What follows belongs to an exercise in optimizing a design on an open flow for small area, a short achievable clock period and few clock cycles per item; a production flow would make more cautious choices. At most, simulation tests tie the RTL to the original design; equivalence was not proved. Not every run is shown, and edits may drop behaviour that the tests do not exercise. The RTL of runs 2 to 5 was laid out without a check of its function. Power figures rest on the tool's default switching activity, not on a simulated workload.

==> design/flow/design.v <==
module mux2 
	#(parameter N = 64)
	(input logic [N-1:0] d0, d1,
	input logic s,
	output logic [N-1:0] y);
	assign y = s ? d1 : d0;
endmodule
module mux4
	#(parameter N = 64)
	(input logic [N-1:0] d00, d01, d10, d11,
	input logic [1:0] s,
	output logic [N-1:0] y);
    always_comb
        case (s)
            2'b00: y = d00;
            2'b01: y = d01;
            2'b10: y = d10;
            2'b11: y = d11;
            default: y = 2'b00;
        endcase
endmodule
module adder 
	#(parameter N = 64)
	(input logic [N-1:0] a, b,
	output logic [N-1:0] y);
	assign y = a + b;
endmodule
module sl2 
	#(parameter N = 64)
	(input logic [N-1:0] a,					
	output logic [N-1:0] y);
	assign y[0] = 1'b0;
	assign y[1] = 1'b0;
	assign y[63:2] = a[61:0];
endmodule
module flopr 
	#(parameter N = 64)
	(input logic clk, reset,
	input logic [N-1:0] d,
	output logic [N-1:0] q);
	always_ff @(posedge clk, posedge reset)
		if (reset) q <= 'b0;
		else q <= d;
endmodule
module flopr_e 
	#(parameter N = 64)
	(input logic clk, reset, enable,
	 input logic [N-1: 0] d,
	 output logic [N-1: 0] q);
	always_ff @(posedge clk, posedge reset)
		if (reset)       q <= '0;
		else if (enable) q <= d;
endmodule
module alu
	#(parameter N = 64)
	(input logic [N-1:0] a, b,
	input logic [3:0] ALUControl,
	output logic [N-1:0] result,
	output logic zero);
	always_comb 
		begin
			case(ALUControl)
				4'b0000: result = a & b;
				4'b0001: result = a | b;
				4'b0010: result = a + b;
				4'b0110: result = a - b;
				4'b0111: result = b;
				default: result = '1;
			endcase
			zero = (result == 0)?  1'b1 : 1'b0;
		end
endmodule
module signext
	(input logic [31:0] a,
	output logic [63:0] y);
	always_comb 
		begin			
			casez(a[31:21])
				11'b111_1100_00?0: y = {{55{a[20]}},a[20:12]}; 					 
				11'b101_1010_????: y = {{45{a[23]}},a[23:5]}; 					 
				11'b110_1001_01??: y = {48'b0, a[20:5]} << (a[22:21] * 16);	 
				default: y = '0;                                				 
		 	endcase
	 	end
endmodule
module regfile
	(input logic clk, reset, we3,
	input logic [4:0] ra1, ra2, wa3,
	input logic [63:0] wd3,
	output logic [63:0] rd1,rd2);
	logic [31:0][63:0] REGS;
	always_ff @(posedge clk, posedge reset)
		begin
			if (reset)
				begin
					for(int i = 0; i < 31; ++i) REGS[i] <= i;
					REGS[31] <= 0;
				end
			else if (we3 && wa3!= 5'd31) REGS[wa3] <= wd3;
		end
	always_comb 
		begin
			rd1 = (wa3 == ra1 && we3 && wa3!= 5'd31)? wd3: REGS[ra1];
			rd2 = (wa3 == ra2 && we3 && wa3!= 5'd31)? wd3: REGS[ra2];
		end		
endmodule
module maindec
	(input logic [10:0] Op,
	output logic Reg2Loc, ALUSrc, MemtoReg, RegWrite, MemRead, MemWrite, Branch,
	output logic [1:0] ALUOp);
	logic [8:0] signalValue;
	always_comb 
		begin
			casez(Op)
				11'b100_0101_1000: signalValue = 9'b0_0_0_1_0_0_0_10;  
				11'b110_0101_1000: signalValue = 9'b0_0_0_1_0_0_0_10;  
				11'b100_0101_0000: signalValue = 9'b0_0_0_1_0_0_0_10;  
				11'b101_0101_0000: signalValue = 9'b0_0_0_1_0_0_0_10;  
				11'b111_1100_0010: signalValue = 9'b0_1_1_1_1_0_0_00;  
				11'b111_1100_0000: signalValue = 9'b1_1_0_0_0_1_0_00;  
				11'b101_1010_0???: signalValue = 9'b1_0_0_0_0_0_1_01;  
				11'b110_1001_01??: signalValue = 9'b0_1_0_1_0_0_0_01;  
				default: signalValue = 9'b0_0_0_0_0_0_0_00;
			endcase
			{Reg2Loc, ALUSrc, MemtoReg, RegWrite, MemRead, MemWrite, Branch, ALUOp} = signalValue;
		end
endmodule
module aludec
	(input logic [10:0] funct,  
	input logic [1:0]  aluop,  
	output logic [3:0] alucontrol);  				
	always_comb
		if (aluop == 2'b00) alucontrol = 4'b0010;													 
		else if (aluop == 2'b01) alucontrol = 4'b0111; 											 
		else if((aluop == 2'b10) & (funct == 11'b10001011000)) alucontrol = 4'b0010;	 
		else if((aluop == 2'b10) & (funct == 11'b11001011000)) alucontrol = 4'b0110;	 
		else if((aluop == 2'b10) & (funct == 11'b10001010000)) alucontrol = 4'b0000;	 
		else if((aluop == 2'b10) & (funct == 11'b10101010000)) alucontrol = 4'b0001;	 
		else alucontrol = 4'b0000;
endmodule
module controller 
	(input logic [10:0] instr,
	output logic [3:0] AluControl,						
	output logic reg2loc, regWrite, AluSrc, Branch,
	memtoReg, memRead, memWrite);
	logic [1:0] AluOp_s;
	maindec decPpal	(.Op(instr), 
							.Reg2Loc(reg2loc), 
							.ALUSrc(AluSrc), 
							.MemtoReg(memtoReg), 
							.RegWrite(regWrite), 
							.MemRead(memRead), 
							.MemWrite(memWrite), 
							.Branch(Branch), 
							.ALUOp(AluOp_s));	
	aludec 	decAlu 	(.funct(instr), 
							.aluop(AluOp_s), 
							.alucontrol(AluControl));
endmodule
module fetch
	#(parameter N = 64)
	(input logic PCSrc_F, clk, reset, stall,
	input logic[N-1:0] PCBranch_F,
	output logic[N-1:0] imem_addr_F);
	logic [N-1:0] pc_in, add_out;
	logic [N-1:0] add_in;
	assign add_in = 3'd4;
	adder #(N)	Add(imem_addr_F, add_in, add_out);
	mux2 #(N)	Mux(add_out, PCBranch_F,PCSrc_F,pc_in);
	flopr_e #(N)	PC(clk, reset, ~stall, pc_in, imem_addr_F);
endmodule
module decode 
	#(parameter N = 64)
	(input logic regWrite_D, reg2loc_D, clk, reset,
	input logic [N-1:0] writeData3_D,
	input logic [31:0] instr_D,
	input logic [4:0] wa3_D,
	output logic [4:0] ra1_D, ra2_D,
	output logic [N-1:0] signImm_D, readData1_D, readData2_D);
	logic [4:0] ra2;	
	assign ra1_D = instr_D[9:5];
	assign ra2_D = ra2;		
	mux2 #(5) ra2mux	(.d0(instr_D[20:16]), .d1(instr_D[4:0]), .s(reg2loc_D), .y(ra2));
	regfile registers	(.clk(clk), .reset(reset), .we3(regWrite_D), .ra1(instr_D[9:5]), .ra2(ra2), .wa3(wa3_D), 
							.wd3(writeData3_D), .rd1(readData1_D), .rd2(readData2_D));				
	signext ext	(.a(instr_D), .y(signImm_D));	
endmodule
module execute
	#(parameter N = 64)
	(input logic AluSrc,
	input logic [3:0] AluControl,
	input logic [N-1:0] PC_E, signImm_E, readData1_E, readData2_E,
	output logic [N-1:0] PCBranch_E, aluResult_E, writeData_E,
	output logic zero_E);
	logic [N-1:0] slOut, muxOut;
	sl2 #(N)		Shift(signImm_E, slOut);
	adder #(N)	Add(PC_E, slOut, PCBranch_E);
	mux2 #(N)	Mux(readData2_E, signImm_E, AluSrc, muxOut);
	alu #(N) 	Alu(readData1_E, muxOut, AluControl, aluResult_E, zero_E);
	assign writeData_E = readData2_E;
endmodule
module memory 	
	(input logic Branch_M, zero_M,					
	output logic PCSrc_M);
	assign PCSrc_M = Branch_M & zero_M;
endmodule
module writeback 
	#(parameter N = 64)
	(input logic [N-1:0] aluResult_W, DM_readData_W,
	input logic memtoReg,
	output logic [N-1:0] writeData3_W);					
	mux2 #(64) MtoRmux (.d0(aluResult_W), .d1(DM_readData_W), .s(memtoReg), .y(writeData3_W));
endmodule
module forwarding_unit 
    (input logic exmem_regwrite, memwb_regwrite,
    input logic  [4:0] idex_rn1, idex_rm2, exmem_rd, memwb_rd,
    output logic [1:0] forwardA, forwardB);
    logic [1:0] forA, forB;
    always_comb 
        begin
            if (exmem_regwrite && exmem_rd !== 31 && exmem_rd === idex_rn1)
                forA = 2'b10;
            else if (memwb_regwrite && memwb_rd !== 31 && memwb_rd === idex_rn1)  
                forA = 2'b01;
            else
                forA = 2'b00;
            if (exmem_regwrite && exmem_rd !== 31 && exmem_rd === idex_rm2)
                forB = 2'b10;
            else if (memwb_regwrite && memwb_rd !== 31 && memwb_rd === idex_rm2)
                forB = 2'b01;
            else
                forB = 2'b00;
            forwardA = forA;
            forwardB = forB;
        end
endmodule
module hazard_detection_unit
	(input logic idex_memread,
	input logic [4:0] idex_rd, ifid_rn1, ifid_rm2,
	output logic stall);
	assign stall = idex_memread && ((idex_rd === ifid_rn1) || (idex_rd === ifid_rm2));
endmodule
module datapath 
	#(parameter N = 64)
	(input logic reset, clk,
	input logic reg2loc,									
	input logic AluSrc,
	input logic [3:0] AluControl,
	input logic	Branch,
	input logic memRead,
	input logic memWrite,
	input logic regWrite,	
	input logic memtoReg,									
	input logic [31:0] IM_readData,
	input logic [N-1:0] DM_readData,
	output logic [N-1:0] IM_addr, DM_addr, DM_writeData,
	output logic DM_writeEnable, DM_readEnable, stall, PCSrc);					
	logic PCSrc_signal, stall_signal, stall_hdu;
	logic [N-1:0] PCBranch_E, aluResult_E, writeData_E, writeData3; 
	logic [N-1:0] signImm_D, readData1_D, readData2_D;
	logic zero_E;
	logic [95:0] qIF_ID;
	logic [280:0] qID_EX;
	logic [202:0] qEX_MEM;
	logic [134:0] qMEM_WB;
	assign stall = stall_signal;
	assign PCSrc = PCSrc_signal;
	fetch #(64) FETCH (.PCSrc_F(PCSrc_signal),
							.clk(clk),
							.reset(reset),
							.PCBranch_F(qEX_MEM[197:134]),
							.imem_addr_F(IM_addr),
							.stall(stall_signal));							
	flopr_e #(96) IF_ID 	(.clk(clk),
						.reset(reset), 
						.enable(~stall_signal),
						.d({IM_addr, IM_readData}),
						.q(qIF_ID));
	logic [4:0] ra1_D, ra2_D;  
	decode #(64)  DECODE 	(.regWrite_D(qMEM_WB[134]),
							.reg2loc_D(reg2loc), 
							.clk(clk),
							.reset(reset),
							.writeData3_D(writeData3),
							.instr_D(qIF_ID[31:0]), 
							.signImm_D(signImm_D), 
							.readData1_D(readData1_D),
							.readData2_D(readData2_D),
							.wa3_D(qMEM_WB[4:0]),
							.ra1_D(ra1_D),
							.ra2_D(ra2_D));				
	logic [9:0] IDEX_mux_out, ID_EX_control;
	hazard_detection_unit HAZARD (.idex_memread(qID_EX[264]), .idex_rd(qID_EX[4:0]), 
									.ifid_rn1(ra1_D), .ifid_rm2(ra2_D), .stall(stall_hdu));
	assign stall_signal = stall_hdu & ~PCSrc_signal;
	mux2 #(10)	controlMUX (.d0({AluSrc, AluControl, Branch, memRead, memWrite, regWrite, memtoReg}), 
						.d1('0), 
						.s(stall_signal), 
						.y(IDEX_mux_out));
	mux2 #(10)  flushMUX1	(.d0(IDEX_mux_out),
									.d1('0),
									.s(PCSrc_signal),
									.y(ID_EX_control));
	flopr  #(281) ID_EX    (.clk(clk),
							.reset(reset), 
							.d({ra1_D, ra2_D, 
							ID_EX_control,
							qIF_ID[95:32], signImm_D, readData1_D, readData2_D, qIF_ID[4:0]}),
							.q(qID_EX));
	logic [N-1:0] f_Rd1, f_Rd2;
	logic [1:0] fwd1, fwd2;
	forwarding_unit FWD (.exmem_regwrite(qEX_MEM[199]), .memwb_regwrite(qMEM_WB[134]),
						.idex_rn1(qID_EX[280:276]), .idex_rm2(qID_EX[275:271]),
						.exmem_rd(qEX_MEM[4:0]), .memwb_rd(qMEM_WB[4:0]),
						.forwardA(fwd1), .forwardB(fwd2));
	mux4 #(N) MuxRd1 	(.d00(qID_EX[132:69]), 	 
						.d01(writeData3), 		 
						.d10(qEX_MEM[132:69]), 	 
						.d11(qID_EX[132:69]), 	 
						.s(fwd1), 
						.y(f_Rd1));
	mux4 #(N) MuxRd2	(.d00(qID_EX[68:5]), 	 
						.d01(writeData3),  		 
						.d10(qEX_MEM[132:69]), 	 
						.d11(qID_EX[68:5]), 	 
						.s(fwd2), 
						.y(f_Rd2));
	execute  #(64) EXECUTE	(.AluSrc(qID_EX[270]),
									.AluControl(qID_EX[269:266]),
									.PC_E(qID_EX[260:197]), 
									.signImm_E(qID_EX[196:133]), 
									.readData1_E(f_Rd1),  
									.readData2_E(f_Rd2),  
									.PCBranch_E(PCBranch_E), 
									.aluResult_E(aluResult_E), 
									.writeData_E(writeData_E), 
									.zero_E(zero_E));											
	logic [4:0] EX_MEM_control;
	logic zero_E_control;
	mux2 #(5) flushMUX2	(.d0(qID_EX[265:261]),
								.d1('0),
								.s(PCSrc_signal),
								.y(EX_MEM_control));
	mux2 #(1) flushMUX3	(.d0(zero_E),
								.d1('0),
								.s(PCSrc_signal),
								.y(zero_E_control));
	flopr #(203) EX_MEM	(.clk(clk),
						.reset(reset), 
						.d({EX_MEM_control, PCBranch_E, zero_E_control, aluResult_E, writeData_E, qID_EX[4:0]}),
						.q(qEX_MEM));
	memory MEMORY	(.Branch_M(qEX_MEM[202]), 
						.zero_M(qEX_MEM[133]), 
						.PCSrc_M(PCSrc_signal));
	assign DM_writeData = qEX_MEM[68:5];
	assign DM_addr = qEX_MEM[132:69];
	assign DM_writeEnable = qEX_MEM[200];
	assign DM_readEnable = qEX_MEM[201];
	flopr #(135) MEM_WB	(.clk(clk),
								.reset(reset), 
								.d({qEX_MEM[199:198], qEX_MEM[132:69],	DM_readData, qEX_MEM[4:0]}),
								.q(qMEM_WB));
	writeback #(64) WRITEBACK	(.aluResult_W(qMEM_WB[132:69]), 
										.DM_readData_W(qMEM_WB[68:5]), 
										.memtoReg(qMEM_WB[133]), 
										.writeData3_W(writeData3));		
endmodule
module processor_arm 
	#(parameter N = 64)
	(input logic CLOCK_50, reset,
	output logic [N-1:0] IM_addr,
	input logic [31:0] IM_readData,
	output logic [N-1:0] DM_writeData, DM_addr,
	output logic DM_writeEnable, DM_readEnable,
	input logic [N-1:0] DM_readData);
	logic [31:0] q;		
	logic [3:0] AluControl;
	logic reg2loc, regWrite, AluSrc, Branch, memtoReg, memRead, memWrite, stall_signal, PCSrc_signal;
	logic [10:0] instr;
	assign q = PCSrc_signal ? 32'b0 : IM_readData;
	controller c	(.instr(instr), 
						.AluControl(AluControl), 
						.reg2loc(reg2loc), 
						.regWrite(regWrite), 
						.AluSrc(AluSrc), 
						.Branch(Branch),
						.memtoReg(memtoReg), 
						.memRead(memRead), 
						.memWrite(memWrite));
	datapath #(64) dp	(.reset(reset), 
							.clk(CLOCK_50), 
							.reg2loc(reg2loc), 
							.AluSrc(AluSrc), 
							.AluControl(AluControl), 
							.Branch(Branch), 
							.memRead(memRead),
							.memWrite(memWrite), 
							.regWrite(regWrite), 
							.memtoReg(memtoReg), 
							.stall(stall_signal),
							.PCSrc(PCSrc_signal),
							.IM_readData(q), 
							.DM_readData(DM_readData), 
							.IM_addr(IM_addr), 
							.DM_addr(DM_addr), 
							.DM_writeData(DM_writeData), 
							.DM_writeEnable(DM_writeEnable), 
							.DM_readEnable(DM_readEnable));				
	flopr_e #(11)	IF_ID_TOP 	(.clk(CLOCK_50),
									.reset(reset), 
									.enable(~stall_signal),
									.d(q[31:21]), 
									.q(instr));
endmodule
==> design/flow/run.sh <==
#!/bin/bash
# synth_recipe.tcl (not shown) runs the flow's synth.tcl, then flattens the netlist and writes it again
# the make line also repeats each setting of config.mk as NAME=value (left out here)
make -C /OpenROAD-flow-scripts/flow DESIGN_CONFIG=/design/flow/config.mk WORK_HOME=/design/flow/orfs CLKGATE_MAP_FILE= SYNTH_SCRIPT=/design/flow/synth_recipe.tcl finish
==> design/flow/config.mk <==
export PLATFORM = sky130hd
export DESIGN_NAME = processor_arm
export DESIGN_NICKNAME = processor_arm
export VERILOG_FILES = /design/flow/design.v
export SDC_FILE = /design/flow/constraint.sdc
export NUM_CORES = 8
export LEC_CHECK = 0
export CAP_MARGIN = 20
export CORE_MARGIN = 2
export CORE_UTILIZATION = 40
export SETUP_SLACK_MARGIN = 0.5
export SLEW_MARGIN = 20
==> design/flow/constraint.sdc <==
create_clock -name core_clock -period 8.5 [get_ports {CLOCK_50}]
set_input_delay 1.7000 -clock core_clock [delete_from_list [all_inputs] [get_ports {CLOCK_50}]]
set_output_delay 1.7000 -clock core_clock [all_outputs]
set_load 0.01 [all_outputs]
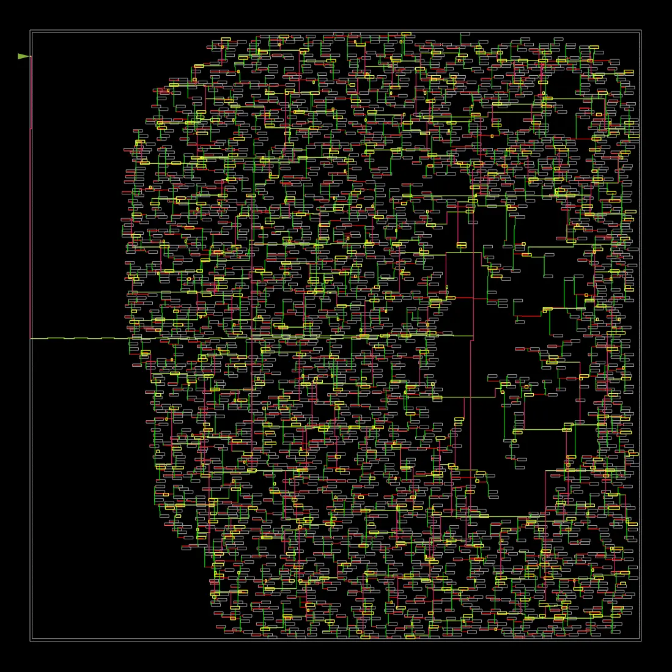
run_1/clocks.png
Clock Power: 14.4 mW
clock latency (worst-skew pair): 0.95 ns
Post-Route Skew: 0.0527 ns
CLK BUF: 437
clock sinks: 2824

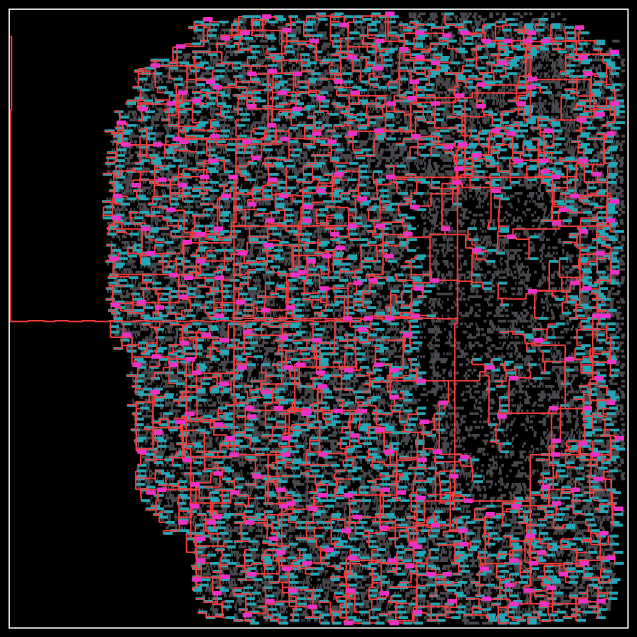
run_1/clk_routes.png
Drawn at 1 px/um.
[clock wires] red | length: 39.1 mm
[clock drivers] magenta | count: 312
[flip-flops] cyan | count: 2824
routed clock nets	313
flops lie	all over the die

==> summary.txt, run 1 <==
Die height -> 617 um
Final TNS setup -> 0 ns
Filler cells -> 36100
Top-count cell post-synth -> nand2_1
DRT met1 WL -> 253000 um
Antenna violations before repair -> 32
Num sequential -> 2824
Horiz. Die Dim -> 617 um
Switching share of power -> 27.9%
Crit path time final -> 7.82 ns
ANT cells -> 7
Comb_multi_in -> 12000
First-pass GRT wire length -> 874000 um
Clock share of power -> 44.8%
Post-synthesis sequential area ratio -> 47.0%
CP Capture Type -> flop
Max H-tree Level -> 5
Placed standard-cell area -> 0.157 mm2
Part of the power in registers -> 44.0%
Effective utilization at floorplan -> 40.1%
Met3 WL -> 56900 um
Number of flops mapped to enable cells by yosys -> 0
Top cells by area, synth -> dfrtp_1, nand2_1, mux4_2
RSZ-0062 raised after global routing -> no
Share of layout cells above drive strength 1 -> 12.0%
Total Power -> 32.2 mW
Most common cell after layout, fill and taps aside -> nand2_1
Status -> complete, no violations
Synth top cells by count -> nand2_1, dfrtp_1, o21ai_0
Hold Crit Endpoint -> dp.EX_MEM.q[135]
Leading cell kind -> multi-input gates
Crit Path Max Fanout -> 11
Area leader, netlist -> dfrtp_1
Synthesized area per cell -> 9.07 um2
Post-synth top area share -> 45.7%
Cts hold-fix bufs -> 0
RD Place Congestion -> 1.04
Max-cap violations -> 0
NetSw -> 8.99 mW
Post-route cell area -> 0.168 mm2
Area Overhead vs Synth -> 11.9%
Yosys reg bits -> 2824
Tap cells -> 4994
Layout clock area frac -> 6.36%
DR top layer -> met5
Vias in the first global route -> 121000
Post-Synthesis Cells -> 16600
First drt pass iteration count -> 7
Sequential Area -> 0.0708 mm2
Root Buffer -> clkbuf_16
Non-clk buf share -> 4.12%
Period utilization -> 91.9%
Avg WL per Cell -> 28.4 um
Fmax -> 128 MHz
Buf/Inv on CP -> 5
Most common cell type on the critical path -> buf_4
Dominant synthesized flop cell -> dfrtp_1
Final #Nets -> 16100
CTS tree -> built
Worst Setup Slack post-DPL -> 0.208 ns
Post-route ant nets -> 0
Grt ovf -> 0
CP Launch Type -> flop
Via count -> 128000
Slowest-stage cell, CP -> o311ai_1
Most frequent cells in the layout -> nand2_1, dfrtp_1, o21ai_0
Yosys warnings -> 13
Comb power frac -> 11.1%
Multi-input combinational area share -> 43.6%
GRT Resource Usage Total -> 31.0%
Worst setup startpoint -> dp.MEM_WB.q[1]
Rel. slew slack -> 19.5%
Slack of the critical path -> 0.685 ns
WHS Path Cells -> 0
Data arrival time of the critical path -> 8.67 ns
P_comb -> 3.59 mW
Worst-case clock buffer depth -> 4
P_leak -> 71.6 nW
Num ports -> 292
Mapped Area -> 0.150 mm2
Inverter count -> 74
Tightest Hold Check Type -> reg -> reg
Placed Cells -> 20600
Met3 global-route usage -> 6.24%
CTS Buf Count -> 312
Met2 Use GR -> 46.1%
Die area -> 0.381 mm2
Non-filler instance count after layout -> 21100
Slew @ Worst Pin -> 1.21 ns
CP Class -> reg -> reg
Reg2reg setup slack -> 0.68 ns
Via density -> 6.06
CP delay by family, top -> simple AND/OR/NAND/NOR gates
Clk pin slew, worst setup/hold paths -> 0.06 ns
Final HPWL DP -> 372000 um
Final setup viols -> 0
Yosys cell types -> 101
Biggest consumer -> clock
Asr flop ratio synth -> 100%
Peak supply drop -> 0.000140 V
DR DRC count -> 0
Number of DRC markers in iteration 0 -> 15200
Final WL -> 600000 um
End of the worst register-to-register path -> dp.EX_MEM.q[133]
GRT Max-Usage Layer -> met2
Worst Path Required -> 9.36 ns
Sequential power -> 14.2 mW
Area of the multi-input gates -> 0.0734 mm2
Internal power -> 23.2 mW
Power per standard cell area -> 191 mW/mm2
Routing usage on met1 -> 43.7%
CP Depth -> 29
Hold_sp -> dp.ID_EX.q[198]
Reg2Reg Depth -> 29
FF-to-FF Start -> dp.MEM_WB.q[1]
Final Hold Fails -> 0
Met2 Routed Length -> 260000 um
Max-slew violations -> 0
Final Hold Slack -> 0.346 ns
IO buf count -> 291
Non-CTS buffers -> 693
Critical path capture point -> dp.EX_MEM.q[133]
Largest stage delay, worst path -> 0.65 ns
Largest net degree at the start of global routing -> 173
Testbench counts for the RTL of run 1, summed over its fixed seeds: cycles 288,328, instrs 217,597.
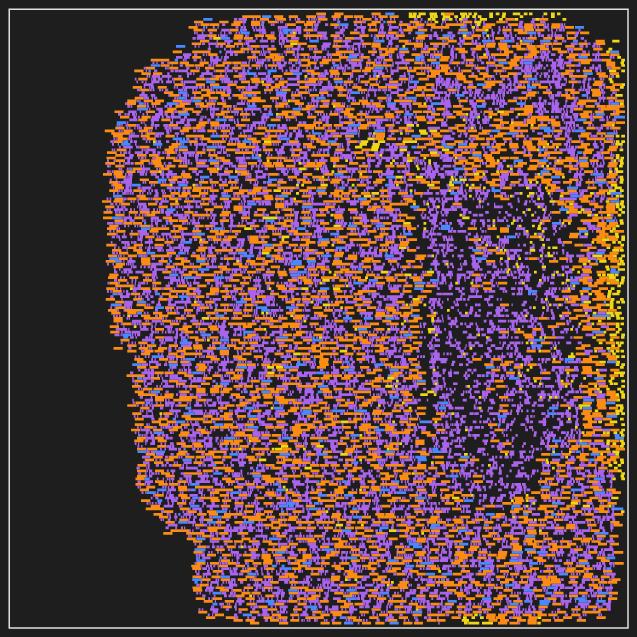
run_1/placement_by_type.png
Drawn at 1 px/um.
class	color	cells	share of their area
combinational and other logic	purple	12048	45%
remaining buffers and delay cells	yellow	693	4.3%
sequential cells	orange	2824	44%
clock drivers and dummy loads	blue	559	6.6%
core area: 0.375 mm2
Core Util, Final: 44.9%
fraction of area in registers: 42.0%
# rows: 225

[run 1: registers in the layout, indices dropped and copies added (netlist names)]
register                  count
dp.DECODE.registers.REGS   2048
dp.ID_EX.q                  279
dp.MEM_WB.q                 135
dp.IF_ID.q                   96
dp.FETCH.PC.q                64
dp.EX_MEM.q                 202
[run 1: repair_timing]
| item | 4_1_cts | 5_1_grt |
|---|---|---|
| setup buffers | 1 | 7 |
| resized for setup | 14 | 35 |
| gates cloned | 1 | 0 |
| setup endpoints to repair | 1 | 1 |
| hold endpoints to repair | 0 | 0 |
| pin swaps | 2 | 6 |
[run 1: kinds of logic (layout without fill, tap and decap cells)]
| kind of cell | after synthesis | after routing | synth area share (%) |
|---|---|---|---|
| buf+inv | 1787 | 1326 | 5.04 |
| compound gates | 3843 | 3843 | 14.8 |
| flops | 2824 | 2824 | 47.0 |
| fa+ha+maj | 176 | 176 | 1.42 |
| other cells | 0 | 7 | 0 |
| xor+xnor | 187 | 187 | 1.11 |
| mux | 904 | 904 | 11.4 |
| simple gates | 6864 | 6864 | 19.2 |
run_1/chip.png
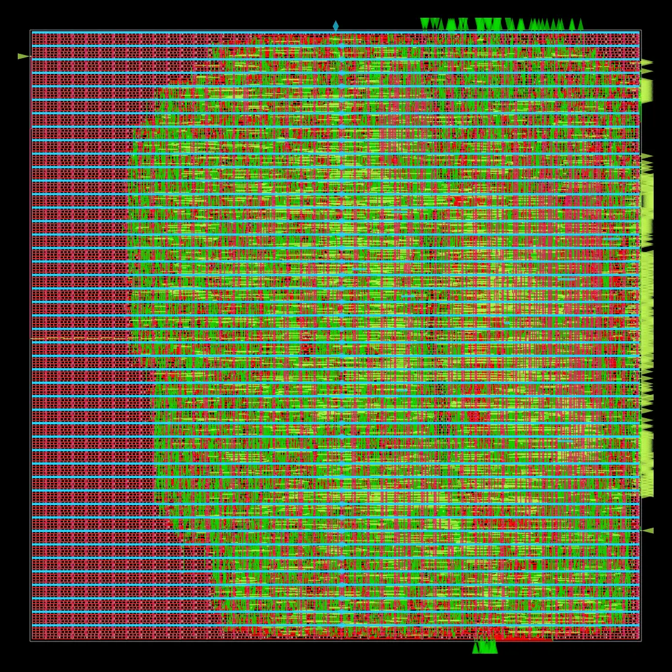

## Run 2: files that changed since run 1, shown whole
==> design/flow/design.v <==
module regfile
	(input logic clk, reset, we3,
	input logic [4:0] ra1, ra2, wa3,
	input logic [63:0] wd3,
	output logic [63:0] rd1, rd2);
	logic [30:0][63:0] REGS;
	logic [30:0] written;
	always_ff @(posedge clk, posedge reset)
		if (reset) written <= '0;
		else if (we3 && wa3 != 5'd31) written[wa3] <= 1'b1;
	always_ff @(posedge clk)
		for (int i = 0; i < 31; i++)
			if (we3 && wa3 == i) REGS[i] <= wd3;
	logic [31:0][63:0] rv;
	logic [31:0] wv;
	logic [63:0] r1, r2;
	logic w1, w2;
	assign rv = {64'b0, REGS};
	assign wv = {1'b0, written};
	assign r1 = rv[ra1];
	assign r2 = rv[ra2];
	assign w1 = wv[ra1];
	assign w2 = wv[ra2];
	assign rd1 = w1 ? r1 : {59'b0, ra1 & {5{ra1 != 5'd31}}};
	assign rd2 = w2 ? r2 : {59'b0, ra2 & {5{ra2 != 5'd31}}};
endmodule
module processor_arm
	#(parameter N = 64)
	(input logic CLOCK_50, reset,
	output logic [N-1:0] IM_addr,
	input logic [31:0] IM_readData,
	output logic [N-1:0] DM_writeData, DM_addr,
	output logic DM_writeEnable, DM_readEnable,
	input logic [N-1:0] DM_readData);
	logic clk;
	assign clk = CLOCK_50;
	logic [63:0] pc;                     
	logic [31:0] instr_D;                
	logic [63:0] tgt_D;                  
	logic [63:0] A_E, B_E, S_E;          
	logic cin_E;
	logic [1:0] op_E;                    
	logic we_E, ld_E, st_E;
	logic [4:0] rd_E;
	logic [63:0] res_M, S_M;             
	logic we_M, ld_M, st_M;
	logic [4:0] rd_M;
	logic stall, redirect_D;
	logic f_uncond;
	logic [63:0] f_target;
	assign IM_addr = pc;
	assign f_uncond = (IM_readData[31:24] == 8'hB4) && (IM_readData[4:0] == 5'd31);
	assign f_target = pc + {{43{IM_readData[23]}}, IM_readData[23:5], 2'b00};
	always_ff @(posedge clk, posedge reset)
		if (reset) begin
			pc <= '0;
			instr_D <= '0;
		end else if (redirect_D) begin
			pc <= tgt_D;
			instr_D <= '0;
		end else if (!stall) begin
			if (f_uncond) begin
				pc <= f_target;
				instr_D <= '0;
			end else begin
				pc <= pc + 64'd4;
				instr_D <= IM_readData;
			end
		end
	always_ff @(posedge clk)
		if (!stall) tgt_D <= f_target;
	logic [10:0] op;
	logic isR, isSUB, isAND, isORR, isLD, isST, isCBZ, isMOVZ;
	logic [4:0] rn, rm, rt, p2;
	logic [63:0] wd_M;
	logic [63:0] rf1, rf2, res_E;
	logic zero_E;
	assign op = instr_D[31:21];
	assign isAND = (op == 11'b10001010000);
	assign isORR = (op == 11'b10101010000);
	assign isSUB = (op == 11'b11001011000);
	assign isR = (op == 11'b10001011000) | isSUB | isAND | isORR;
	assign isLD = (op == 11'b11111000010);
	assign isST = (op == 11'b11111000000);
	assign isCBZ = (instr_D[31:24] == 8'b10110100);
	assign isMOVZ = (instr_D[31:23] == 9'b110100101);
	assign rt = instr_D[4:0];
	assign rn = instr_D[9:5];
	assign rm = instr_D[20:16];
	assign p2 = instr_D[28] ? rt : rm;
	regfile registers (.clk(clk), .reset(reset), .we3(we_M), .ra1(rn), .ra2(p2), .wa3(rd_M),
		.wd3(wd_M), .rd1(rf1), .rd2(rf2));
	logic e1, e2, m1, m2;
	assign e1 = we_E && (rd_E == rn);
	assign e2 = we_E && (rd_E == p2);
	assign m1 = we_M && (rd_M == rn);
	assign m2 = we_M && (rd_M == p2);
	logic use1, use2;
	assign use1 = isR | isLD | isST;
	assign use2 = isR | isST | isCBZ;
	assign stall = (ld_E && ((use1 && e1) || (use2 && e2))) || (isCBZ && ld_M && m2);
	logic [63:0] v1, v2;
	assign v1 = e1 ? res_E : m1 ? wd_M : rf1;
	assign v2 = e2 ? res_E : m2 ? wd_M : rf2;
	logic rt_zero;
	assign rt_zero = e2 ? zero_E : m2 ? (res_M == 64'b0) : (rf2 == 64'b0);
	assign redirect_D = isCBZ && !stall && rt_zero;
	logic [63:0] imm;
	always_comb
		if (isMOVZ) imm = {48'b0, instr_D[20:5]} << {instr_D[22:21], 4'b0};
		else imm = {{55{instr_D[20]}}, instr_D[20:12]};
	always_ff @(posedge clk) begin
		A_E <= isMOVZ ? 64'b0 : v1;
		B_E <= isR ? (isSUB ? ~v2 : v2) : imm;
		S_E <= v2;
		cin_E <= isSUB;
		op_E <= {isORR, isAND};
		rd_E <= instr_D[4:0];
	end
	always_ff @(posedge clk, posedge reset)
		if (reset) begin
			we_E <= 1'b0;
			ld_E <= 1'b0;
			st_E <= 1'b0;
		end else begin
			we_E <= !stall && (isR || isLD || isMOVZ) && (instr_D[4:0] != 5'd31);
			ld_E <= !stall && isLD;
			st_E <= !stall && isST;
		end
	always_comb
		case (op_E)
			2'b01: res_E = A_E & B_E;
			2'b10: res_E = A_E | B_E;
			default: res_E = A_E + B_E + {63'b0, cin_E};
		endcase
	always_comb
		case (op_E)
			2'b01: zero_E = ((A_E & B_E) == 64'b0);
			2'b10: zero_E = ((A_E | B_E) == 64'b0);
			default: zero_E = ((A_E ^ B_E) == {A_E[62:0] | B_E[62:0], cin_E});
		endcase
	always_ff @(posedge clk) begin
		res_M <= res_E;
		S_M <= S_E;
		rd_M <= rd_E;
	end
	always_ff @(posedge clk, posedge reset)
		if (reset) begin
			we_M <= 1'b0;
			ld_M <= 1'b0;
			st_M <= 1'b0;
		end else begin
			we_M <= we_E;
			ld_M <= ld_E;
			st_M <= st_E;
		end
	assign DM_addr = res_M;
	assign DM_writeData = S_M;
	assign DM_writeEnable = st_M;
	assign DM_readEnable = ld_M;
	assign wd_M = ld_M ? DM_readData : res_M;
endmodule
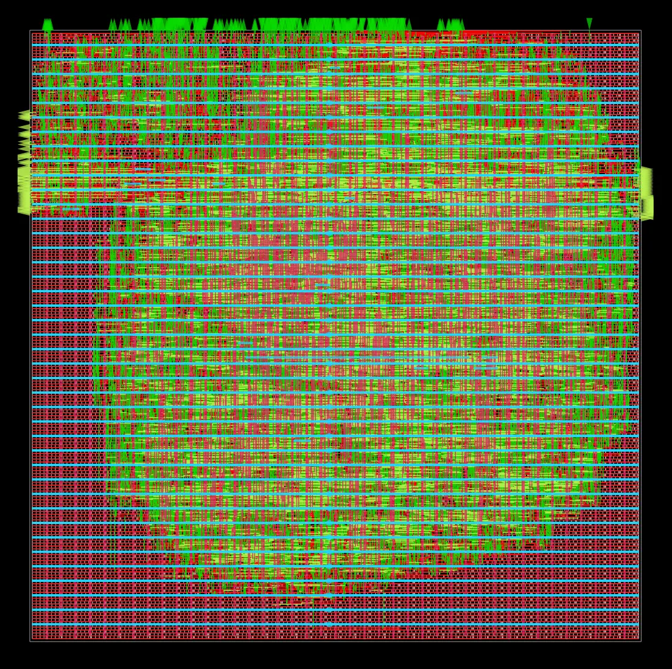
run_2/chip.png
die area: 0.330 mm2
non-filler instance count after layout: 15300
Horiz. Die Dim: 574 um

==> run 2 against run 1 <==
Hold slack lost 0.026 ns. Sequential share of layout area grew 6.3 points. Maximum frequency grew 7.0%. Sequential power shrank 3%. Final area shrank 12%. Non-clock buffer count shrank 52. Sequential cell count shrank 310. Die area shrank 13%. Global-route usage grew 4.3 points. Clock power shrank 12%. Still clean. Critical path depth shrank 14.
==> summary.txt, run 2 <==
Core area -> 0.324 mm2 (-14%)
Area leader, netlist -> edfxtp_1
Final HPWL DP -> 381000 um (+2.4%)
CP delay by family, top -> simple AND/OR/NAND/NOR gates
Worst setup startpoint -> instr_D[28]
Period utilization -> 86.0% (-6.0 points)
Total Power -> 31.0 mW (-3.8%)
Root Buffer -> clkbuf_16
Mux cell area share after synthesis -> 13.5% (+2.0 points)
Largest net degree at the start of global routing -> 112 (-35%)
DR DRC count -> 0 (unchanged)
Compound-cell area share of the yosys netlist -> 15.2% (+0.40 points)
Mapped Area -> 0.130 mm2 (-14%)
Grt ovf -> 0 (unchanged)
Hold_sp -> S_E[49]
FF-to-FF Start -> instr_D[28]
Top-count cell post-synth -> edfxtp_1
Peak supply drop -> 0.000155 V (+10%)
Final TNS setup -> 0 ns (unchanged)
Top cells by area, synth -> edfxtp_1, mux4_2, dfxtp_1
Vias in the first global route -> 101000 (-16%)
Worst-case clock buffer depth -> 4 (unchanged)
Final WL -> 603000 um (+0.50%)
Area Overhead vs Synth -> 13.7%
Post-synthesis sequential area ratio -> 55.0% (+7.9 points)
Clock sinks -> 2514 (-11%)
Avg WL per Cell -> 39.3 um (+38%)
Met2 Routed Length -> 250000 um (-3.9%)
Dominant synthesized flop cell -> edfxtp_1
Post-Synthesis Cells -> 10700 (-35%)
Max-cap violations -> 0 (unchanged)
Fmax -> 137 MHz (+7.0%)
CP Class -> reg -> reg
# rows -> 209 (-7.1%)
Most frequent cells in the layout -> edfxtp_1, nand2_1, a21oi_1
Effective utilization at floorplan -> 40.2% (+0.058 points)
GRT Max-Usage Layer -> met2
Slack of the critical path -> 1.19 ns (+0.509 ns)
Synthesized area per cell -> 12.1 um2 (+34%)
Cts hold-fix bufs -> 0 (unchanged)
Post-Route Skew -> 0.0754 ns (+0.0228 ns)
Post-route cell area -> 0.148 mm2 (-12%)
Fraction of the mapped netlist area in simple logic gates -> 9.13% (-10 points)
Yosys reg bits -> 2514 (-11%)
Final setup viols -> 0 (unchanged)
Max-slew violations -> 0 (unchanged)
Status -> complete, no violations
Num ports -> 292 (unchanged)
Power per standard cell area -> 210 mW/mm2 (+9.5%)
Rel. slew slack -> 6.25% (-13 points)
IO buf count -> 291 (unchanged)
Share of layout cells above drive strength 1 -> 15.0% (+3.0 points)
Number of DRC markers in iteration 0 -> 20700 (+36%)
Final Hold Slack -> 0.320 ns (-0.0255 ns)
Buf/Inv on CP -> 4 (-1)
Area of the multi-input gates -> 0.0545 mm2 (-26%)
Asr flop ratio synth -> 5.29% (-95 points)
CP Launch Type -> flop
Final Hold Fails -> 0 (unchanged)
Max H-tree Level -> 5 (unchanged)
Slew @ Worst Pin -> 1.40 ns (+0.196 ns)
Yosys warnings -> 2 (-11)
Worst Path Required -> 9.29 ns (-0.07 ns)
Most common cell after layout, fill and taps aside -> edfxtp_1
First-pass GRT wire length -> 822000 um (-5.9%)
Post-synth top area share -> 47.3% (+1.6 points)
Synth top cells by count -> edfxtp_1, nand2_1, a21oi_1
Crit path time final -> 7.31 ns (-0.509 ns)
Post-route ant nets -> 0 (unchanged)
Largest stage delay, worst path -> 0.99 ns (+0.34 ns)
Clock latency (worst-skew pair) -> 0.97 ns (+0.02 ns)
Top reg by flops -> registers.REGS
Clk pin slew, worst setup/hold paths -> 0.07 ns (about the same)
Adder-Cell Fraction of Synth Area -> 1.95% (+0.53 points)
Final #Nets -> 11000 (-31%)
Met3 WL -> 87000 um (+53%)
Met3 global-route usage -> 11.6% (+5.3 points)
First drt pass iteration count -> 9 (+2)
Placed Cells -> 14800 (-28%)
CTS tree -> built
Via density -> 7.01 (+16%)
RD Place Congestion -> 1.03 (-0.80%)
Number of flops mapped to enable cells by yosys -> 2048 (+2048)
GRT Resource Usage Total -> 35.3% (+4.3 points)
Largest register FFs -> 1984 (-3.1%)
Via count -> 107000 (-16%)
Met2 Use GR -> 50.0% (+3.9 points)
CTS Buf Count -> 288 (-7.7%)
Tightest Hold Check Type -> reg -> reg
Data arrival time of the critical path -> 8.10 ns (-0.57 ns)
DRT met1 WL -> 218000 um (-14%)
Sequential Area -> 0.0715 mm2 (+1.1%)
Slowest-stage cell, CP -> dfrtp_4
Core Util, Final -> 45.7% (+0.78 points)
Yosys cell types -> 94 (-6.9%)
Setup Fix Bufs, Post-CTS -> 0 (-1)
Main combinational cell family by area after synthesis -> compound AO/OA/AOI/OAI gates
CP Capture Type -> flop
Post-CTS Resized -> 0 (-14)
Worst Setup Slack post-DPL -> 1.70 ns (+1.49 ns)
RSZ-0062 raised after global routing -> no
Crit Path Max Fanout -> 56 (+45)
Antenna violations before repair -> 56 (+75%)
Routing usage on met1 -> 45.9% (+2.2 points)
Filler cells -> 29100 (-19%)
P_leak -> 49.9 nW (-30%)
Placed standard-cell area -> 0.138 mm2 (-12%)
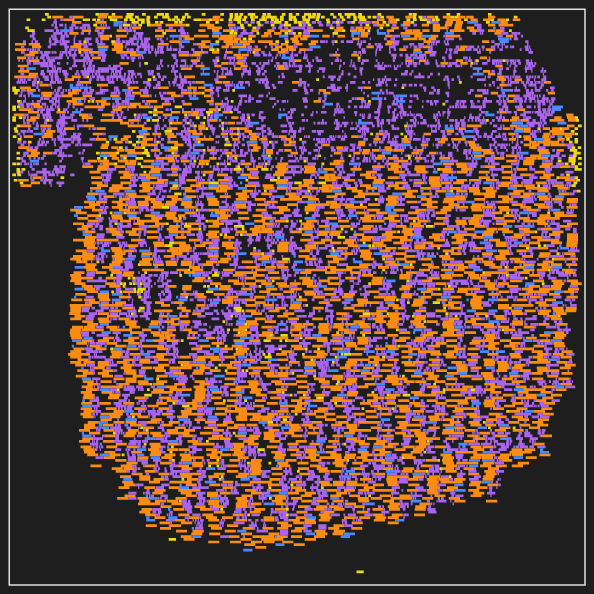
run_2/placement_by_type.png
Drawn at 1 px/um.
class	color	cells	share of their area
clock drivers and dummy loads	blue	516	6.6%
remaining buffers and delay cells	yellow	641	4.2%
sequential cells	orange	2514	50%
combinational and other logic	purple	7303	39%

run 2: changes by cell type in the layout (fill, tap and decap cells not counted), moves of 333 or more:
cell      before   now
o21ai_0     2259   564
nand2_1     4642  1156
nand3_1     1191   343
dfxtp_1        0   333
dfrtp_1     2739   121
a211oi_1      31   528
edfxtp_1       0  2048
run 2: final cells by class:
type,instances,area share (%)
clock inverters,167,1.12
repair buffers,641,4.05
multi-input cells,7065,36.9
well taps,4325,3.66
clock buffers,349,5.24
diodes,43,0.0728
flip-flops and latches,2514,48.4
inverters,238,0.621
run 2: power breakdown:
group	leakage, nW	switching, mW	internal (mW)
Combinational	22.5	3.09	1.36
Sequential	22.7	0.207	13.6
Clock	4.62	5.45	7.27
Total	49.9	8.75	22.2
run 2: path summary, 6_finish.rpt:
path | to | cells past startpoint | slack (ns)
worst max-delay path | pc[49] | 15 | 1.19
worst max register to register | pc[49] | 15 | 1.19
max in group asynchronous | instr_D[17] | 3 | 5.59
worst min register to register | S_M[49] | 0 | 0.32
worst min-delay path | S_M[49] | 0 | 0.32
min in group asynchronous | pc[58] | 2 | 1.30
run_2/clk_routes.png
Drawn at 1 px/um.
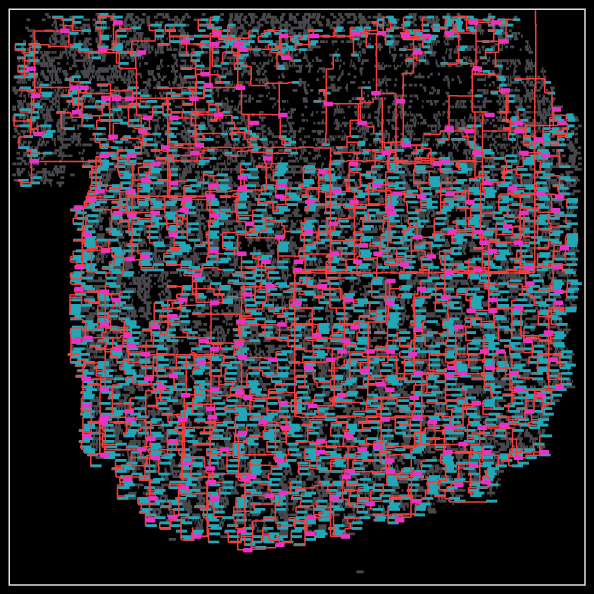

## Run 3: files that changed since run 2, shown whole
==> design/flow/design.v <==
module regfile
	(input logic clk, reset, we3,
	input logic [30:0] sel1,
	input logic [31:0] sel2,             
	input logic [4:0] wa3,
	input logic [63:0] wd3,
	output logic [63:0] rd1, rd2,
	output logic zero2);
	logic [30:0][63:0] REGS;
	logic [30:0] written, zf;
	logic wzero;
	assign wzero = (wd3 == 64'b0);
	always_ff @(posedge clk, posedge reset)
		if (reset) written <= '0;
		else if (we3 && wa3 != 5'd31) written[wa3] <= 1'b1;
	always_ff @(posedge clk)
		for (int i = 0; i < 31; i++)
			if (we3 && wa3 == i) begin
				REGS[i] <= wd3;
				zf[i] <= wzero;
			end
	always_comb begin
		rd1 = '0;
		rd2 = '0;
		zero2 = sel2[31];
		for (int i = 0; i < 31; i++) begin
			rd1 = rd1 | ({64{sel1[i] & written[i]}} & REGS[i])
			          | ({64{sel1[i] & ~written[i]}} & 64'(i));
			rd2 = rd2 | ({64{sel2[i] & written[i]}} & REGS[i])
			          | ({64{sel2[i] & ~written[i]}} & 64'(i));
			zero2 = zero2 | (sel2[i] & (written[i] ? zf[i] : (i == 0)));
		end
	end
endmodule
module processor_arm
	#(parameter N = 64)
	(input logic CLOCK_50, reset,
	output logic [N-1:0] IM_addr,
	input logic [31:0] IM_readData,
	output logic [N-1:0] DM_writeData, DM_addr,
	output logic DM_writeEnable, DM_readEnable,
	input logic [N-1:0] DM_readData);
	logic clk;
	assign clk = CLOCK_50;
	logic [7:0] lo;                      
	logic [53:0] hb;                     
	logic [11:0] hv;                     
	logic hc;
	logic [31:0] instr_D;                
	logic [7:0] tlo_D;                   
	logic tc_D;                          
	logic [63:0] A_E, B_E, S_E;          
	logic cin_E;
	logic [1:0] op_E;                    
	logic we_E, ld_E, st_E;
	logic [4:0] rd_E;
	logic [63:0] res_M, S_M;             
	logic we_M, ld_M, st_M;
	logic [4:0] rd_M;
	logic stall, redirect_D;
	logic [53:0] hi;
	assign hi = hb + {{42{hv[11]}}, hv} + {53'b0, hc};
	assign IM_addr = {hb, lo, 2'b00};
	logic f_uncond;
	logic [8:0] f_tlo;                   
	assign f_uncond = (IM_readData[31:24] == 8'hB4) && (IM_readData[4:0] == 5'd31);
	assign f_tlo = {1'b0, lo} + {1'b0, IM_readData[12:5]};
	logic [4:0] f_p2;
	logic [30:0] sel1_F, sel1_D;
	logic [31:0] sel2_F, sel2_D;
	assign f_p2 = IM_readData[28] ? IM_readData[4:0] : IM_readData[20:16];
	always_comb
		for (int i = 0; i < 32; i++) begin
			if (i < 31) sel1_F[i] = (IM_readData[9:5] == i);
			sel2_F[i] = (f_p2 == i);
		end
	logic [11:0] d_hv;
	assign d_hv = {instr_D[23], instr_D[23:13]} + {11'b0, tc_D} - {11'b0, lo == 8'd0};
	always_ff @(posedge clk, posedge reset)
		if (reset) begin
			lo <= '0;
			hb <= '0;
			hv <= '0;
			hc <= 1'b0;
			instr_D <= '0;
		end else begin
			hb <= hi;
			if (redirect_D) begin
				lo <= tlo_D;
				hv <= d_hv;
				hc <= 1'b0;
				instr_D <= '0;
			end else if (stall) begin
				hv <= '0;
				hc <= 1'b0;
			end else begin
				instr_D <= IM_readData;
				if (f_uncond) begin
					lo <= f_tlo[7:0];
					hv <= {IM_readData[23], IM_readData[23:13]};
					hc <= f_tlo[8];
				end else begin
					lo <= lo + 8'd1;
					hv <= '0;
					hc <= (lo == 8'hFF);
				end
			end
		end
	always_ff @(posedge clk)
		if (!stall) begin
			tlo_D <= f_tlo[7:0];
			tc_D <= f_tlo[8];
			sel1_D <= sel1_F;
			sel2_D <= sel2_F;
		end
	logic [10:0] op;
	logic isR, isSUB, isAND, isORR, isLD, isST, isCBZ, isMOVZ;
	logic [4:0] rn, rm, rt, p2;
	logic [63:0] wd_M;
	logic [63:0] rf1, rf2, res_E;
	logic zero_E;
	assign op = instr_D[31:21];
	assign isAND = (op == 11'b10001010000);
	assign isORR = (op == 11'b10101010000);
	assign isSUB = (op == 11'b11001011000);
	assign isR = (op == 11'b10001011000) | isSUB | isAND | isORR;
	assign isLD = (op == 11'b11111000010);
	assign isST = (op == 11'b11111000000);
	assign isCBZ = (instr_D[31:24] == 8'b10110100) && (instr_D[4:0] != 5'd31);
	assign isMOVZ = (instr_D[31:23] == 9'b110100101);
	assign rt = instr_D[4:0];
	assign rn = instr_D[9:5];
	assign rm = instr_D[20:16];
	assign p2 = instr_D[28] ? rt : rm;
	logic rf_zero2;
	regfile registers (.clk(clk), .reset(reset), .we3(we_M), .sel1(sel1_D), .sel2(sel2_D), .wa3(rd_M),
		.wd3(wd_M), .rd1(rf1), .rd2(rf2), .zero2(rf_zero2));
	logic e1, e2, m1, m2;
	assign e1 = we_E && (rd_E == rn);
	assign e2 = we_E && (rd_E == p2);
	assign m1 = we_M && (rd_M == rn);
	assign m2 = we_M && (rd_M == p2);
	logic use1, use2;
	assign use1 = isR | isLD | isST;
	assign use2 = isR | isST | isCBZ;
	assign stall = (ld_E && ((use1 && e1) || (use2 && e2))) || (isCBZ && ld_M && m2);
	logic [63:0] v1, v2;
	assign v1 = e1 ? res_E : m1 ? wd_M : rf1;
	assign v2 = e2 ? res_E : m2 ? wd_M : rf2;
	logic rt_zero;
	assign rt_zero = e2 ? zero_E : m2 ? (res_M == 64'b0) : rf_zero2;
	assign redirect_D = isCBZ && !stall && rt_zero;
	logic [63:0] imm;
	always_comb
		if (isMOVZ) imm = {48'b0, instr_D[20:5]} << {instr_D[22:21], 4'b0};
		else imm = {{55{instr_D[20]}}, instr_D[20:12]};
	always_ff @(posedge clk) begin
		A_E <= isMOVZ ? 64'b0 : v1;
		B_E <= isR ? (isSUB ? ~v2 : v2) : imm;
		S_E <= v2;
		cin_E <= isSUB;
		op_E <= {isORR, isAND};
		rd_E <= instr_D[4:0];
	end
	always_ff @(posedge clk, posedge reset)
		if (reset) begin
			we_E <= 1'b0;
			ld_E <= 1'b0;
			st_E <= 1'b0;
		end else begin
			we_E <= !stall && (isR || isLD || isMOVZ) && (instr_D[4:0] != 5'd31);
			ld_E <= !stall && isLD;
			st_E <= !stall && isST;
		end
	always_comb
		case (op_E)
			2'b01: res_E = A_E & B_E;
			2'b10: res_E = A_E | B_E;
			default: res_E = A_E + B_E + {63'b0, cin_E};
		endcase
	always_comb
		case (op_E)
			2'b01: zero_E = ((A_E & B_E) == 64'b0);
			2'b10: zero_E = ((A_E | B_E) == 64'b0);
			default: zero_E = ((A_E ^ B_E) == {A_E[62:0] | B_E[62:0], cin_E});
		endcase
	always_ff @(posedge clk) begin
		res_M <= res_E;
		S_M <= S_E;
		rd_M <= rd_E;
	end
	always_ff @(posedge clk, posedge reset)
		if (reset) begin
			we_M <= 1'b0;
			ld_M <= 1'b0;
			st_M <= 1'b0;
		end else begin
			we_M <= we_E;
			ld_M <= ld_E;
			st_M <= st_E;
		end
	assign DM_addr = res_M;
	assign DM_writeData = S_M;
	assign DM_writeEnable = st_M;
	assign DM_readEnable = ld_M;
	assign wd_M = ld_M ? DM_readData : res_M;
endmodule
==> design/flow/config.mk <==
export PLATFORM = sky130hd
export DESIGN_NAME = processor_arm
export DESIGN_NICKNAME = processor_arm
export VERILOG_FILES = /design/flow/design.v
export SDC_FILE = /design/flow/constraint.sdc
export NUM_CORES = 8
export LEC_CHECK = 0
export CAP_MARGIN = 20
export CORE_MARGIN = 2
export CORE_UTILIZATION = 50
export SETUP_SLACK_MARGIN = 4.0
export SLEW_MARGIN = 20
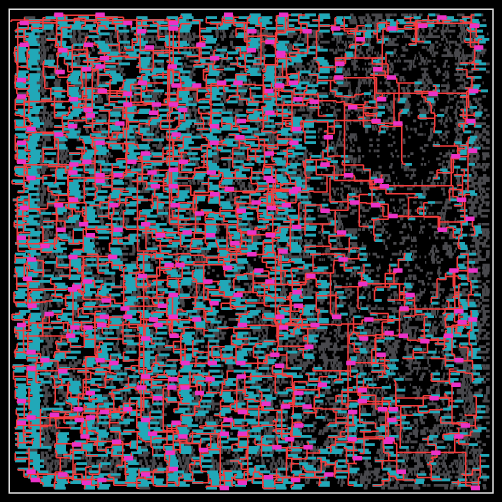
run_3/clk_routes.png
Drawn at 1 px/um.
[flip-flops] cyan | count: 2564
[clock drivers] magenta | count: 289
[clock wires] red | length: 32.3 mm
routed clock nets	290
flops lie	all over the die

==> run 3 against run 2 <==
Final area decreased by 11%. Maximum frequency up 53%. Cell count fell by 20%. Still clean. Highest routed layer unchanged. Core utilization up 12 points. Clock skew is 0.0096 ns lower. First-iteration DRC count grew 21%. Power decreased by 7.2%. Via count decreased by 5.8%. Largest power group unchanged. Worst setup slack improved by 2.5 ns. Synthesized area fell by 12%.
==> summary.txt, run 3 <==
Status -> complete, no violations
Effective utilization at floorplan -> 50.3% (+10 points)
GRT Max-Usage Layer -> met2
Non-filler instance count after layout -> 12300 (-20%)
Fraction of the mapped netlist area in simple logic gates -> 7.88% (-1.2 points)
Post-synth top area share -> 54.8% (+7.5 points)
Clock Power -> 12.6 mW (about the same)
Synth top cells by count -> edfxtp_1, a22oi_1, a221oi_1
Clock share of power -> 43.8% (+2.8 points)
Internal power -> 21.8 mW (-1.9%)
FF-to-FF Start -> instr_D[19]
Power per standard cell area -> 219 mW/mm2 (+4.7%)
Max-slew violations -> 0 (unchanged)
Area Overhead vs Synth -> 14.6%
Avg WL per Cell -> 50.4 um (+28%)
Final HPWL DP -> 358000 um (-5.9%)
Slack of the critical path -> 3.72 ns (+2.53 ns)
Met3 WL -> 115000 um (+33%)
RSZ-0062 raised after global routing -> yes
GRT Resource Usage Total -> 51.6% (+16 points)
Peak supply drop -> 0.000246 V (+59%)
Area of the multi-input gates -> 0.0386 mm2 (-29%)
Comb power frac -> 7.2% (-7.2 points)
Final TNS setup -> 0 ns (unchanged)
Yosys reg bits -> 2564 (+2.0%)
Slew @ Worst Pin -> 1.36 ns (-0.0419 ns)
Compound-cell area share of the yosys netlist -> 19.9% (+4.8 points)
Final setup viols -> 0 (unchanged)
Hold_sp -> S_E[5]
Core area -> 0.227 mm2 (-30%)
CP Capture Type -> flop
Synthesized area per cell -> 13.0 um2 (+7.1%)
Grt ovf -> 0 (unchanged)
Worst Path Required -> 9.34 ns (+0.05 ns)
Number of flops mapped to enable cells by yosys -> 2087 (+1.9%)
Final WL -> 619000 um (+2.6%)
Worst setup startpoint -> instr_D[19]
Tightest Hold Check Type -> reg -> reg
Adder-Cell Fraction of Synth Area -> 2.44% (+0.48 points)
Yosys warnings -> 2 (unchanged)
Share of layout cells above drive strength 1 -> 10.2% (-4.7 points)
Met2 Routed Length -> 243000 um (-3.0%)
Vias in the first global route -> 91600 (-9.3%)
Largest net degree at the start of global routing -> 74 (-34%)
Placed standard-cell area -> 0.121 mm2 (-12%)
Reg2Reg Depth -> 10 (-5)
Root Buffer -> clkbuf_16
Fmax -> 209 MHz (+53%)
Asr flop ratio synth -> 5.62% (+0.33 points)
NetSw -> 6.94 mW (-21%)
Total Power -> 28.8 mW (-7.2%)
Num ports -> 292 (unchanged)
Final #Nets -> 9314 (-16%)
Crit path time final -> 4.78 ns (-2.53 ns)
Switching share of power -> 24.1% (-4.1 points)
Post-Synthesis Cells -> 8814 (-18%)
Hold Crit Endpoint -> S_M[5]
Worst-case clock buffer depth -> 4 (unchanged)
Routing usage on met1 -> 63.3% (+17 points)
WHS Path Cells -> 0 (unchanged)
Part of the power in registers -> 49.0% (+4.4 points)
Met2 Use GR -> 69.9% (+20 points)
First-pass GRT wire length -> 811000 um (-1.3%)
DR DRC count -> 0 (unchanged)
P_comb -> 2.07 mW (-54%)
Number of DRC markers in iteration 0 -> 25100 (+21%)
IO buf count -> 289 (-0.69%)
Placed Cells -> 11700 (-21%)
Crit Path Max Fanout -> 19 (-66%)
DRT met1 WL -> 203000 um (-6.7%)
End of the worst register-to-register path -> B_E[24]
Clk pin slew, worst setup/hold paths -> 0.06 ns (about the same)
Max-cap violations -> 0 (unchanged)
Final Hold Slack -> 0.311 ns (-0.00949 ns)
Max H-tree Level -> 5 (unchanged)
Yosys cell types -> 94 (unchanged)
Die area -> 0.232 mm2 (-29%)
Dominant synthesized flop cell -> edfxtp_1
Sequential Area -> 0.0729 mm2 (+2.0%)
Most common cell after layout, fill and taps aside -> edfxtp_1
# rows -> 175 (-16%)
Via density -> 8.25 (+18%)
Top-count cell post-synth -> edfxtp_1
Core Util, Final -> 57.7% (+12 points)
P_leak -> 45.4 nW (-9.1%)
Period utilization -> 56.2% (-30 points)
Worst Setup Slack post-DPL -> 3.29 ns (+1.58 ns)
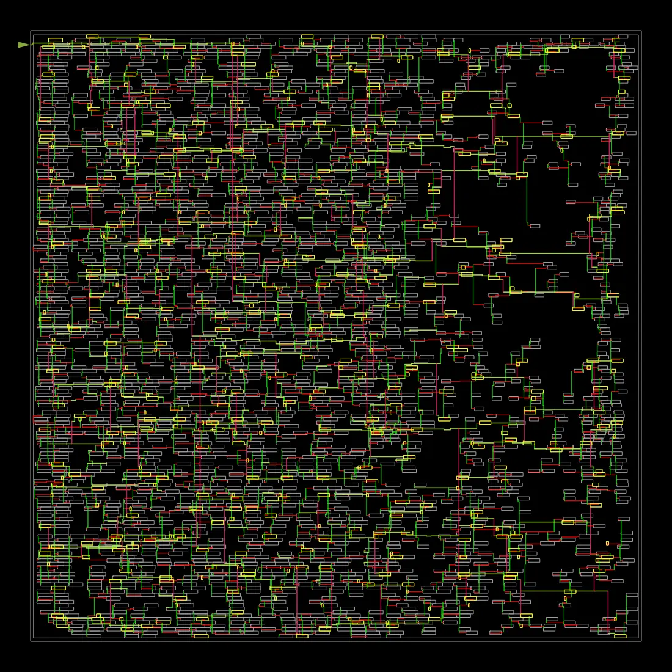
run_3/clocks.png
clock sinks: 2564
CLK BUF: 348
num sequential: 2564
CTS Buf Count: 289
clock latency (worst-skew pair): 1.01 ns

run 3: cell types whose count changed in the layout (fill, tap and decap cells not counted), sizes merged, moves of 333 or more:
cell | before | now
mux4 | 612 | 0
a21oi | 784 | 327
a22oi | 16 | 664
o21ai | 595 | 262
nand2 | 1162 | 337
a211oi | 532 | 63
a22o | 3 | 574
a221oi | 55 | 585
run 3: final cells by class:
type,count,area share (%)
Sequential cell,2564,55.7
Clock inverter,150,1.12
Inverter,284,0.822
Tap cell,3009,2.87
Antenna cell,64,0.122
Timing Repair Buffer,556,4.09
Multi-Input combinational cell,5301,29.4
Timing Repair inverter,1,0.00382
Clock buffer,348,5.88
run 3: worst max-delay path, cell delays in order, from the launching register on:
cell,delay [ns]
dfrtp_1,0.73
mux2i_1,0.24
xnor2_1,0.19
nor2_2,0.47
and4b_4,0.48
buf_4,0.58
or4_1,0.65
o211ai_1,0.50
o21ai_1,0.51
xnor2_1,0.18
a21oi_1,0.08
run 3: timing repair:
item	CTS	global route
hold buffers	0	0
endpoints found under the setup margin	62	50
setup buffers	1	2
pin swaps	1	2
gates cloned	1	1
resized for setup	12	17
run_3/placement_by_type.png
Drawn at 1.5 px/um.
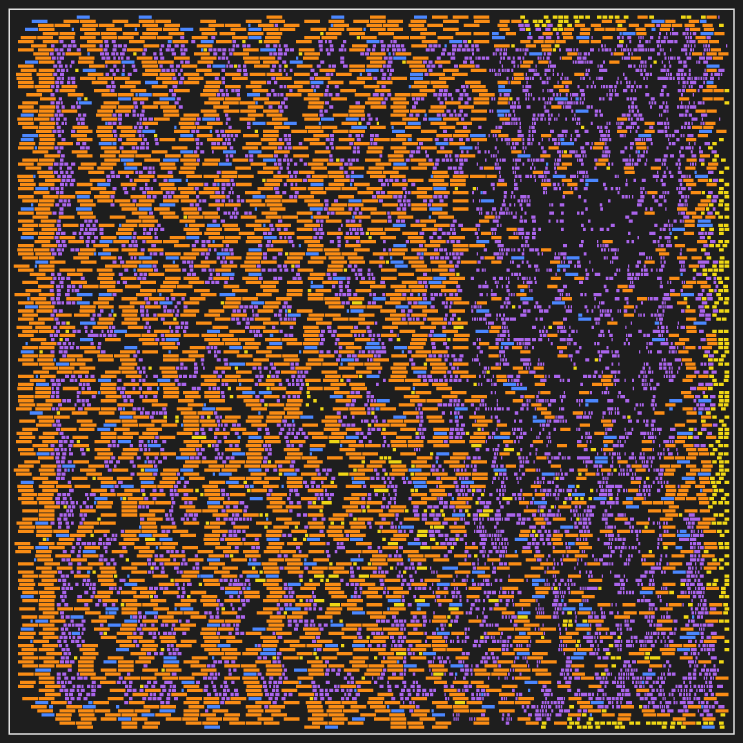

==> run 4: changes to the inputs <==
--- a/design/flow/design.v
+++ b/design/flow/design.v
@@ -51,5 +51,5 @@
 	logic tc_D;                          
 	logic [63:0] A_E, B_E, S_E;          
-	logic cin_E;
+	logic sub_E;                         
 	logic [1:0] op_E;                    
 	logic we_E, ld_E, st_E;
@@ -69,12 +69,12 @@
 	logic [30:0] sel1_F, sel1_D;
 	logic [31:0] sel2_F, sel2_D;
+	logic f_movz;
+	assign f_movz = (IM_readData[31:23] == 9'b110100101);
 	assign f_p2 = IM_readData[28] ? IM_readData[4:0] : IM_readData[20:16];
 	always_comb
 		for (int i = 0; i < 32; i++) begin
-			if (i < 31) sel1_F[i] = (IM_readData[9:5] == i);
+			if (i < 31) sel1_F[i] = (IM_readData[9:5] == i) && !f_movz;
 			sel2_F[i] = (f_p2 == i);
 		end
-	logic [11:0] d_hv;
-	assign d_hv = {instr_D[23], instr_D[23:13]} + {11'b0, tc_D} - {11'b0, lo == 8'd0};
 	always_ff @(posedge clk, posedge reset)
 		if (reset) begin
@@ -85,14 +85,11 @@
 			instr_D <= '0;
 		end else begin
-			hb <= hi;
 			if (redirect_D) begin
 				lo <= tlo_D;
-				hv <= d_hv;
-				hc <= 1'b0;
+				hv <= {instr_D[23], instr_D[23:13]};
+				hc <= tc_D;
 				instr_D <= '0;
-			end else if (stall) begin
-				hv <= '0;
-				hc <= 1'b0;
-			end else begin
+			end else if (!stall) begin
+				hb <= hi;
 				instr_D <= IM_readData;
 				if (f_uncond) begin
@@ -137,15 +134,30 @@
 		.wd3(wd_M), .rd1(rf1), .rd2(rf2), .zero2(rf_zero2));
 	logic e1, e2, m1, m2;
-	assign e1 = we_E && (rd_E == rn);
-	assign e2 = we_E && (rd_E == p2);
-	assign m1 = we_M && (rd_M == rn);
-	assign m2 = we_M && (rd_M == p2);
+	logic d_we;
+	assign d_we = (isR || isLD || isMOVZ) && (instr_D[4:0] != 5'd31);
+	always_ff @(posedge clk, posedge reset)
+		if (reset) begin
+			e1 <= 1'b0;
+			e2 <= 1'b0;
+			m1 <= 1'b0;
+			m2 <= 1'b0;
+		end else if (stall) begin
+			e1 <= 1'b0;
+			e2 <= 1'b0;
+			m1 <= we_E && (rd_E == rn) && !isMOVZ;
+			m2 <= we_E && (rd_E == p2);
+		end else begin
+			e1 <= d_we && (instr_D[4:0] == IM_readData[9:5]) && !f_movz;
+			e2 <= d_we && (instr_D[4:0] == f_p2);
+			m1 <= we_E && (rd_E == IM_readData[9:5]) && !f_movz;
+			m2 <= we_E && (rd_E == f_p2);
+		end
 	logic use1, use2;
 	assign use1 = isR | isLD | isST;
 	assign use2 = isR | isST | isCBZ;
 	assign stall = (ld_E && ((use1 && e1) || (use2 && e2))) || (isCBZ && ld_M && m2);
-	logic [63:0] v1, v2;
-	assign v1 = e1 ? res_E : m1 ? wd_M : rf1;
-	assign v2 = e2 ? res_E : m2 ? wd_M : rf2;
+	logic [63:0] o1, o2;
+	assign o1 = m1 ? wd_M : rf1;
+	assign o2 = m2 ? wd_M : rf2;
 	logic rt_zero;
 	assign rt_zero = e2 ? zero_E : m2 ? (res_M == 64'b0) : rf_zero2;
@@ -155,9 +167,10 @@
 		if (isMOVZ) imm = {48'b0, instr_D[20:5]} << {instr_D[22:21], 4'b0};
 		else imm = {{55{instr_D[20]}}, instr_D[20:12]};
+	logic [63:0] resA_E;
 	always_ff @(posedge clk) begin
-		A_E <= isMOVZ ? 64'b0 : v1;
-		B_E <= isR ? (isSUB ? ~v2 : v2) : imm;
-		S_E <= v2;
-		cin_E <= isSUB;
+		A_E <= e1 ? resA_E : (isSUB ? ~o1 : o1);
+		B_E <= (e2 && isR) ? res_E : (isR ? o2 : imm);
+		S_E <= e2 ? res_E : o2;
+		sub_E <= isSUB;
 		op_E <= {isORR, isAND};
 		rd_E <= instr_D[4:0];
@@ -169,13 +182,17 @@
 			st_E <= 1'b0;
 		end else begin
-			we_E <= !stall && (isR || isLD || isMOVZ) && (instr_D[4:0] != 5'd31);
+			we_E <= !stall && d_we;
 			ld_E <= !stall && isLD;
 			st_E <= !stall && isST;
 		end
+	logic [63:0] sum_E;
+	logic subA;
+	assign sum_E = A_E + B_E;
+	assign subA = sub_E ^ isSUB;
 	always_comb
 		case (op_E)
-			2'b01: res_E = A_E & B_E;
-			2'b10: res_E = A_E | B_E;
-			default: res_E = A_E + B_E + {63'b0, cin_E};
+			2'b01: begin res_E = A_E & B_E; resA_E = (A_E & B_E) ^ {64{isSUB}}; end
+			2'b10: begin res_E = A_E | B_E; resA_E = (A_E | B_E) ^ {64{isSUB}}; end
+			default: begin res_E = sum_E ^ {64{sub_E}}; resA_E = sum_E ^ {64{subA}}; end
 		endcase
 	always_comb
@@ -183,5 +200,5 @@
 			2'b01: zero_E = ((A_E & B_E) == 64'b0);
 			2'b10: zero_E = ((A_E | B_E) == 64'b0);
-			default: zero_E = ((A_E ^ B_E) == {A_E[62:0] | B_E[62:0], cin_E});
+			default: zero_E = sub_E ? ((A_E ^ B_E) == '1) : ((A_E ^ B_E) == {A_E[62:0] | B_E[62:0], 1'b0});
 		endcase
 	always_ff @(posedge clk) begin
--- a/design/flow/config.mk
+++ b/design/flow/config.mk
@@ -8,5 +8,6 @@
 export CAP_MARGIN = 20
 export CORE_MARGIN = 2
-export CORE_UTILIZATION = 50
-export SETUP_SLACK_MARGIN = 4.0
+export CORE_UTILIZATION = 40
+export CTS_CLUSTER_SIZE = 30
+export SETUP_SLACK_MARGIN = 5.0
 export SLEW_MARGIN = 20
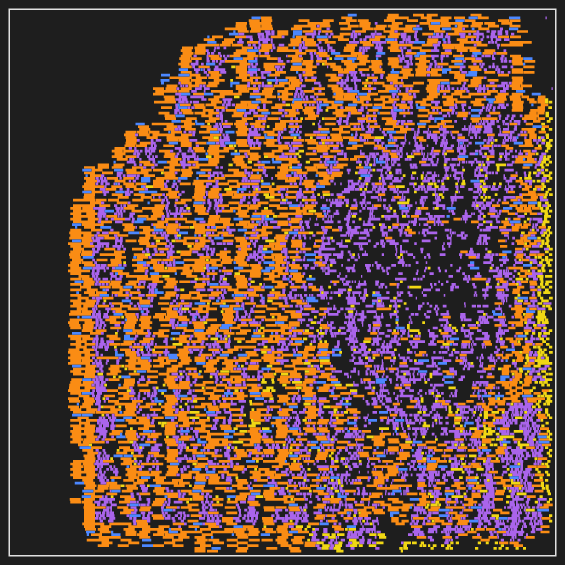
run_4/placement_by_type.png
Drawn at 1 px/um.
class	color	cells	share of their area
combinational and other logic	purple	6181	34%
remaining buffers and delay cells	yellow	834	6.2%
clock drivers and dummy loads	blue	485	6.6%
sequential cells	orange	2567	53%

==> run 4 against run 3 <==
Sequential power about the same. Synthesized cell count up 7.0%. Maximum frequency up 20%. Highest routed layer unchanged. Still clean on timing, DRC and antenna. Cell count up 14%. Combinational power down 18%. Count of clock-buffer cells in the layout down 17. Core utilization down 9.0 points. Largest cell class unchanged. Global-route usage down 11 points. Sequential cell count up 3. Die area up 28%. Critical path depth unchanged. Hold slack better by 0.0016 ns.
==> summary.txt, run 4 <==
Worst Setup Slack post-DPL -> 2.94 ns (-0.345 ns)
Largest net degree at the start of global routing -> 148 (+100%)
DRT met1 WL -> 223000 um (+9.8%)
Placed Cells -> 13200 (+13%)
Share of layout cells above drive strength 1 -> 17.1% (+6.8 points)
Non-CTS buffers -> 834 (+50%)
Number of flops mapped to enable cells by yosys -> 2087 (unchanged)
Avg WL per Cell -> 46.4 um (-7.9%)
Compound-cell area share of the yosys netlist -> 20.6% (+0.64 points)
Area of the multi-input gates -> 0.0450 mm2 (+17%)
Comb_multi_in -> 5879 (+11%)
Placed standard-cell area -> 0.126 mm2 (+3.9%)
Die height -> 545 um
RD Place Congestion -> 1.06
Most common cell after layout, fill and taps aside -> edfxtp_1
Leading cell kind -> sequential cells
Die area -> 0.297 mm2 (+28%)
Total Power -> 28.2 mW (-1.9%)
RSZ-0062 raised after global routing -> yes
CP Class -> reg -> reg
Max-cap violations -> 0 (unchanged)
Final setup viols -> 0 (unchanged)
Slowest-stage cell, CP -> dfrtp_1
FF-to-FF Start -> registers.written[2]
Final Hold Fails -> 0
Rel. slew slack -> 1.15%
Largest stage delay, worst path -> 0.68 ns (-0.05 ns)
Root Buffer -> clkbuf_16
CP Capture Type -> flop
Power per standard cell area -> 199 mW/mm2 (-9.4%)
Antenna violations before repair -> 59
Most frequent cells in the layout -> edfxtp_1, a22oi_1, a221oi_1
Slack of the critical path -> 4.51 ns (+0.791 ns)
Top cells by area, synth -> edfxtp_1, a22oi_1, dfxtp_1
Met3 WL -> 120000 um (+4.4%)
Final HPWL DP -> 368000 um (+2.7%)
Post-Synthesis Cells -> 9435 (+7.0%)
Data arrival time of the critical path -> 4.73 ns
Multi-input combinational area share -> 31.7% (+2.3 points)
Sequential Area -> 0.0731 mm2 (+0.24%)
Post-route ant nets -> 0
Layout clock area frac -> 6.38% (-0.62 points)
Mux cell area share after synthesis -> 1.14%
GRT Max-Usage Layer -> met2
Via count -> 106000
Filler cells -> 25300
Area leader, netlist -> edfxtp_1
Area Overhead vs Synth -> 21.1%
Top reg by flops -> registers.REGS
Cts hold-fix bufs -> 0 (unchanged)
Final Hold Slack -> 0.313 ns (+0.00164 ns)
Adder-Cell Fraction of Synth Area -> 2.17% (-0.26 points)
GRT Resource Usage Total -> 41.0% (-11 points)
Top-count cell post-synth -> edfxtp_1
Met2 Use GR -> 56.2% (-14 points)
DR top layer -> met5
Yosys cell types -> 94 (unchanged)
Worst Path Required -> 9.25 ns (-0.09 ns)
Met3 global-route usage -> 19.4%
Main combinational cell family by area after synthesis -> compound AO/OA/AOI/OAI gates
Yosys reg bits -> 2567 (+0.12%)
Tap cells -> 3900 (+30%)
Final #Nets -> 10200 (+9.1%)
Fmax -> 251 MHz (+20%)
Met2 Routed Length -> 252000 um (+3.7%)
Grt ovf -> 0 (unchanged)
Fraction of area in registers -> 51.6% (-4.1 points)
Vias in the first global route -> 97000 (+5.8%)
Status -> complete, no violations
Post-Route Skew -> 0.0827 ns
Critical path, cell by cell -> and2_4 -> buf_8 -> buf_8 -> a22o_1 -> a221oi_1 -> nand4_1 -> nor3_2 -> a211oi_4 -> nor2_1 -> o21ai_1
Worst setup startpoint -> registers.written[2]
# rows -> 198 (+13%)
Effective utilization at floorplan -> 40.2% (-10 points)
Number of DRC markers in iteration 0 -> 25300 (+0.63%)
P_leak -> 49.5 nW (+9.2%)
Non-filler instance count after layout -> 14000 (+14%)
Most common cell type on the critical path -> buf_8
Routing usage on met1 -> 52.3% (-11 points)
First drt pass iteration count -> 10
Peak supply drop -> 0.000157 V (-36%)
Hold_sp -> S_E[60]
Inverter count -> 302 (+6.0%)
Yosys warnings -> 2 (unchanged)
DR DRC count -> 0 (unchanged)
XOR/XNOR Fraction of Synth Area -> 2.43%
Max H-tree Level -> 5 (unchanged)
Synth top cells by count -> edfxtp_1, a22oi_1, a21oi_1
CTS tree -> built
CP Launch Type -> flop
Num ports -> 292 (unchanged)
Core Util, Final -> 48.7% (-9.0 points)
Tightest Hold Check Type -> reg -> reg
Synthesized area per cell -> 12.4 um2 (-4.3%)
Final WL -> 651000 um (+5.1%)
Post-synthesis sequential area ratio -> 62.3%
Via density -> 7.57 (-8.2%)
Non-clk buf share -> 5.99% (+1.9 points)
Post-synth top area share -> 53.5% (-1.3 points)
Crit Path Max Fanout -> 28 (+9)
CLK BUF -> 331 (-4.9%)
Mapped Area -> 0.117 mm2
Clk pin slew, worst setup/hold paths -> 0.06 ns (about the same)
Dominant synthesized flop cell -> edfxtp_1
Largest register FFs -> 1984
Max-slew violations -> 0 (unchanged)
Asr flop ratio synth -> 5.73% (+0.11 points)
Post-route cell area -> 0.142 mm2
Crit path time final -> 3.99 ns (-0.791 ns)
Core area -> 0.291 mm2 (+28%)
IO buf count -> 289 (unchanged)
Worst-case clock buffer depth -> 4 (unchanged)
Horiz. Die Dim -> 545 um
Final TNS setup -> 0 ns (unchanged)
Period utilization -> 46.9% (-9.3 points)
Slew @ Worst Pin -> 1.48 ns (+0.121 ns)
Fraction of the mapped netlist area in simple logic gates -> 8.07% (+0.19 points)
ANT cells -> 49 (-23%)
First-pass GRT wire length -> 844000 um (+4.0%)
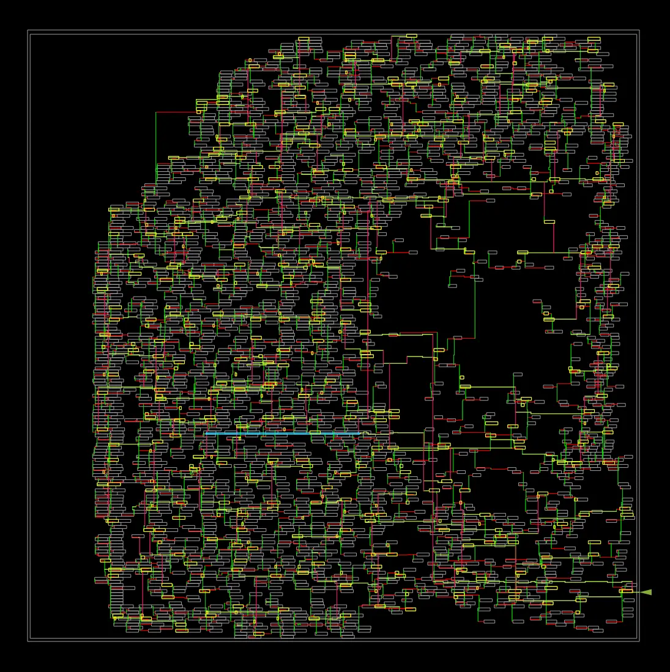
run_4/clocks.png
num sequential: 2567
clock sinks: 2567
clock latency (worst-skew pair): 0.92 ns
Clock Power: 12.5 mW
CTS Buf Count: 275

run 4: power by group:
part	internal, mW	switching [mW]	leakage, nW	total [mW]
sequential	13.8	0.145	23.7	14.0
combinational	0.557	1.15	21.4	1.70
clock	7.16	5.35	4.39	12.5
run 4: worst paths after layout:
path                       cells after the start  endpoint  slack [ns]
setup reg to reg                              10   B_E[43]        4.51
setup / recovery                              10   B_E[43]        4.51
max in group asynchronous                      3      ld_M        6.37
hold / removal                                 0   S_M[60]        0.31
min in group asynchronous                      3      we_M        1.42
hold reg to reg                                0   S_M[60]        0.31
run 4: worst max-delay path, delay by kind of cell (launching register included):
family                 cells  cell delay [ns]
AOI/OAI and AO/OA          4             1.18
DFF                        1             0.68
buffers and inverters      2             0.92
and+or+nand+nor            4             0.92
run 4: logic make-up after synthesis:
family | count (synthesis)
adder cells (fa/ha/maj) | 201
AND/OR/NAND/NOR | 1888
other | 1
AO/OA/AOI/OAI | 3319
multiplexers | 132
flip-flops | 2567
buffers and inverters | 1002
XOR/XNOR | 325
run 4: repair_timing:
action                     in CTS  in global routing
buffers inserted              111                107
setup endpoints to repair     844                419
gates cloned                   12                 19
pin swaps                      94                149
gates resized for setup       680                388
run_4/clk_routes.png
Drawn at 1 px/um.
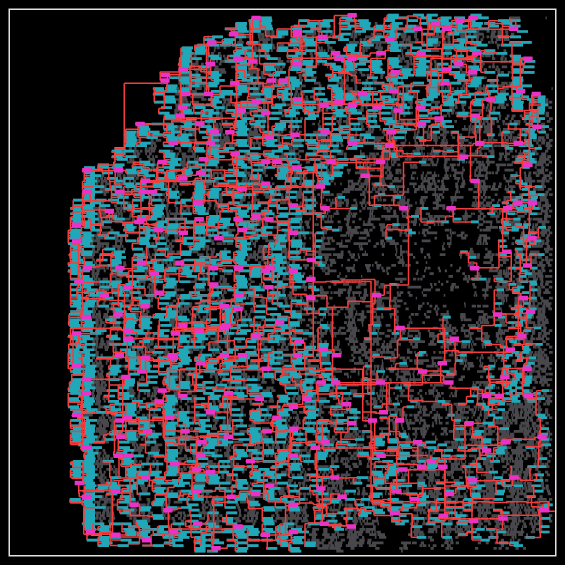

==> run 5: changes to the inputs <==
==> design/flow/flow/run.sh (new file) <==
#!/bin/bash
# Own flow: the standard layout (standard.sh, unchanged synthesis and steps),
# with the port buffers made from ordinary buffer cells instead of the
# clkdlybuf4s50 delay cells that buffer_ports picks by default.
set -euo pipefail
bash standard.sh "BUFFER_PORTS_ARGS=-buffer_cell sky130_fd_sc_hd__buf_4" finish > standard_flow.log 2>&1
==> design/flow/standard.sh (new file) <==
#!/bin/bash
# synth_recipe.tcl (not shown) runs the flow's synth.tcl, then flattens the netlist and writes it again
# the make line also repeats each setting of config.mk as NAME=value (left out here)
make -C /OpenROAD-flow-scripts/flow DESIGN_CONFIG=/design/flow/config.mk WORK_HOME=/design/flow/orfs CLKGATE_MAP_FILE= SYNTH_SCRIPT=/design/flow/synth_recipe.tcl "${@:-finish}"
removed: design/flow/run.sh
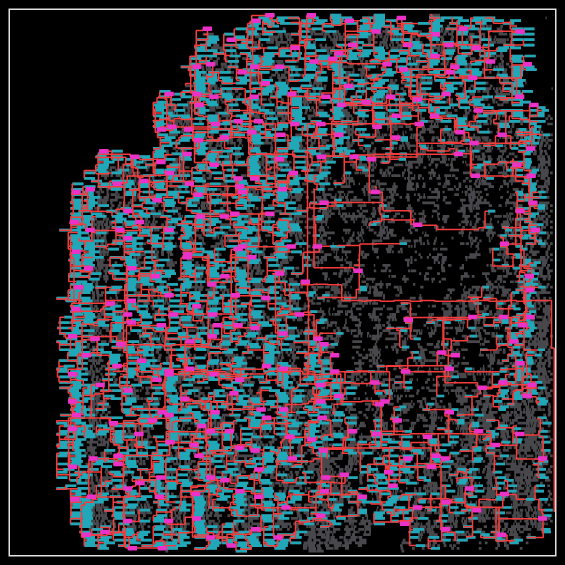
run_5/clk_routes.png
Drawn at 1 px/um.
[clock wires] red | length: 32.2 mm
[flip-flops] cyan | count: 2567
[clock drivers] magenta | count: 280
routed clock nets	281

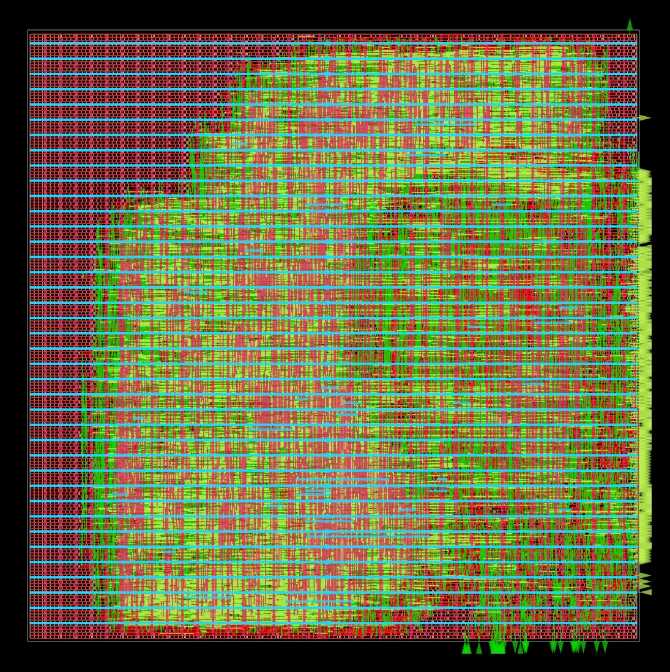
run_5/chip.png
die area: 0.297 mm2
# rows: 198
Core Util, Final: 48.3%
final WL: 651000 um
non-filler instance count after layout: 14000

==> run 5 against run 4 <==
Now fails the layout checks on max-slew violations. Sequential power is essentially flat. Hold slack gained 0.013 ns. First-iteration DRC count grew 0.96%. Critical path type unchanged. Largest cell class unchanged. Count of clock-buffer cells in the layout grew 18. Synthesized area is the same. Final area shrank 0.90%. Global-route usage grew 0.31 points. Largest power group unchanged. Combinational power is essentially flat. Sequential share of layout area grew 0.42 points.
==> summary.txt, run 5 <==
Max-cap violations -> 0 (unchanged)
Slack of the critical path -> 4.54 ns (+0.0213 ns)
Most frequent cells in the layout -> edfxtp_1, a22oi_1, buf_4
RSZ-0062 raised after global routing -> yes
DR DRC count -> 0 (unchanged)
Final Hold Fails -> 0 (unchanged)
CP Capture Type -> flop
Via density -> 7.62 (+0.77%)
Main combinational cell family by area after synthesis -> compound AO/OA/AOI/OAI gates
Yosys reg bits -> 2567 (unchanged)
Placed Cells -> 13200 (+0.0076%)
RD Place Congestion -> 1.04 (-1.2%)
Worst Path Required -> 9.24 ns (about the same)
Critical path, cell by cell -> and2_4 -> buf_4 -> a22o_1 -> a221oi_1 -> nand4_1 -> nor4_2 -> a211oi_1 -> a21oi_1 -> xnor2_1
P_leak -> 49.1 nW (-0.79%)
Slowest-stage cell, CP -> a211oi_1
CTS tree -> built
Via count -> 107000 (+0.88%)
Fraction of area in registers -> 52.0% (+0.42 points)
Dominant synthesized flop cell -> edfxtp_1
Final #Nets -> 10200 (+0.14%)
Area Overhead vs Synth -> 20.0%
Peak supply drop -> 0.000151 V (-3.9%)
Mapped Area -> 0.117 mm2 (unchanged)
Clock sinks -> 2567 (unchanged)
Mux cell area share after synthesis -> 1.14% (unchanged)
Num ports -> 292 (unchanged)
Power per standard cell area -> 198 mW/mm2 (-0.35%)
Status -> complete, but fails checks
Max-slew violations -> 15 (+15)
Tap cells -> 3900 (unchanged)
ANT cells -> 58 (+18%)
Non-clk buf share -> 5.77% (-0.21 points)
Largest stage delay, worst path -> 0.95 ns (+0.27 ns)
Fmax -> 252 MHz (+0.54%)
Crit Path Max Fanout -> 26 (-7.1%)
CP delay by family, top -> compound AO/OA/AOI/OAI gates
Asr flop ratio synth -> 5.73% (unchanged)
Effective utilization at floorplan -> 40.2% (unchanged)
Yosys cell types -> 94 (unchanged)
Fraction of the mapped netlist area in simple logic gates -> 8.07% (unchanged)
Largest register FFs -> 1984 (unchanged)
Grt ovf -> 0 (unchanged)
First-pass GRT wire length -> 849000 um (+0.59%)
Post-synth top area share -> 53.5% (unchanged)
CP Launch Type -> flop
Buf/Inv on CP -> 1 (-1)
Most common cell after layout, fill and taps aside -> edfxtp_1
Inverter count -> 302 (unchanged)
Layout clock area frac -> 6.26% (-0.12 points)
Area of the multi-input gates -> 0.0444 mm2 (-1.4%)
GRT Resource Usage Total -> 41.3% (+0.31 points)
Core area -> 0.291 mm2 (unchanged)
CLK BUF -> 349 (+5.4%)
Top reg by flops -> registers.REGS
Adder-Cell Fraction of Synth Area -> 2.17% (unchanged)
Top cells by area, synth -> edfxtp_1, a22oi_1, dfxtp_1
CTS Buf Count -> 280 (+1.8%)
Leading cell kind -> sequential cells
Tightest Hold Check Type -> reg -> reg
Worst Setup Slack post-DPL -> 3.48 ns (+0.541 ns)
Multi-input combinational area share -> 31.6% (-0.16 points)
Clk pin slew, worst setup/hold paths -> 0.07 ns (about the same)
Non-CTS buffers -> 846 (+1.4%)
IO buf count -> 289 (unchanged)
Final Hold Slack -> 0.326 ns (+0.0134 ns)
Post-synthesis sequential area ratio -> 62.3% (unchanged)
Avg WL per Cell -> 46.4 um (about the same)
Placed standard-cell area -> 0.125 mm2 (-0.63%)
Root Buffer -> clkbuf_16
Antenna violations before repair -> 69 (+17%)
Largest net degree at the start of global routing -> 148 (unchanged)
Top-count cell post-synth -> edfxtp_1
Vias in the first global route -> 96700 (-0.22%)
Number of DRC markers in iteration 0 -> 25500 (+0.96%)
Clock latency (worst-skew pair) -> 0.92 ns (about the same)
Crit path time final -> 3.96 ns (-0.0213 ns)
Reg2reg setup slack -> 4.54 ns (+0.02 ns)
Final setup viols -> 0 (unchanged)
Post-route cell area -> 0.141 mm2 (-0.90%)
Slew @ Worst Pin -> 1.53 ns (+0.0484 ns)
Sequential Area -> 0.0731 mm2 (about the same)
Die height -> 545 um (unchanged)
Post-route ant nets -> 0 (unchanged)
Cts hold-fix bufs -> 0 (unchanged)
Filler cells -> 25200 (-0.051%)
Synth top cells by count -> edfxtp_1, a22oi_1, a21oi_1
Horiz. Die Dim -> 545 um (unchanged)
Data arrival time of the critical path -> 4.70 ns (-0.03 ns)
Post-Synthesis Cells -> 9435 (unchanged)
Rel. slew slack -> -2.08% (-3.2 points)
Period utilization -> 46.6% (-0.25 points)
XOR/XNOR Fraction of Synth Area -> 2.43% (unchanged)
Final TNS setup -> 0 ns (unchanged)
CP Class -> reg -> reg
Area leader, netlist -> edfxtp_1
Yosys warnings -> 2 (unchanged)
Number of flops mapped to enable cells by yosys -> 2087 (unchanged)
Num sequential -> 2567 (unchanged)
Synthesized area per cell -> 12.4 um2 (unchanged)
First drt pass iteration count -> 19 (+9)
Final HPWL DP -> 370000 um (+0.47%)
Compound-cell area share of the yosys netlist -> 20.6% (unchanged)
Share of layout cells above drive strength 1 -> 19.0% (+1.9 points)
Comb_multi_in -> 5876 (-0.051%)
SO Viols -> max-slew violations
Total Power -> 27.8 mW (-1.2%)
Post-Route Skew -> 0.118 ns (+0.0348 ns)
Max H-tree Level -> 5 (unchanged)
Worst-case clock buffer depth -> 4 (unchanged)
==> run 5: cell counts after synthesis <==
Identical to the previous run, type by type.
==> run 5: timing repair <==
action / in CTS / in global routing
gates cloned: 13 / 15
pin swaps: 97 / 136
gates resized for setup: 477 / 294
setup buffers: 120 / 111
endpoints found under the hold margin: 0 / 0
setup endpoints to repair: 645 / 376
==> run 5: worst paths after layout <==
check	from	to	depth (start not counted)
setup / recovery	sel1_D[5]	A_E[2]	9
hold / removal	S_E[16]	S_M[16]	0
setup reg to reg	sel1_D[5]	A_E[2]	9
hold reg to reg	S_E[16]	S_M[16]	0
max in group asynchronous	reset	ld_M	3
min in group asynchronous	reset	lo[3]	3
==> run 5: routing by layer <==
layer / global-route usage [%] / share of wire [%] / vias up
li1: - / - / 38600
met1: 52.3 / 35 / 51800
met2: 55.5 / 38 / 12700
met3: 20.9 / 18 / 3791
met4: 25.2 / 8.5 / 66
met5: 0.849 / 0.12 / -
==> run 5: report_power, final <==
group	internal (mW)	switching [mW]	total [mW]
sequential	13.8	0.147	14.0
combinational	0.530	1.15	1.68
clock	6.83	5.35	12.2
total	21.2	6.65	27.8
run_5/clocks.png
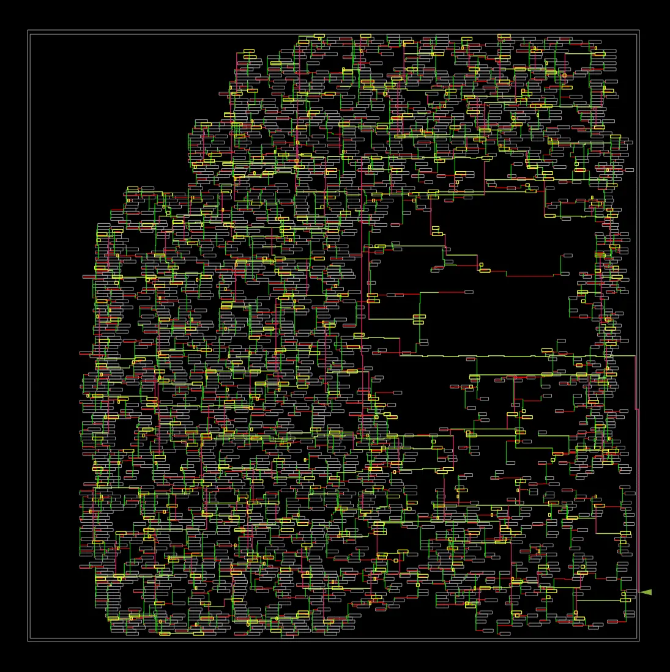

## Run 6: files that changed since run 5, shown whole
==> design/flow/design.v <==
module regfile
	(input logic clk, reset, we3,
	input logic [30:0] sel1, sel2,
	input logic [4:0] wa3,
	input logic [63:0] wd3,
	input logic wzero,                   
	output logic [63:0] rd1, rd2,
	output logic zero2,
	output logic [30:0] written);
	logic [30:0][63:0] REGS;
	logic [30:0] zf;
	always_ff @(posedge clk, posedge reset)
		if (reset) written <= '0;
		else if (we3 && wa3 != 5'd31) written[wa3] <= 1'b1;
	always_ff @(posedge clk)
		for (int i = 0; i < 31; i++)
			if (we3 && wa3 == i) begin
				REGS[i] <= wd3;
				zf[i] <= wzero;
			end
	always_comb begin
		rd1 = '0;
		rd2 = '0;
		zero2 = 1'b0;
		for (int i = 0; i < 31; i++) begin
			rd1 = rd1 | ({64{sel1[i]}} & REGS[i]);
			rd2 = rd2 | ({64{sel2[i]}} & REGS[i]);
			zero2 = zero2 | (sel2[i] & zf[i]);
		end
	end
endmodule
module processor_arm
	#(parameter N = 64)
	(input logic CLOCK_50, reset,
	output logic [N-1:0] IM_addr,
	input logic [31:0] IM_readData,
	output logic [N-1:0] DM_writeData, DM_addr,
	output logic DM_writeEnable, DM_readEnable,
	input logic [N-1:0] DM_readData);
	logic clk;
	assign clk = CLOCK_50;
	logic [7:0] lo;                      
	logic [11:0] mid;                    
	logic [41:0] top;                    
	logic [1:0] td;                      
	logic [11:0] hv;                     
	logic hc;
	logic [31:0] instr_D;                
	logic [7:0] tlo_D;                   
	logic tc_D;                          
	logic [63:0] A_E, B_E, S_E;          
	logic sub_E;                         
	logic [1:0] op_E;                    
	logic we_E, ld_E, st_E;
	logic [4:0] rd_E;
	logic [63:0] res_M, S_M;             
	logic zres_M;                        
	logic we_M, ld_M, st_M;
	logic [4:0] rd_M;
	logic stall, redirect_D;
	logic [13:0] mid_sum;
	assign mid_sum = {2'b00, mid} + {{2{hv[11]}}, hv} + {13'b0, hc};
	logic [41:0] top_next;
	always_comb begin
		logic all1, all0;
		all1 = 1'b1;
		all0 = 1'b1;
		for (int i = 0; i < 42; i++) begin
			top_next[i] = top[i] ^ ((td == 2'b01) ? all1 : (td == 2'b11) ? all0 : 1'b0);
			all1 = all1 & top[i];
			all0 = all0 & ~top[i];
		end
	end
	assign IM_addr = {top, mid, lo, 2'b00};
	logic f_uncond;
	logic [8:0] f_tlo;                   
	assign f_uncond = (IM_readData[31:24] == 8'hB4) && (IM_readData[4:0] == 5'd31);
	assign f_tlo = {1'b0, lo} + {1'b0, IM_readData[12:5]};
	logic [4:0] f_rn, f_p2;
	logic [30:0] sel1_F, sel1_D, sel2_F, sel2_D;
	logic f_movz;
	assign f_movz = (IM_readData[31:23] == 9'b110100101);
	assign f_rn = IM_readData[9:5];
	assign f_p2 = IM_readData[28] ? IM_readData[4:0] : IM_readData[20:16];
	always_comb
		for (int i = 0; i < 31; i++) begin
			sel1_F[i] = (f_rn == i) && !f_movz;
			sel2_F[i] = (f_p2 == i);
		end
	always_ff @(posedge clk, posedge reset)
		if (reset) begin
			lo <= '0;
			mid <= '0;
			top <= '0;
			td <= '0;
			hv <= '0;
			hc <= 1'b0;
			instr_D <= '0;
		end else begin
			if (redirect_D) begin
				lo <= tlo_D;
				hv <= {instr_D[23], instr_D[23:13]};
				hc <= tc_D;
				instr_D <= '0;
			end else if (!stall) begin
				mid <= mid_sum[11:0];
				top <= top_next;
				td <= mid_sum[13:12];
				instr_D <= IM_readData;
				if (f_uncond) begin
					lo <= f_tlo[7:0];
					hv <= {IM_readData[23], IM_readData[23:13]};
					hc <= f_tlo[8];
				end else begin
					lo <= lo + 8'd1;
					hv <= '0;
					hc <= (lo == 8'hFF);
				end
			end
		end
	always_ff @(posedge clk)
		if (!stall) begin
			tlo_D <= f_tlo[7:0];
			tc_D <= f_tlo[8];
			sel1_D <= sel1_F;
			sel2_D <= sel2_F;
		end
	logic [10:0] op;
	logic isR, isSUB, isAND, isORR, isLD, isST, isCBZ, isMOVZ;
	logic [4:0] rn, rm, rt, p2;
	logic [63:0] wd_M;
	logic wzero_M;
	logic [63:0] rd1, rd2, res_E;
	logic zero_E;
	logic [30:0] written;
	assign op = instr_D[31:21];
	assign isAND = (op == 11'b10001010000);
	assign isORR = (op == 11'b10101010000);
	assign isSUB = (op == 11'b11001011000);
	assign isR = (op == 11'b10001011000) | isSUB | isAND | isORR;
	assign isLD = (op == 11'b11111000010);
	assign isST = (op == 11'b11111000000);
	assign isCBZ = (instr_D[31:24] == 8'b10110100) && (instr_D[4:0] != 5'd31);
	assign isMOVZ = (instr_D[31:23] == 9'b110100101);
	assign rt = instr_D[4:0];
	assign rn = instr_D[9:5];
	assign rm = instr_D[20:16];
	assign p2 = instr_D[28] ? rt : rm;
	logic rf_zero2;
	regfile registers (.clk(clk), .reset(reset), .we3(we_M), .sel1(sel1_D), .sel2(sel2_D), .wa3(rd_M),
		.wd3(wd_M), .wzero(wzero_M), .rd1(rd1), .rd2(rd2), .zero2(rf_zero2), .written(written));
	logic e1, e2, m1, m2, n1, n2;
	logic d_we;
	assign d_we = (isR || isLD || isMOVZ) && (instr_D[4:0] != 5'd31);
	logic [31:0] unwritten;
	always_comb begin
		unwritten = {1'b0, ~written};
		if (we_M) unwritten[rd_M] = 1'b0;
	end
	always_ff @(posedge clk, posedge reset)
		if (reset) begin
			e1 <= 1'b0;
			e2 <= 1'b0;
			m1 <= 1'b0;
			m2 <= 1'b0;
			n1 <= 1'b0;
			n2 <= 1'b0;
		end else if (stall) begin
			e1 <= 1'b0;
			e2 <= 1'b0;
			m1 <= we_E && (rd_E == rn) && !isMOVZ;
			m2 <= we_E && (rd_E == p2);
			n1 <= unwritten[rn] && !isMOVZ;
			n2 <= unwritten[p2];
		end else begin
			e1 <= d_we && (instr_D[4:0] == f_rn) && !f_movz;
			e2 <= d_we && (instr_D[4:0] == f_p2);
			m1 <= we_E && (rd_E == f_rn) && !f_movz;
			m2 <= we_E && (rd_E == f_p2);
			n1 <= unwritten[f_rn] && !f_movz;
			n2 <= unwritten[f_p2];
		end
	logic use1, use2;
	assign use1 = isR | isLD | isST;
	assign use2 = isR | isST | isCBZ;
	assign stall = (ld_E && ((use1 && e1) || (use2 && e2))) || (isCBZ && ld_M && m2);
	logic [63:0] o1, o2;
	assign o1 = m1 ? wd_M : n1 ? {59'b0, rn} : rd1;
	assign o2 = m2 ? wd_M : n2 ? {59'b0, p2} : rd2;
	logic rt_zero;
	assign rt_zero = e2 ? zero_E : m2 ? zres_M : n2 ? (p2 == 5'd0) : rf_zero2;
	assign redirect_D = isCBZ && !stall && rt_zero;
	logic [63:0] imm;
	always_comb
		if (isMOVZ) imm = {48'b0, instr_D[20:5]} << {instr_D[22:21], 4'b0};
		else imm = {{55{instr_D[20]}}, instr_D[20:12]};
	logic [63:0] resA_E;
	always_ff @(posedge clk) begin
		A_E <= e1 ? resA_E : (isSUB ? ~o1 : o1);
		B_E <= (e2 && isR) ? res_E : (isR ? o2 : imm);
		S_E <= e2 ? res_E : o2;
		sub_E <= isSUB;
		op_E <= {isORR, isAND};
		rd_E <= instr_D[4:0];
	end
	always_ff @(posedge clk, posedge reset)
		if (reset) begin
			we_E <= 1'b0;
			ld_E <= 1'b0;
			st_E <= 1'b0;
		end else begin
			we_E <= !stall && d_we;
			ld_E <= !stall && isLD;
			st_E <= !stall && isST;
		end
	logic [63:0] sum_E;
	logic subA;
	assign sum_E = A_E + B_E;
	assign subA = sub_E ^ isSUB;
	always_comb
		case (op_E)
			2'b01: begin res_E = A_E & B_E; resA_E = (A_E & B_E) ^ {64{isSUB}}; end
			2'b10: begin res_E = A_E | B_E; resA_E = (A_E | B_E) ^ {64{isSUB}}; end
			default: begin res_E = sum_E ^ {64{sub_E}}; resA_E = sum_E ^ {64{subA}}; end
		endcase
	always_comb
		case (op_E)
			2'b01: zero_E = ((A_E & B_E) == 64'b0);
			2'b10: zero_E = ((A_E | B_E) == 64'b0);
			default: zero_E = sub_E ? ((A_E ^ B_E) == '1) : ((A_E ^ B_E) == {A_E[62:0] | B_E[62:0], 1'b0});
		endcase
	always_ff @(posedge clk) begin
		res_M <= res_E;
		zres_M <= zero_E;
		S_M <= S_E;
		rd_M <= rd_E;
	end
	always_ff @(posedge clk, posedge reset)
		if (reset) begin
			we_M <= 1'b0;
			ld_M <= 1'b0;
			st_M <= 1'b0;
		end else begin
			we_M <= we_E;
			ld_M <= ld_E;
			st_M <= st_E;
		end
	assign DM_addr = res_M;
	assign DM_writeData = S_M;
	assign DM_writeEnable = st_M;
	assign DM_readEnable = ld_M;
	assign wd_M = ld_M ? DM_readData : res_M;
	assign wzero_M = ld_M ? (DM_readData == 64'b0) : zres_M;
endmodule
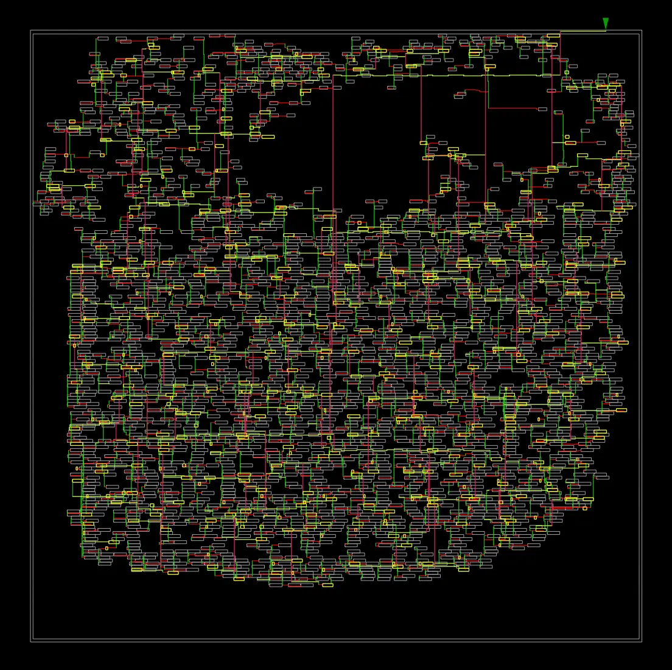
run_6/clocks.png
CTS Buf Count: 285
Post-Route Skew: 0.0557 ns
num sequential: 2571

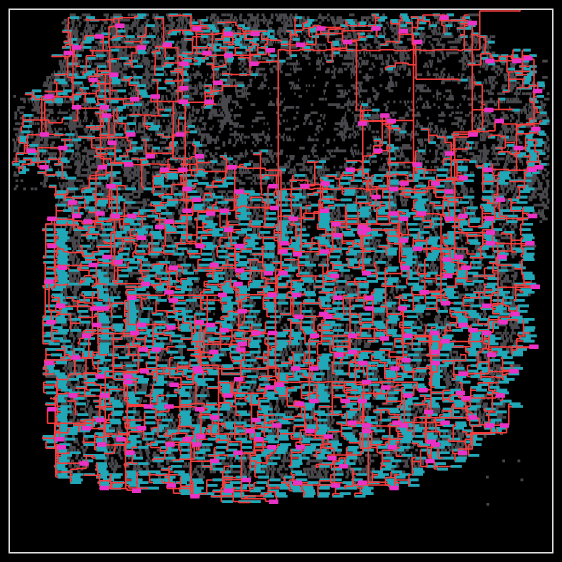
run_6/clk_routes.png
Drawn at 1 px/um.
[clock drivers] magenta | count: 285
[flip-flops] cyan | count: 2571
[clock wires] red | length: 32.4 mm
flops lie	all over the die
routed clock nets	286
Clock Power: 13.0 mW
clock share of power: 43.0%

==> run 6 against run 5 <==
The run now finishes clean. Clock power rose by 7%. First-iteration DRC count rose by 5.5%. Power rose by 8.6%. Routed wire length fell by 2.6%. Sequential share of layout area rose by 1.6 points. Synthesized area fell by 1.1%. Synthesized cell count fell by 4.1%. Critical path type unchanged. Critical endpoint is now mid[9]. Highest routed layer unchanged.
==> summary.txt, run 6 <==
Root Buffer -> clkbuf_16
Most frequent cells in the layout -> edfxtp_1, a22oi_1, buf_4
Dominant synthesized flop cell -> edfxtp_1
Placed standard-cell area -> 0.123 mm2 (-1.8%)
Top reg by flops -> registers.REGS
Number of flops mapped to enable cells by yosys -> 2086 (-0.048%)
Area leader, netlist -> edfxtp_1
DRT met1 WL -> 217000 um (-3.6%)
Largest stage delay, worst path -> 0.78 ns (-0.17 ns)
Status -> complete, no violations
Num ports -> 292 (unchanged)
Core area -> 0.288 mm2 (-1.1%)
Data arrival time of the critical path -> 4.60 ns (-0.10 ns)
Crit Path Max Fanout -> 7 (-73%)
Max-cap violations -> 0 (unchanged)
Via count -> 104000 (-3.1%)
CP Depth -> 14 (+5)
Post-Synthesis Cells -> 9044 (-4.1%)
Slowest-stage cell, CP -> a222oi_1
Setup Fix Bufs, Post-CTS -> 56 (-53%)
Yosys warnings -> 2 (unchanged)
Worst Setup Slack post-DPL -> 3.30 ns (-0.178 ns)
WHS Path Cells -> 0 (unchanged)
Yosys reg bits -> 2571 (+0.16%)
Share of layout cells above drive strength 1 -> 17.5% (-1.4 points)
Clock latency (worst-skew pair) -> 0.92 ns (about the same)
Max H-tree Level -> 5 (unchanged)
Compound-cell area share of the yosys netlist -> 20.1% (-0.48 points)
DR DRC count -> 0 (unchanged)
Mux cell area share after synthesis -> 1.75% (+0.61 points)
Routing usage on met1 -> 53.5% (+1.2 points)
Non-filler instance count after layout -> 13300 (-4.9%)
Met2 Use GR -> 55.7% (+0.11 points)
Post-synth top area share -> 54.1% (+0.59 points)
Top cells by area, synth -> edfxtp_1, dfxtp_1, a22oi_1
Met3 WL -> 112000 um (-6.7%)
CTS tree -> built
Number of DRC markers in iteration 0 -> 26900 (+5.5%)
Final Hold Slack -> 0.313 ns (-0.0128 ns)
Final HPWL DP -> 361000 um (-2.4%)
Yosys cell types -> 101 (+7.4%)
IO buf count -> 289 (unchanged)
Mapped Area -> 0.116 mm2 (-1.1%)
RD Place Congestion -> 1.02 (-2.1%)
Die height -> 542 um (-0.57%)
XOR/XNOR Fraction of Synth Area -> 2.46% (+0.032 points)
Horiz. Die Dim -> 542 um (-0.57%)
Post-route cell area -> 0.136 mm2 (-3.0%)
Total Power -> 30.2 mW (+8.6%)
# rows -> 197 (-0.51%)
Synthesized area per cell -> 12.8 um2 (+3.1%)
GRT Max-Usage Layer -> met2
Largest net degree at the start of global routing -> 79 (-47%)
Clk pin slew, worst setup/hold paths -> 0.07 ns (about the same)
Critical path, cell by cell -> inv_1 -> ha_4 -> a222oi_1 -> o211ai_1 -> o2bb2ai_2 -> nor4_4 -> a311oi_2 -> buf_4 -> nor4bb_4 -> buf_12 -> buf_4 -> nor2b_4 -> buf_12 -> mux2_2
Vias in the first global route -> 94600 (-2.2%)
End of the worst register-to-register path -> mid[9]
Largest register FFs -> 1984 (unchanged)
Buf/Inv on CP -> 5 (+4)
Met3 global-route usage -> 17.2% (-3.7 points)
Period utilization -> 45.2% (-1.5 points)
RSZ-0062 raised after global routing -> yes
Post-route ant nets -> 0 (unchanged)
Synth top cells by count -> edfxtp_1, a22oi_1, a221oi_1
Worst setup startpoint -> A_E[9]
Most common cell after layout, fill and taps aside -> edfxtp_1
Area Overhead vs Synth -> 17.8%
Asr flop ratio synth -> 5.87% (+0.15 points)
Final Hold Fails -> 0 (unchanged)
Post-CTS Resized -> 269 (-44%)
First-pass GRT wire length -> 832000 um (-2.0%)
Avg WL per Cell -> 47.5 um (+2.5%)
P_leak -> 47.3 nW (-3.6%)
Crit path time final -> 3.84 ns (-0.125 ns)
Power per standard cell area -> 222 mW/mm2 (+12%)
Placed Cells -> 12700 (-4.2%)
Worst Path Required -> 9.26 ns (+0.02 ns)
Via density -> 7.77 (+1.9%)
Fmax -> 260 MHz (+3.2%)
Max-slew violations -> 0 (-15)
Worst-case clock buffer depth -> 4 (unchanged)
Rel. slew slack -> 10.4% (+12 points)
Grt ovf -> 0 (unchanged)
Top-count cell post-synth -> edfxtp_1
Clock sinks -> 2571 (+0.16%)
Reg2Reg Depth -> 14 (+5)
Die area -> 0.294 mm2 (-1.1%)
Adder-Cell Fraction of Synth Area -> 1.77% (-0.41 points)
Cts hold-fix bufs -> 0 (unchanged)
Final #Nets -> 9555 (-6.1%)
Hold_sp -> S_E[36]
Fraction of the mapped netlist area in simple logic gates -> 7.48% (-0.59 points)
Post-synthesis sequential area ratio -> 63.1% (+0.80 points)
Final setup viols -> 0 (unchanged)
CP Class -> reg -> reg
GRT Resource Usage Total -> 41.4% (+0.057 points)
CP Launch Type -> flop
Final WL -> 634000 um (-2.6%)
FF-to-FF Start -> A_E[9]
CP Capture Type -> flop
Testbench counts for the RTL of run 6, summed over its fixed seeds: cycles 229,640, instrs 217,597.
==> run 6: cell types whose count changed after synthesis, sizes merged, moves of 51 or more <==
cell	before	now
a21oi	504	346
nand4	335	222
a22oi	1055	759
and2	76	25
nor2	372	424
o21ai	351	271
a21o	151	82
a211oi	83	26
nor4	123	57
mux2	13	78
nand2	433	368
a222oi	6	129
a221oi	460	585
a22o	439	546
==> run 6: where the power goes <==
group | internal [mW] | switching [mW] | total [mW]
Combinational | 0.869 | 2.20 | 3.07
Sequential | 14.0 | 0.192 | 14.2
Clock | 7.53 | 5.46 | 13.0
Total | 22.4 | 7.85 | 30.2
==> run 6: layout make-up <==
type                    count  area, um2
diodes                     43        108
well taps                3781       4730
clock buffers             339       7530
clock inverters           171       1970
multi-input cells        5475      41500
fillers                 25200     152000
flip-flops and latches   2571      73100
repair buffers            695       6350
inverters                 266       1030
repair inverters            2       16.3
==> run 6: kinds of logic (layout without fill, tap and decap cells) <==
logic type,Yosys count,after routing
simple gates,1751,1752
buf+inv,1004,1473
mux,172,173
flops,2571,2571
fa+ha+maj,161,161
other cells,1,45
compound gates,3071,3074
xor+xnor,313,313
run_6/chip.png
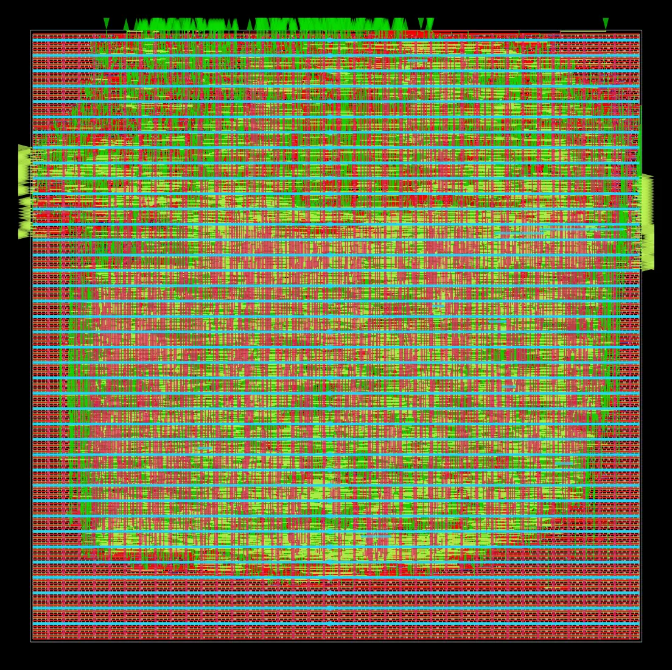

==> run 7: changes to the inputs <==
==> design/flow/flow/run.sh (replaced) <==
#!/bin/bash
# Own flow: the standard layout (standard.sh, unchanged synthesis and steps), with
# - the port buffers made from ordinary buffer cells instead of the clkdlybuf4s50
#   delay cells that buffer_ports picks by default;
# - clock tree synthesis with larger sink clusters and without dummy loads.
set -euo pipefail
bash standard.sh \
  "BUFFER_PORTS_ARGS=-buffer_cell sky130_fd_sc_hd__buf_4" \
  "CTS_ARGS=-sink_clustering_enable -repair_clock_nets -dont_use_dummy_load -sink_clustering_size 24 -sink_clustering_max_diameter 80" \
  finish > standard_flow.log 2>&1
--- a/design/flow/config.mk
+++ b/design/flow/config.mk
@@ -9,5 +9,4 @@
 export CORE_MARGIN = 2
 export CORE_UTILIZATION = 40
-export CTS_CLUSTER_SIZE = 30
 export SETUP_SLACK_MARGIN = 5.0
 export SLEW_MARGIN = 20
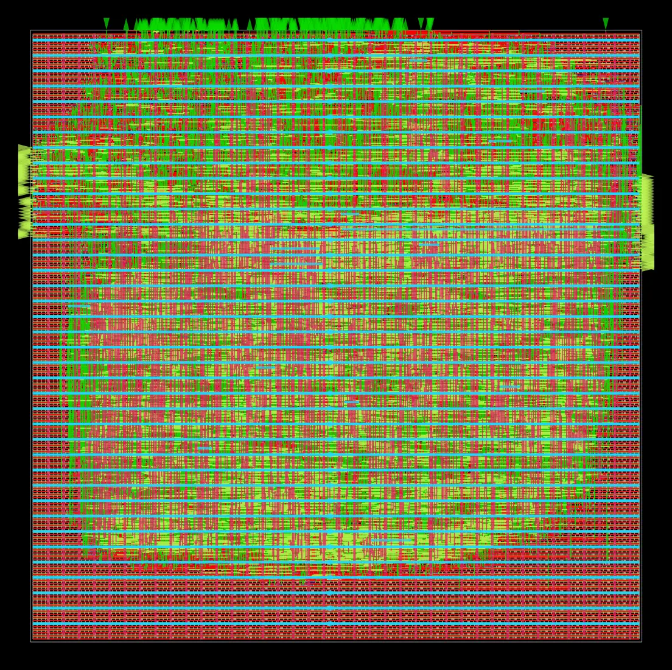
run_7/chip.png
final WL: 630000 um
die height: 542 um
die area: 0.294 mm2
num ports: 292
Horiz. Die Dim: 542 um

==> run 7 against run 6 <==
First-iteration DRC count down 0.62%. Via count down 1.5%. Sequential power about the same. Non-clock buffer count unchanged. Hold slack worse by 0.083 ns. Synthesized cell count unchanged. Core utilization down 2.0 points. Highest routed layer unchanged.
==> summary.txt, run 7 <==
Worst Path Required -> 9.24 ns (-0.02 ns)
Worst setup startpoint -> B_E[27]
Avg WL per Cell -> 48.6 um (+2.3%)
Max-cap violations -> 0 (unchanged)
Routing usage on met1 -> 53.8% (+0.33 points)
Cts hold-fix bufs -> 0 (unchanged)
Met2 Use GR -> 55.8% (+0.17 points)
Number of flops mapped to enable cells by yosys -> 2086 (unchanged)
DR top layer -> met5
Final TNS setup -> 0 ns
Antenna violations before repair -> 33
Clk pin slew, worst setup/hold paths -> 0.10 ns (+0.03 ns)
CTS tree -> built
Final #Nets -> 9422 (-1.4%)
Internal power -> 18.0 mW (-20%)
Top-count cell post-synth -> edfxtp_1
Status -> complete, no violations
Tap cells -> 3781 (unchanged)
Max H-tree Level -> 4 (-1)
Layout clock area frac -> 2.87% (-4.1 points)
Effective utilization at floorplan -> 40.2%
CP Capture Type -> flop
IO buf count -> 289 (unchanged)
Worst Setup Slack post-DPL -> 3.30 ns (unchanged)
Worst-case clock buffer depth -> 4 (unchanged)
Multi-input combinational area share -> 31.7% (+1.3 points)
Inverter count -> 271 (+1.1%)
Root Buffer -> clkbuf_16
Most common cell after layout, fill and taps aside -> edfxtp_1
Switching share of power -> 26.9% (+0.93 points)
Via count -> 102000 (-1.5%)
CTS Buf Count -> 150 (-47%)
DR DRC count -> 0 (unchanged)
CLK BUF -> 150 (-56%)
Hold_sp -> S_E[36]
Non-filler instance count after layout -> 13000 (-2.8%)
Post-CTS Resized -> 278 (+3.3%)
Synthesized area per cell -> 12.8 um2 (unchanged)
Final Hold Slack -> 0.231 ns (-0.0825 ns)
Rel. slew slack -> 11.7% (+1.3 points)
FF-to-FF Start -> B_E[27]
Grt ovf -> 0 (unchanged)
Asr flop ratio synth -> 5.87% (unchanged)
Largest net degree at the start of global routing -> 79 (unchanged)
Comb_multi_in -> 5474 (-0.018%)
Clock sinks -> 2571 (unchanged)
Part of the power in registers -> 57.5% (+11 points)
Post-synth top area share -> 54.1% (unchanged)
Total Power -> 24.6 mW (-19%)
Leading cell kind -> sequential cells
Mapped Area -> 0.116 mm2 (unchanged)
Post-Route Skew -> 0.116 ns (+0.0601 ns)
Final setup viols -> 0 (unchanged)
Slowest-stage cell, CP -> ha_1
Area of the multi-input gates -> 0.0414 mm2 (-0.12%)
RD Place Congestion -> 1.02 (unchanged)
Yosys warnings -> 2 (unchanged)
Buf/Inv on CP -> 5 (unchanged)
Non-clk buf share -> 4.94% (+0.28 points)
DRT met1 WL -> 218000 um (+0.71%)
Vias in the first global route -> 93100 (-1.6%)
Placed standard-cell area -> 0.123 mm2 (unchanged)
Share of layout cells above drive strength 1 -> 15.2% (-2.4 points)
Period utilization -> 44.9% (-0.25 points)
Met3 WL -> 110000 um (-2.3%)
Crit Path Max Fanout -> 8 (+1)
GRT Max-Usage Layer -> met2
Final Hold Fails -> 0 (unchanged)
Clock share of power -> 30.0% (-13 points)
Critical path, cell by cell -> inv_1 -> ha_1 -> nand4_1 -> o21ai_1 -> o2111ai_2 -> nor4_4 -> a311oi_2 -> buf_4 -> nor4bb_4 -> buf_6 -> buf_12 -> nand2b_4 -> buf_12 -> a21oi_1 -> xor2_1
GRT Resource Usage Total -> 41.2% (-0.21 points)
Clock latency (worst-skew pair) -> 0.91 ns (about the same)
First-pass GRT wire length -> 826000 um (-0.67%)
Slew @ Worst Pin -> 1.32 ns
Largest register FFs -> 1984 (unchanged)
Post-Synthesis Cells -> 9044 (unchanged)
Max-slew violations -> 0 (unchanged)
Final HPWL DP -> 361000 um (unchanged)
Data arrival time of the critical path -> 4.56 ns (-0.04 ns)
Number of DRC markers in iteration 0 -> 26700 (-0.62%)
Largest stage delay, worst path -> 0.52 ns (-0.26 ns)
Top cells by area, synth -> edfxtp_1, dfxtp_1, a22oi_1
Met3 global-route usage -> 16.4% (-0.86 points)
Setup Fix Bufs, Post-CTS -> 65 (+16%)
Non-CTS buffers -> 695 (unchanged)
Sequential Area -> 0.0731 mm2 (unchanged)
Crit path time final -> 3.82 ns (-0.0213 ns)
RSZ-0062 raised after global routing -> yes
Via density -> 7.87 (+1.3%)
Area leader, netlist -> edfxtp_1
CP Launch Type -> flop
Placed Cells -> 12700 (unchanged)
Most frequent cells in the layout -> edfxtp_1, a22oi_1, buf_4
Power per standard cell area -> 188 mW/mm2 (-15%)
ANT cells -> 30 (-30%)
P_leak -> 44.6 nW (-5.8%)
Yosys reg bits -> 2571 (unchanged)
Comb power frac -> 12.4% (+2.2 points)
CP Class -> reg -> reg
Post-synthesis sequential area ratio -> 63.1% (unchanged)
Synth top cells by count -> edfxtp_1, a22oi_1, a221oi_1
Yosys cell types -> 101 (unchanged)
Fmax -> 262 MHz (+0.56%)
NetSw -> 6.62 mW (-16%)
Filler cells -> 25700 (+1.9%)
Dominant synthesized flop cell -> edfxtp_1
Post-route ant nets -> 0 (unchanged)
Area Overhead vs Synth -> 12.9%
Num sequential -> 2571 (unchanged)
Top reg by flops -> registers.REGS
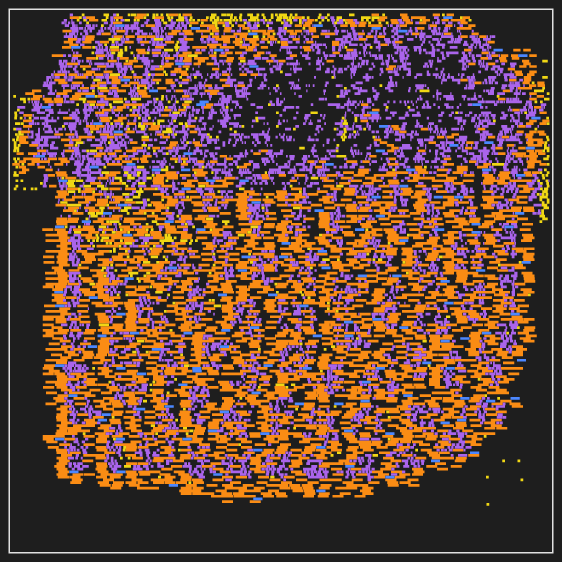
run_7/placement_by_type.png
Drawn at 1 px/um.
class	color	cells	share of their area
sequential cells	orange	2571	58%
remaining buffers and delay cells	yellow	695	5.1%
clock drivers	blue	150	3.0%
combinational and other logic	purple	5745	34%
post-route cell area: 0.131 mm2
Core Util, Final: 45.4%
fraction of area in registers: 56.0%
# rows: 197
core area: 0.288 mm2

==> run 7: cell counts after synthesis <==
Identical to the previous run, type by type.
==> run 7: final timing paths <==
| kind | cells past startpoint | to | slack [ns] |
|---|---|---|---|
| setup reg to reg | 15 | top[36] | 4.68 |
| hold reg to reg | 0 | S_M[36] | 0.23 |
| hold / removal | 0 | S_M[36] | 0.23 |
| min in group asynchronous | 2 | top[8] | 1.00 |
| max in group asynchronous | 3 | ld_M | 5.99 |
| setup / recovery | 15 | top[36] | 4.68 |
==> run 7: cells by family after synthesis <==
| kind of cell | count (synthesis) | synth area share, % |
|---|---|---|
| XOR/XNOR | 313 | 2.46 |
| AND/OR/NAND/NOR | 1751 | 7.48 |
| multiplexers | 172 | 1.75 |
| flip-flops | 2571 | 63.1 |
| adder cells (fa/ha/maj) | 161 | 1.77 |
| AO/OA/AOI/OAI | 3071 | 20.1 |
| other | 1 | 0.00324 |
| buffers and inverters | 1004 | 3.32 |
==> run 7: power groups by stage <==
stage	sequential [mW]	clock (mW)	combinational [mW]
global placement	14.4	0	2.69
detailed placement	14.4	0	2.71
global route	14.2	7.65	3.05
floorplan	14.4	0	1.27
finish	14.2	7.39	3.06
CTS	14.1	7.28	2.80
run_7/clocks.png
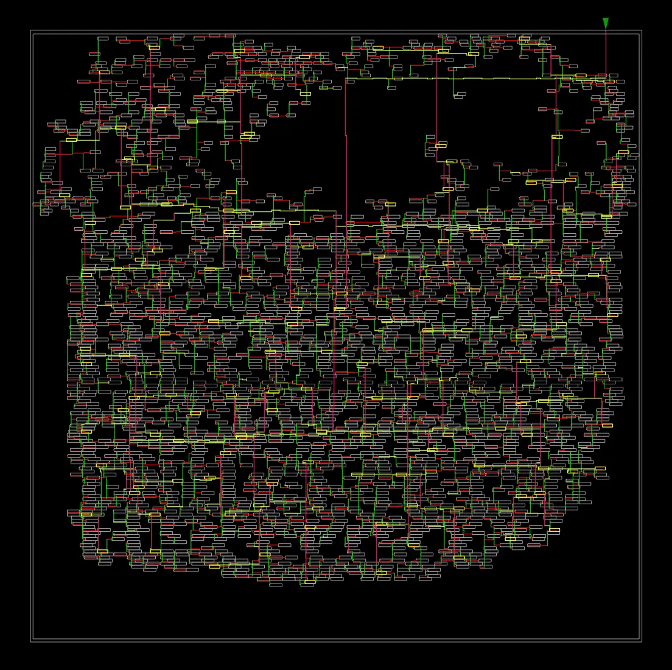

==> run 8: changes to the inputs <==
--- a/design/flow/design.v
+++ b/design/flow/design.v
@@ -123,6 +123,9 @@
 			tlo_D <= f_tlo[7:0];
 			tc_D <= f_tlo[8];
-			sel1_D <= sel1_F;
-			sel2_D <= sel2_F;
+		end
+	always_ff @(posedge clk)
+		for (int i = 0; i < 31; i++) begin
+			sel1_D[i] <= stall ? ((instr_D[9:5] == i) && !isMOVZ) : sel1_F[i];
+			sel2_D[i] <= stall ? (p2 == i) : sel2_F[i];
 		end
 	logic [10:0] op;
--- a/design/flow/flow/run.sh
+++ b/design/flow/flow/run.sh
@@ -7,4 +7,5 @@
 bash standard.sh \
   "BUFFER_PORTS_ARGS=-buffer_cell sky130_fd_sc_hd__buf_4" \
+  "SETUP_SLACK_MARGIN=5.5" \
   "CTS_ARGS=-sink_clustering_enable -repair_clock_nets -dont_use_dummy_load -sink_clustering_size 24 -sink_clustering_max_diameter 80" \
   finish > standard_flow.log 2>&1
--- a/design/flow/config.mk
+++ b/design/flow/config.mk
@@ -10,3 +10,3 @@
 export CORE_UTILIZATION = 40
 export SETUP_SLACK_MARGIN = 5.0
-export SLEW_MARGIN = 20
+export SLEW_MARGIN = 35
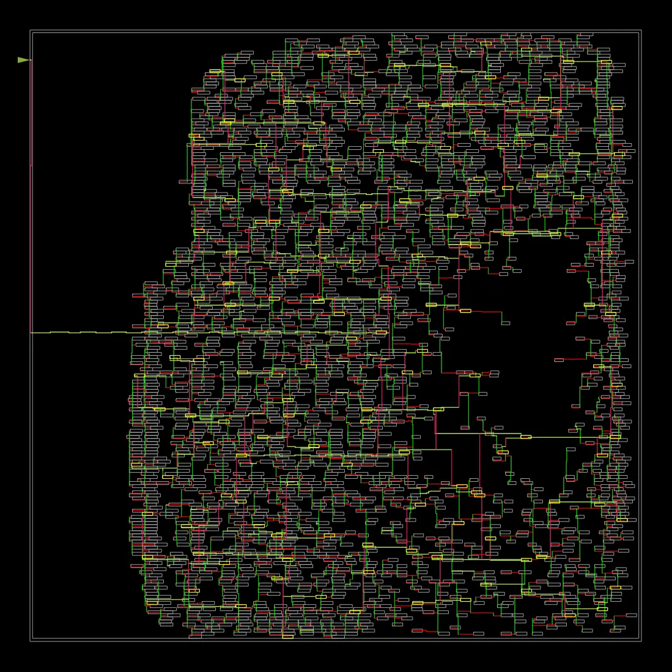
run_8/clocks.png
CTS Buf Count: 147
clock sinks: 2571

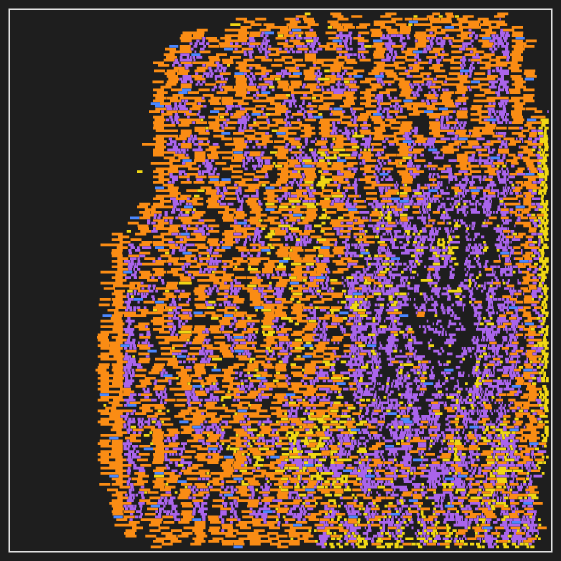
run_8/placement_by_type.png
Drawn at 1 px/um.
class	color	cells	share of their area
clock drivers	blue	147	2.7%
remaining buffers and delay cells	yellow	1101	9.3%
sequential cells	orange	2571	54%
combinational and other logic	purple	5811	34%
Core Util, Final: 48.8%
fraction of area in registers: 52.1%
post-route cell area: 0.140 mm2

==> run 8 against run 7 <==
Final area up 7.3%. Sequential share of layout area down 3.9 points. Hold slack better by 0.060 ns. Sequential cell count unchanged. Clock skew down 0.024 ns. Power up 5.4%. Combinational power up about 40%. Critical path depth down 1. Die area down 0.39%.
==> summary.txt, run 8 <==
Status -> complete, no violations
Post-route ant nets -> 0 (unchanged)
Non-CTS buffers -> 1101 (+58%)
Synth top cells by count -> edfxtp_1, a22oi_1, a221oi_1
Vias in the first global route -> 95700 (+2.7%)
Worst Setup Slack post-DPL -> 3.85 ns (+0.547 ns)
Most frequent cells in the layout -> edfxtp_1, a22oi_1, a22o_1
Largest register FFs -> 1984 (unchanged)
CP Launch Type -> flop
CTS tree -> built
Total Power -> 25.9 mW (+5.4%)
Yosys reg bits -> 2571 (unchanged)
Synthesized area per cell -> 12.6 um2 (-1.2%)
GRT Resource Usage Total -> 41.7% (+0.51 points)
Effective utilization at floorplan -> 40.1% (-0.087 points)
CP Class -> reg -> reg
IO buf count -> 289 (unchanged)
Reg2Reg Depth -> 14 (-1)
GRT Max-Usage Layer -> met2
Grt ovf -> 0 (unchanged)
Most common cell after layout, fill and taps aside -> edfxtp_1
Root Buffer -> clkbuf_16
Core area -> 0.287 mm2 (-0.17%)
Via density -> 8.00 (+1.7%)
Worst setup startpoint -> B_E[52]
Tap cells -> 3781 (unchanged)
NetSw -> 7.30 mW (+10%)
Num sequential -> 2571 (unchanged)
Final TNS setup -> 0 ns (unchanged)
Leading cell kind -> sequential cells
Yosys warnings -> 2 (unchanged)
First-pass GRT wire length -> 838000 um (+1.4%)
CP Capture Type -> flop
Inverter count -> 271 (unchanged)
Adder-Cell Fraction of Synth Area -> 1.77% (+0.0069 points)
Post-Synthesis Cells -> 9120 (+0.84%)
Avg WL per Cell -> 48.5 um (-0.24%)
Testbench counts for the RTL of run 8, summed over its fixed seeds: cycles 229,640, instrs 217,597.
run 8: cell types whose count changed after synthesis, sizes merged, moves of 23 or more:
cell | before | now
a21oi | 346 | 397
o22ai | 59 | 90
nand3 | 331 | 296
nand4 | 222 | 245
nor3 | 125 | 200
dfxtp | 334 | 396
nor2 | 424 | 387
edfxtp | 2086 | 2024
xnor2 | 219 | 186
run 8: critical path, cell delays in order, from the launching register on:
cell	delay [ns]
dfxtp_1	0.34
inv_1	0.05
ha_2	0.49
xor2_1	0.18
a31oi_1	0.11
o21ai_2	0.27
nand4_1	0.21
nor4_4	0.37
a221oi_4	0.16
nor3_4	0.27
buf_12	0.17
nand2b_4	0.24
buf_4	0.16
nor2_2	0.04
xor2_1	0.15
run 8: what timing repair did:
action / in CTS / in global routing
buffers inserted: 341 / 189
cloned: 34 / 16
setup endpoints to repair: 1268 / 1083
gates resized for setup: 1359 / 490
pin swaps: 220 / 222
run 8: power by group through the flow:
stage | logic (mW) | clock network (mW) | registers [mW]
final | 4.28 | 7.36 | 14.3
after detailed placement | 2.98 | 0 | 14.6
after global placement | 2.94 | 0 | 14.6
after floorplan | 1.46 | 0 | 14.5
after global routing | 4.28 | 7.64 | 14.3
after CTS | 3.69 | 7.20 | 14.3

==> screenshots <==
Final layout.
shot_01.png
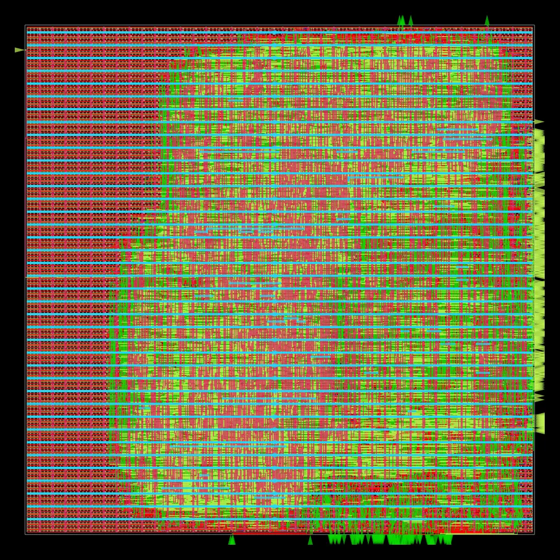
shot_02.png
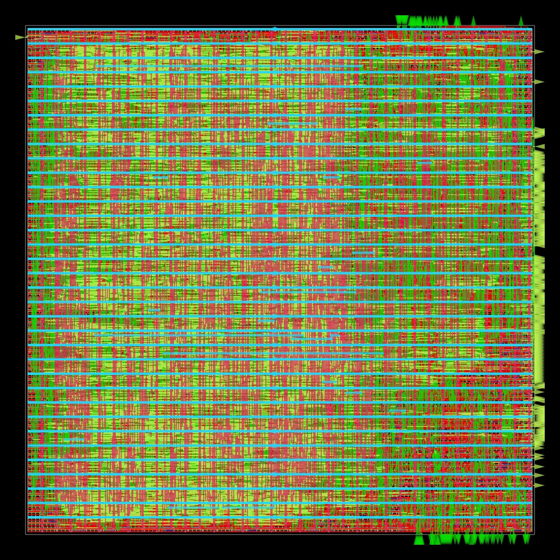
- shot_02.png = run 3
- shot_01.png = run 8
Of these, highest utilization: shot_02.png
Of these, largest die: shot_01.png

[separate check: timing with driven ports]
Ports are ideal in the flow. The routed layouts listed here were re-timed in OpenROAD. Step 1, drivers: a clkbuf_16 drives CLOCK_50 and a buf_2 each remaining input, both assumed. Step 2 moves the port delays by t, midway between the first and last clock arrival at a register: inputs arrive t later, outputs are due t later. That takes back most of the time a late clock gives input paths. Three values: ideal ports, drivers, drivers and shift; two values: the first two.
run | t (ns) | setup WS [ns] | worst register clock-pin slew, ns | cell pins on the clock port's net
run 1 | 1.044 | 0.685 / 0.685 / 0.685 | 0.07 / 0.07 | 1
run 2 | 1.050 | 1.194 / 1.194 / 1.194 | 0.07 / 0.07 | 1
run 3 | 1.078 | 3.723 / 3.723 / 2.952 | 0.07 / 0.07 | 1
run 4 | 0.980 | 4.514 / 4.514 / 4.021 | 0.08 / 0.08 | 1
run 5 | 0.972 | 4.535 / 4.535 / 4.009 | 0.07 / 0.07 | 1
run 6 | 0.992 | 4.660 / 4.660 / 4.015 | 0.07 / 0.07 | 1
run 7 | 0.972 | 4.681 / 4.681 / 4.097 | 0.11 / 0.11 | 1
run 8 | 0.984 | 5.132 / 5.119 / 4.476 | 0.11 / 0.11 | 1
For run 3, which loses most, drivers alone change the setup slack by 0.000 ns; drivers and shift together by -0.771 ns.
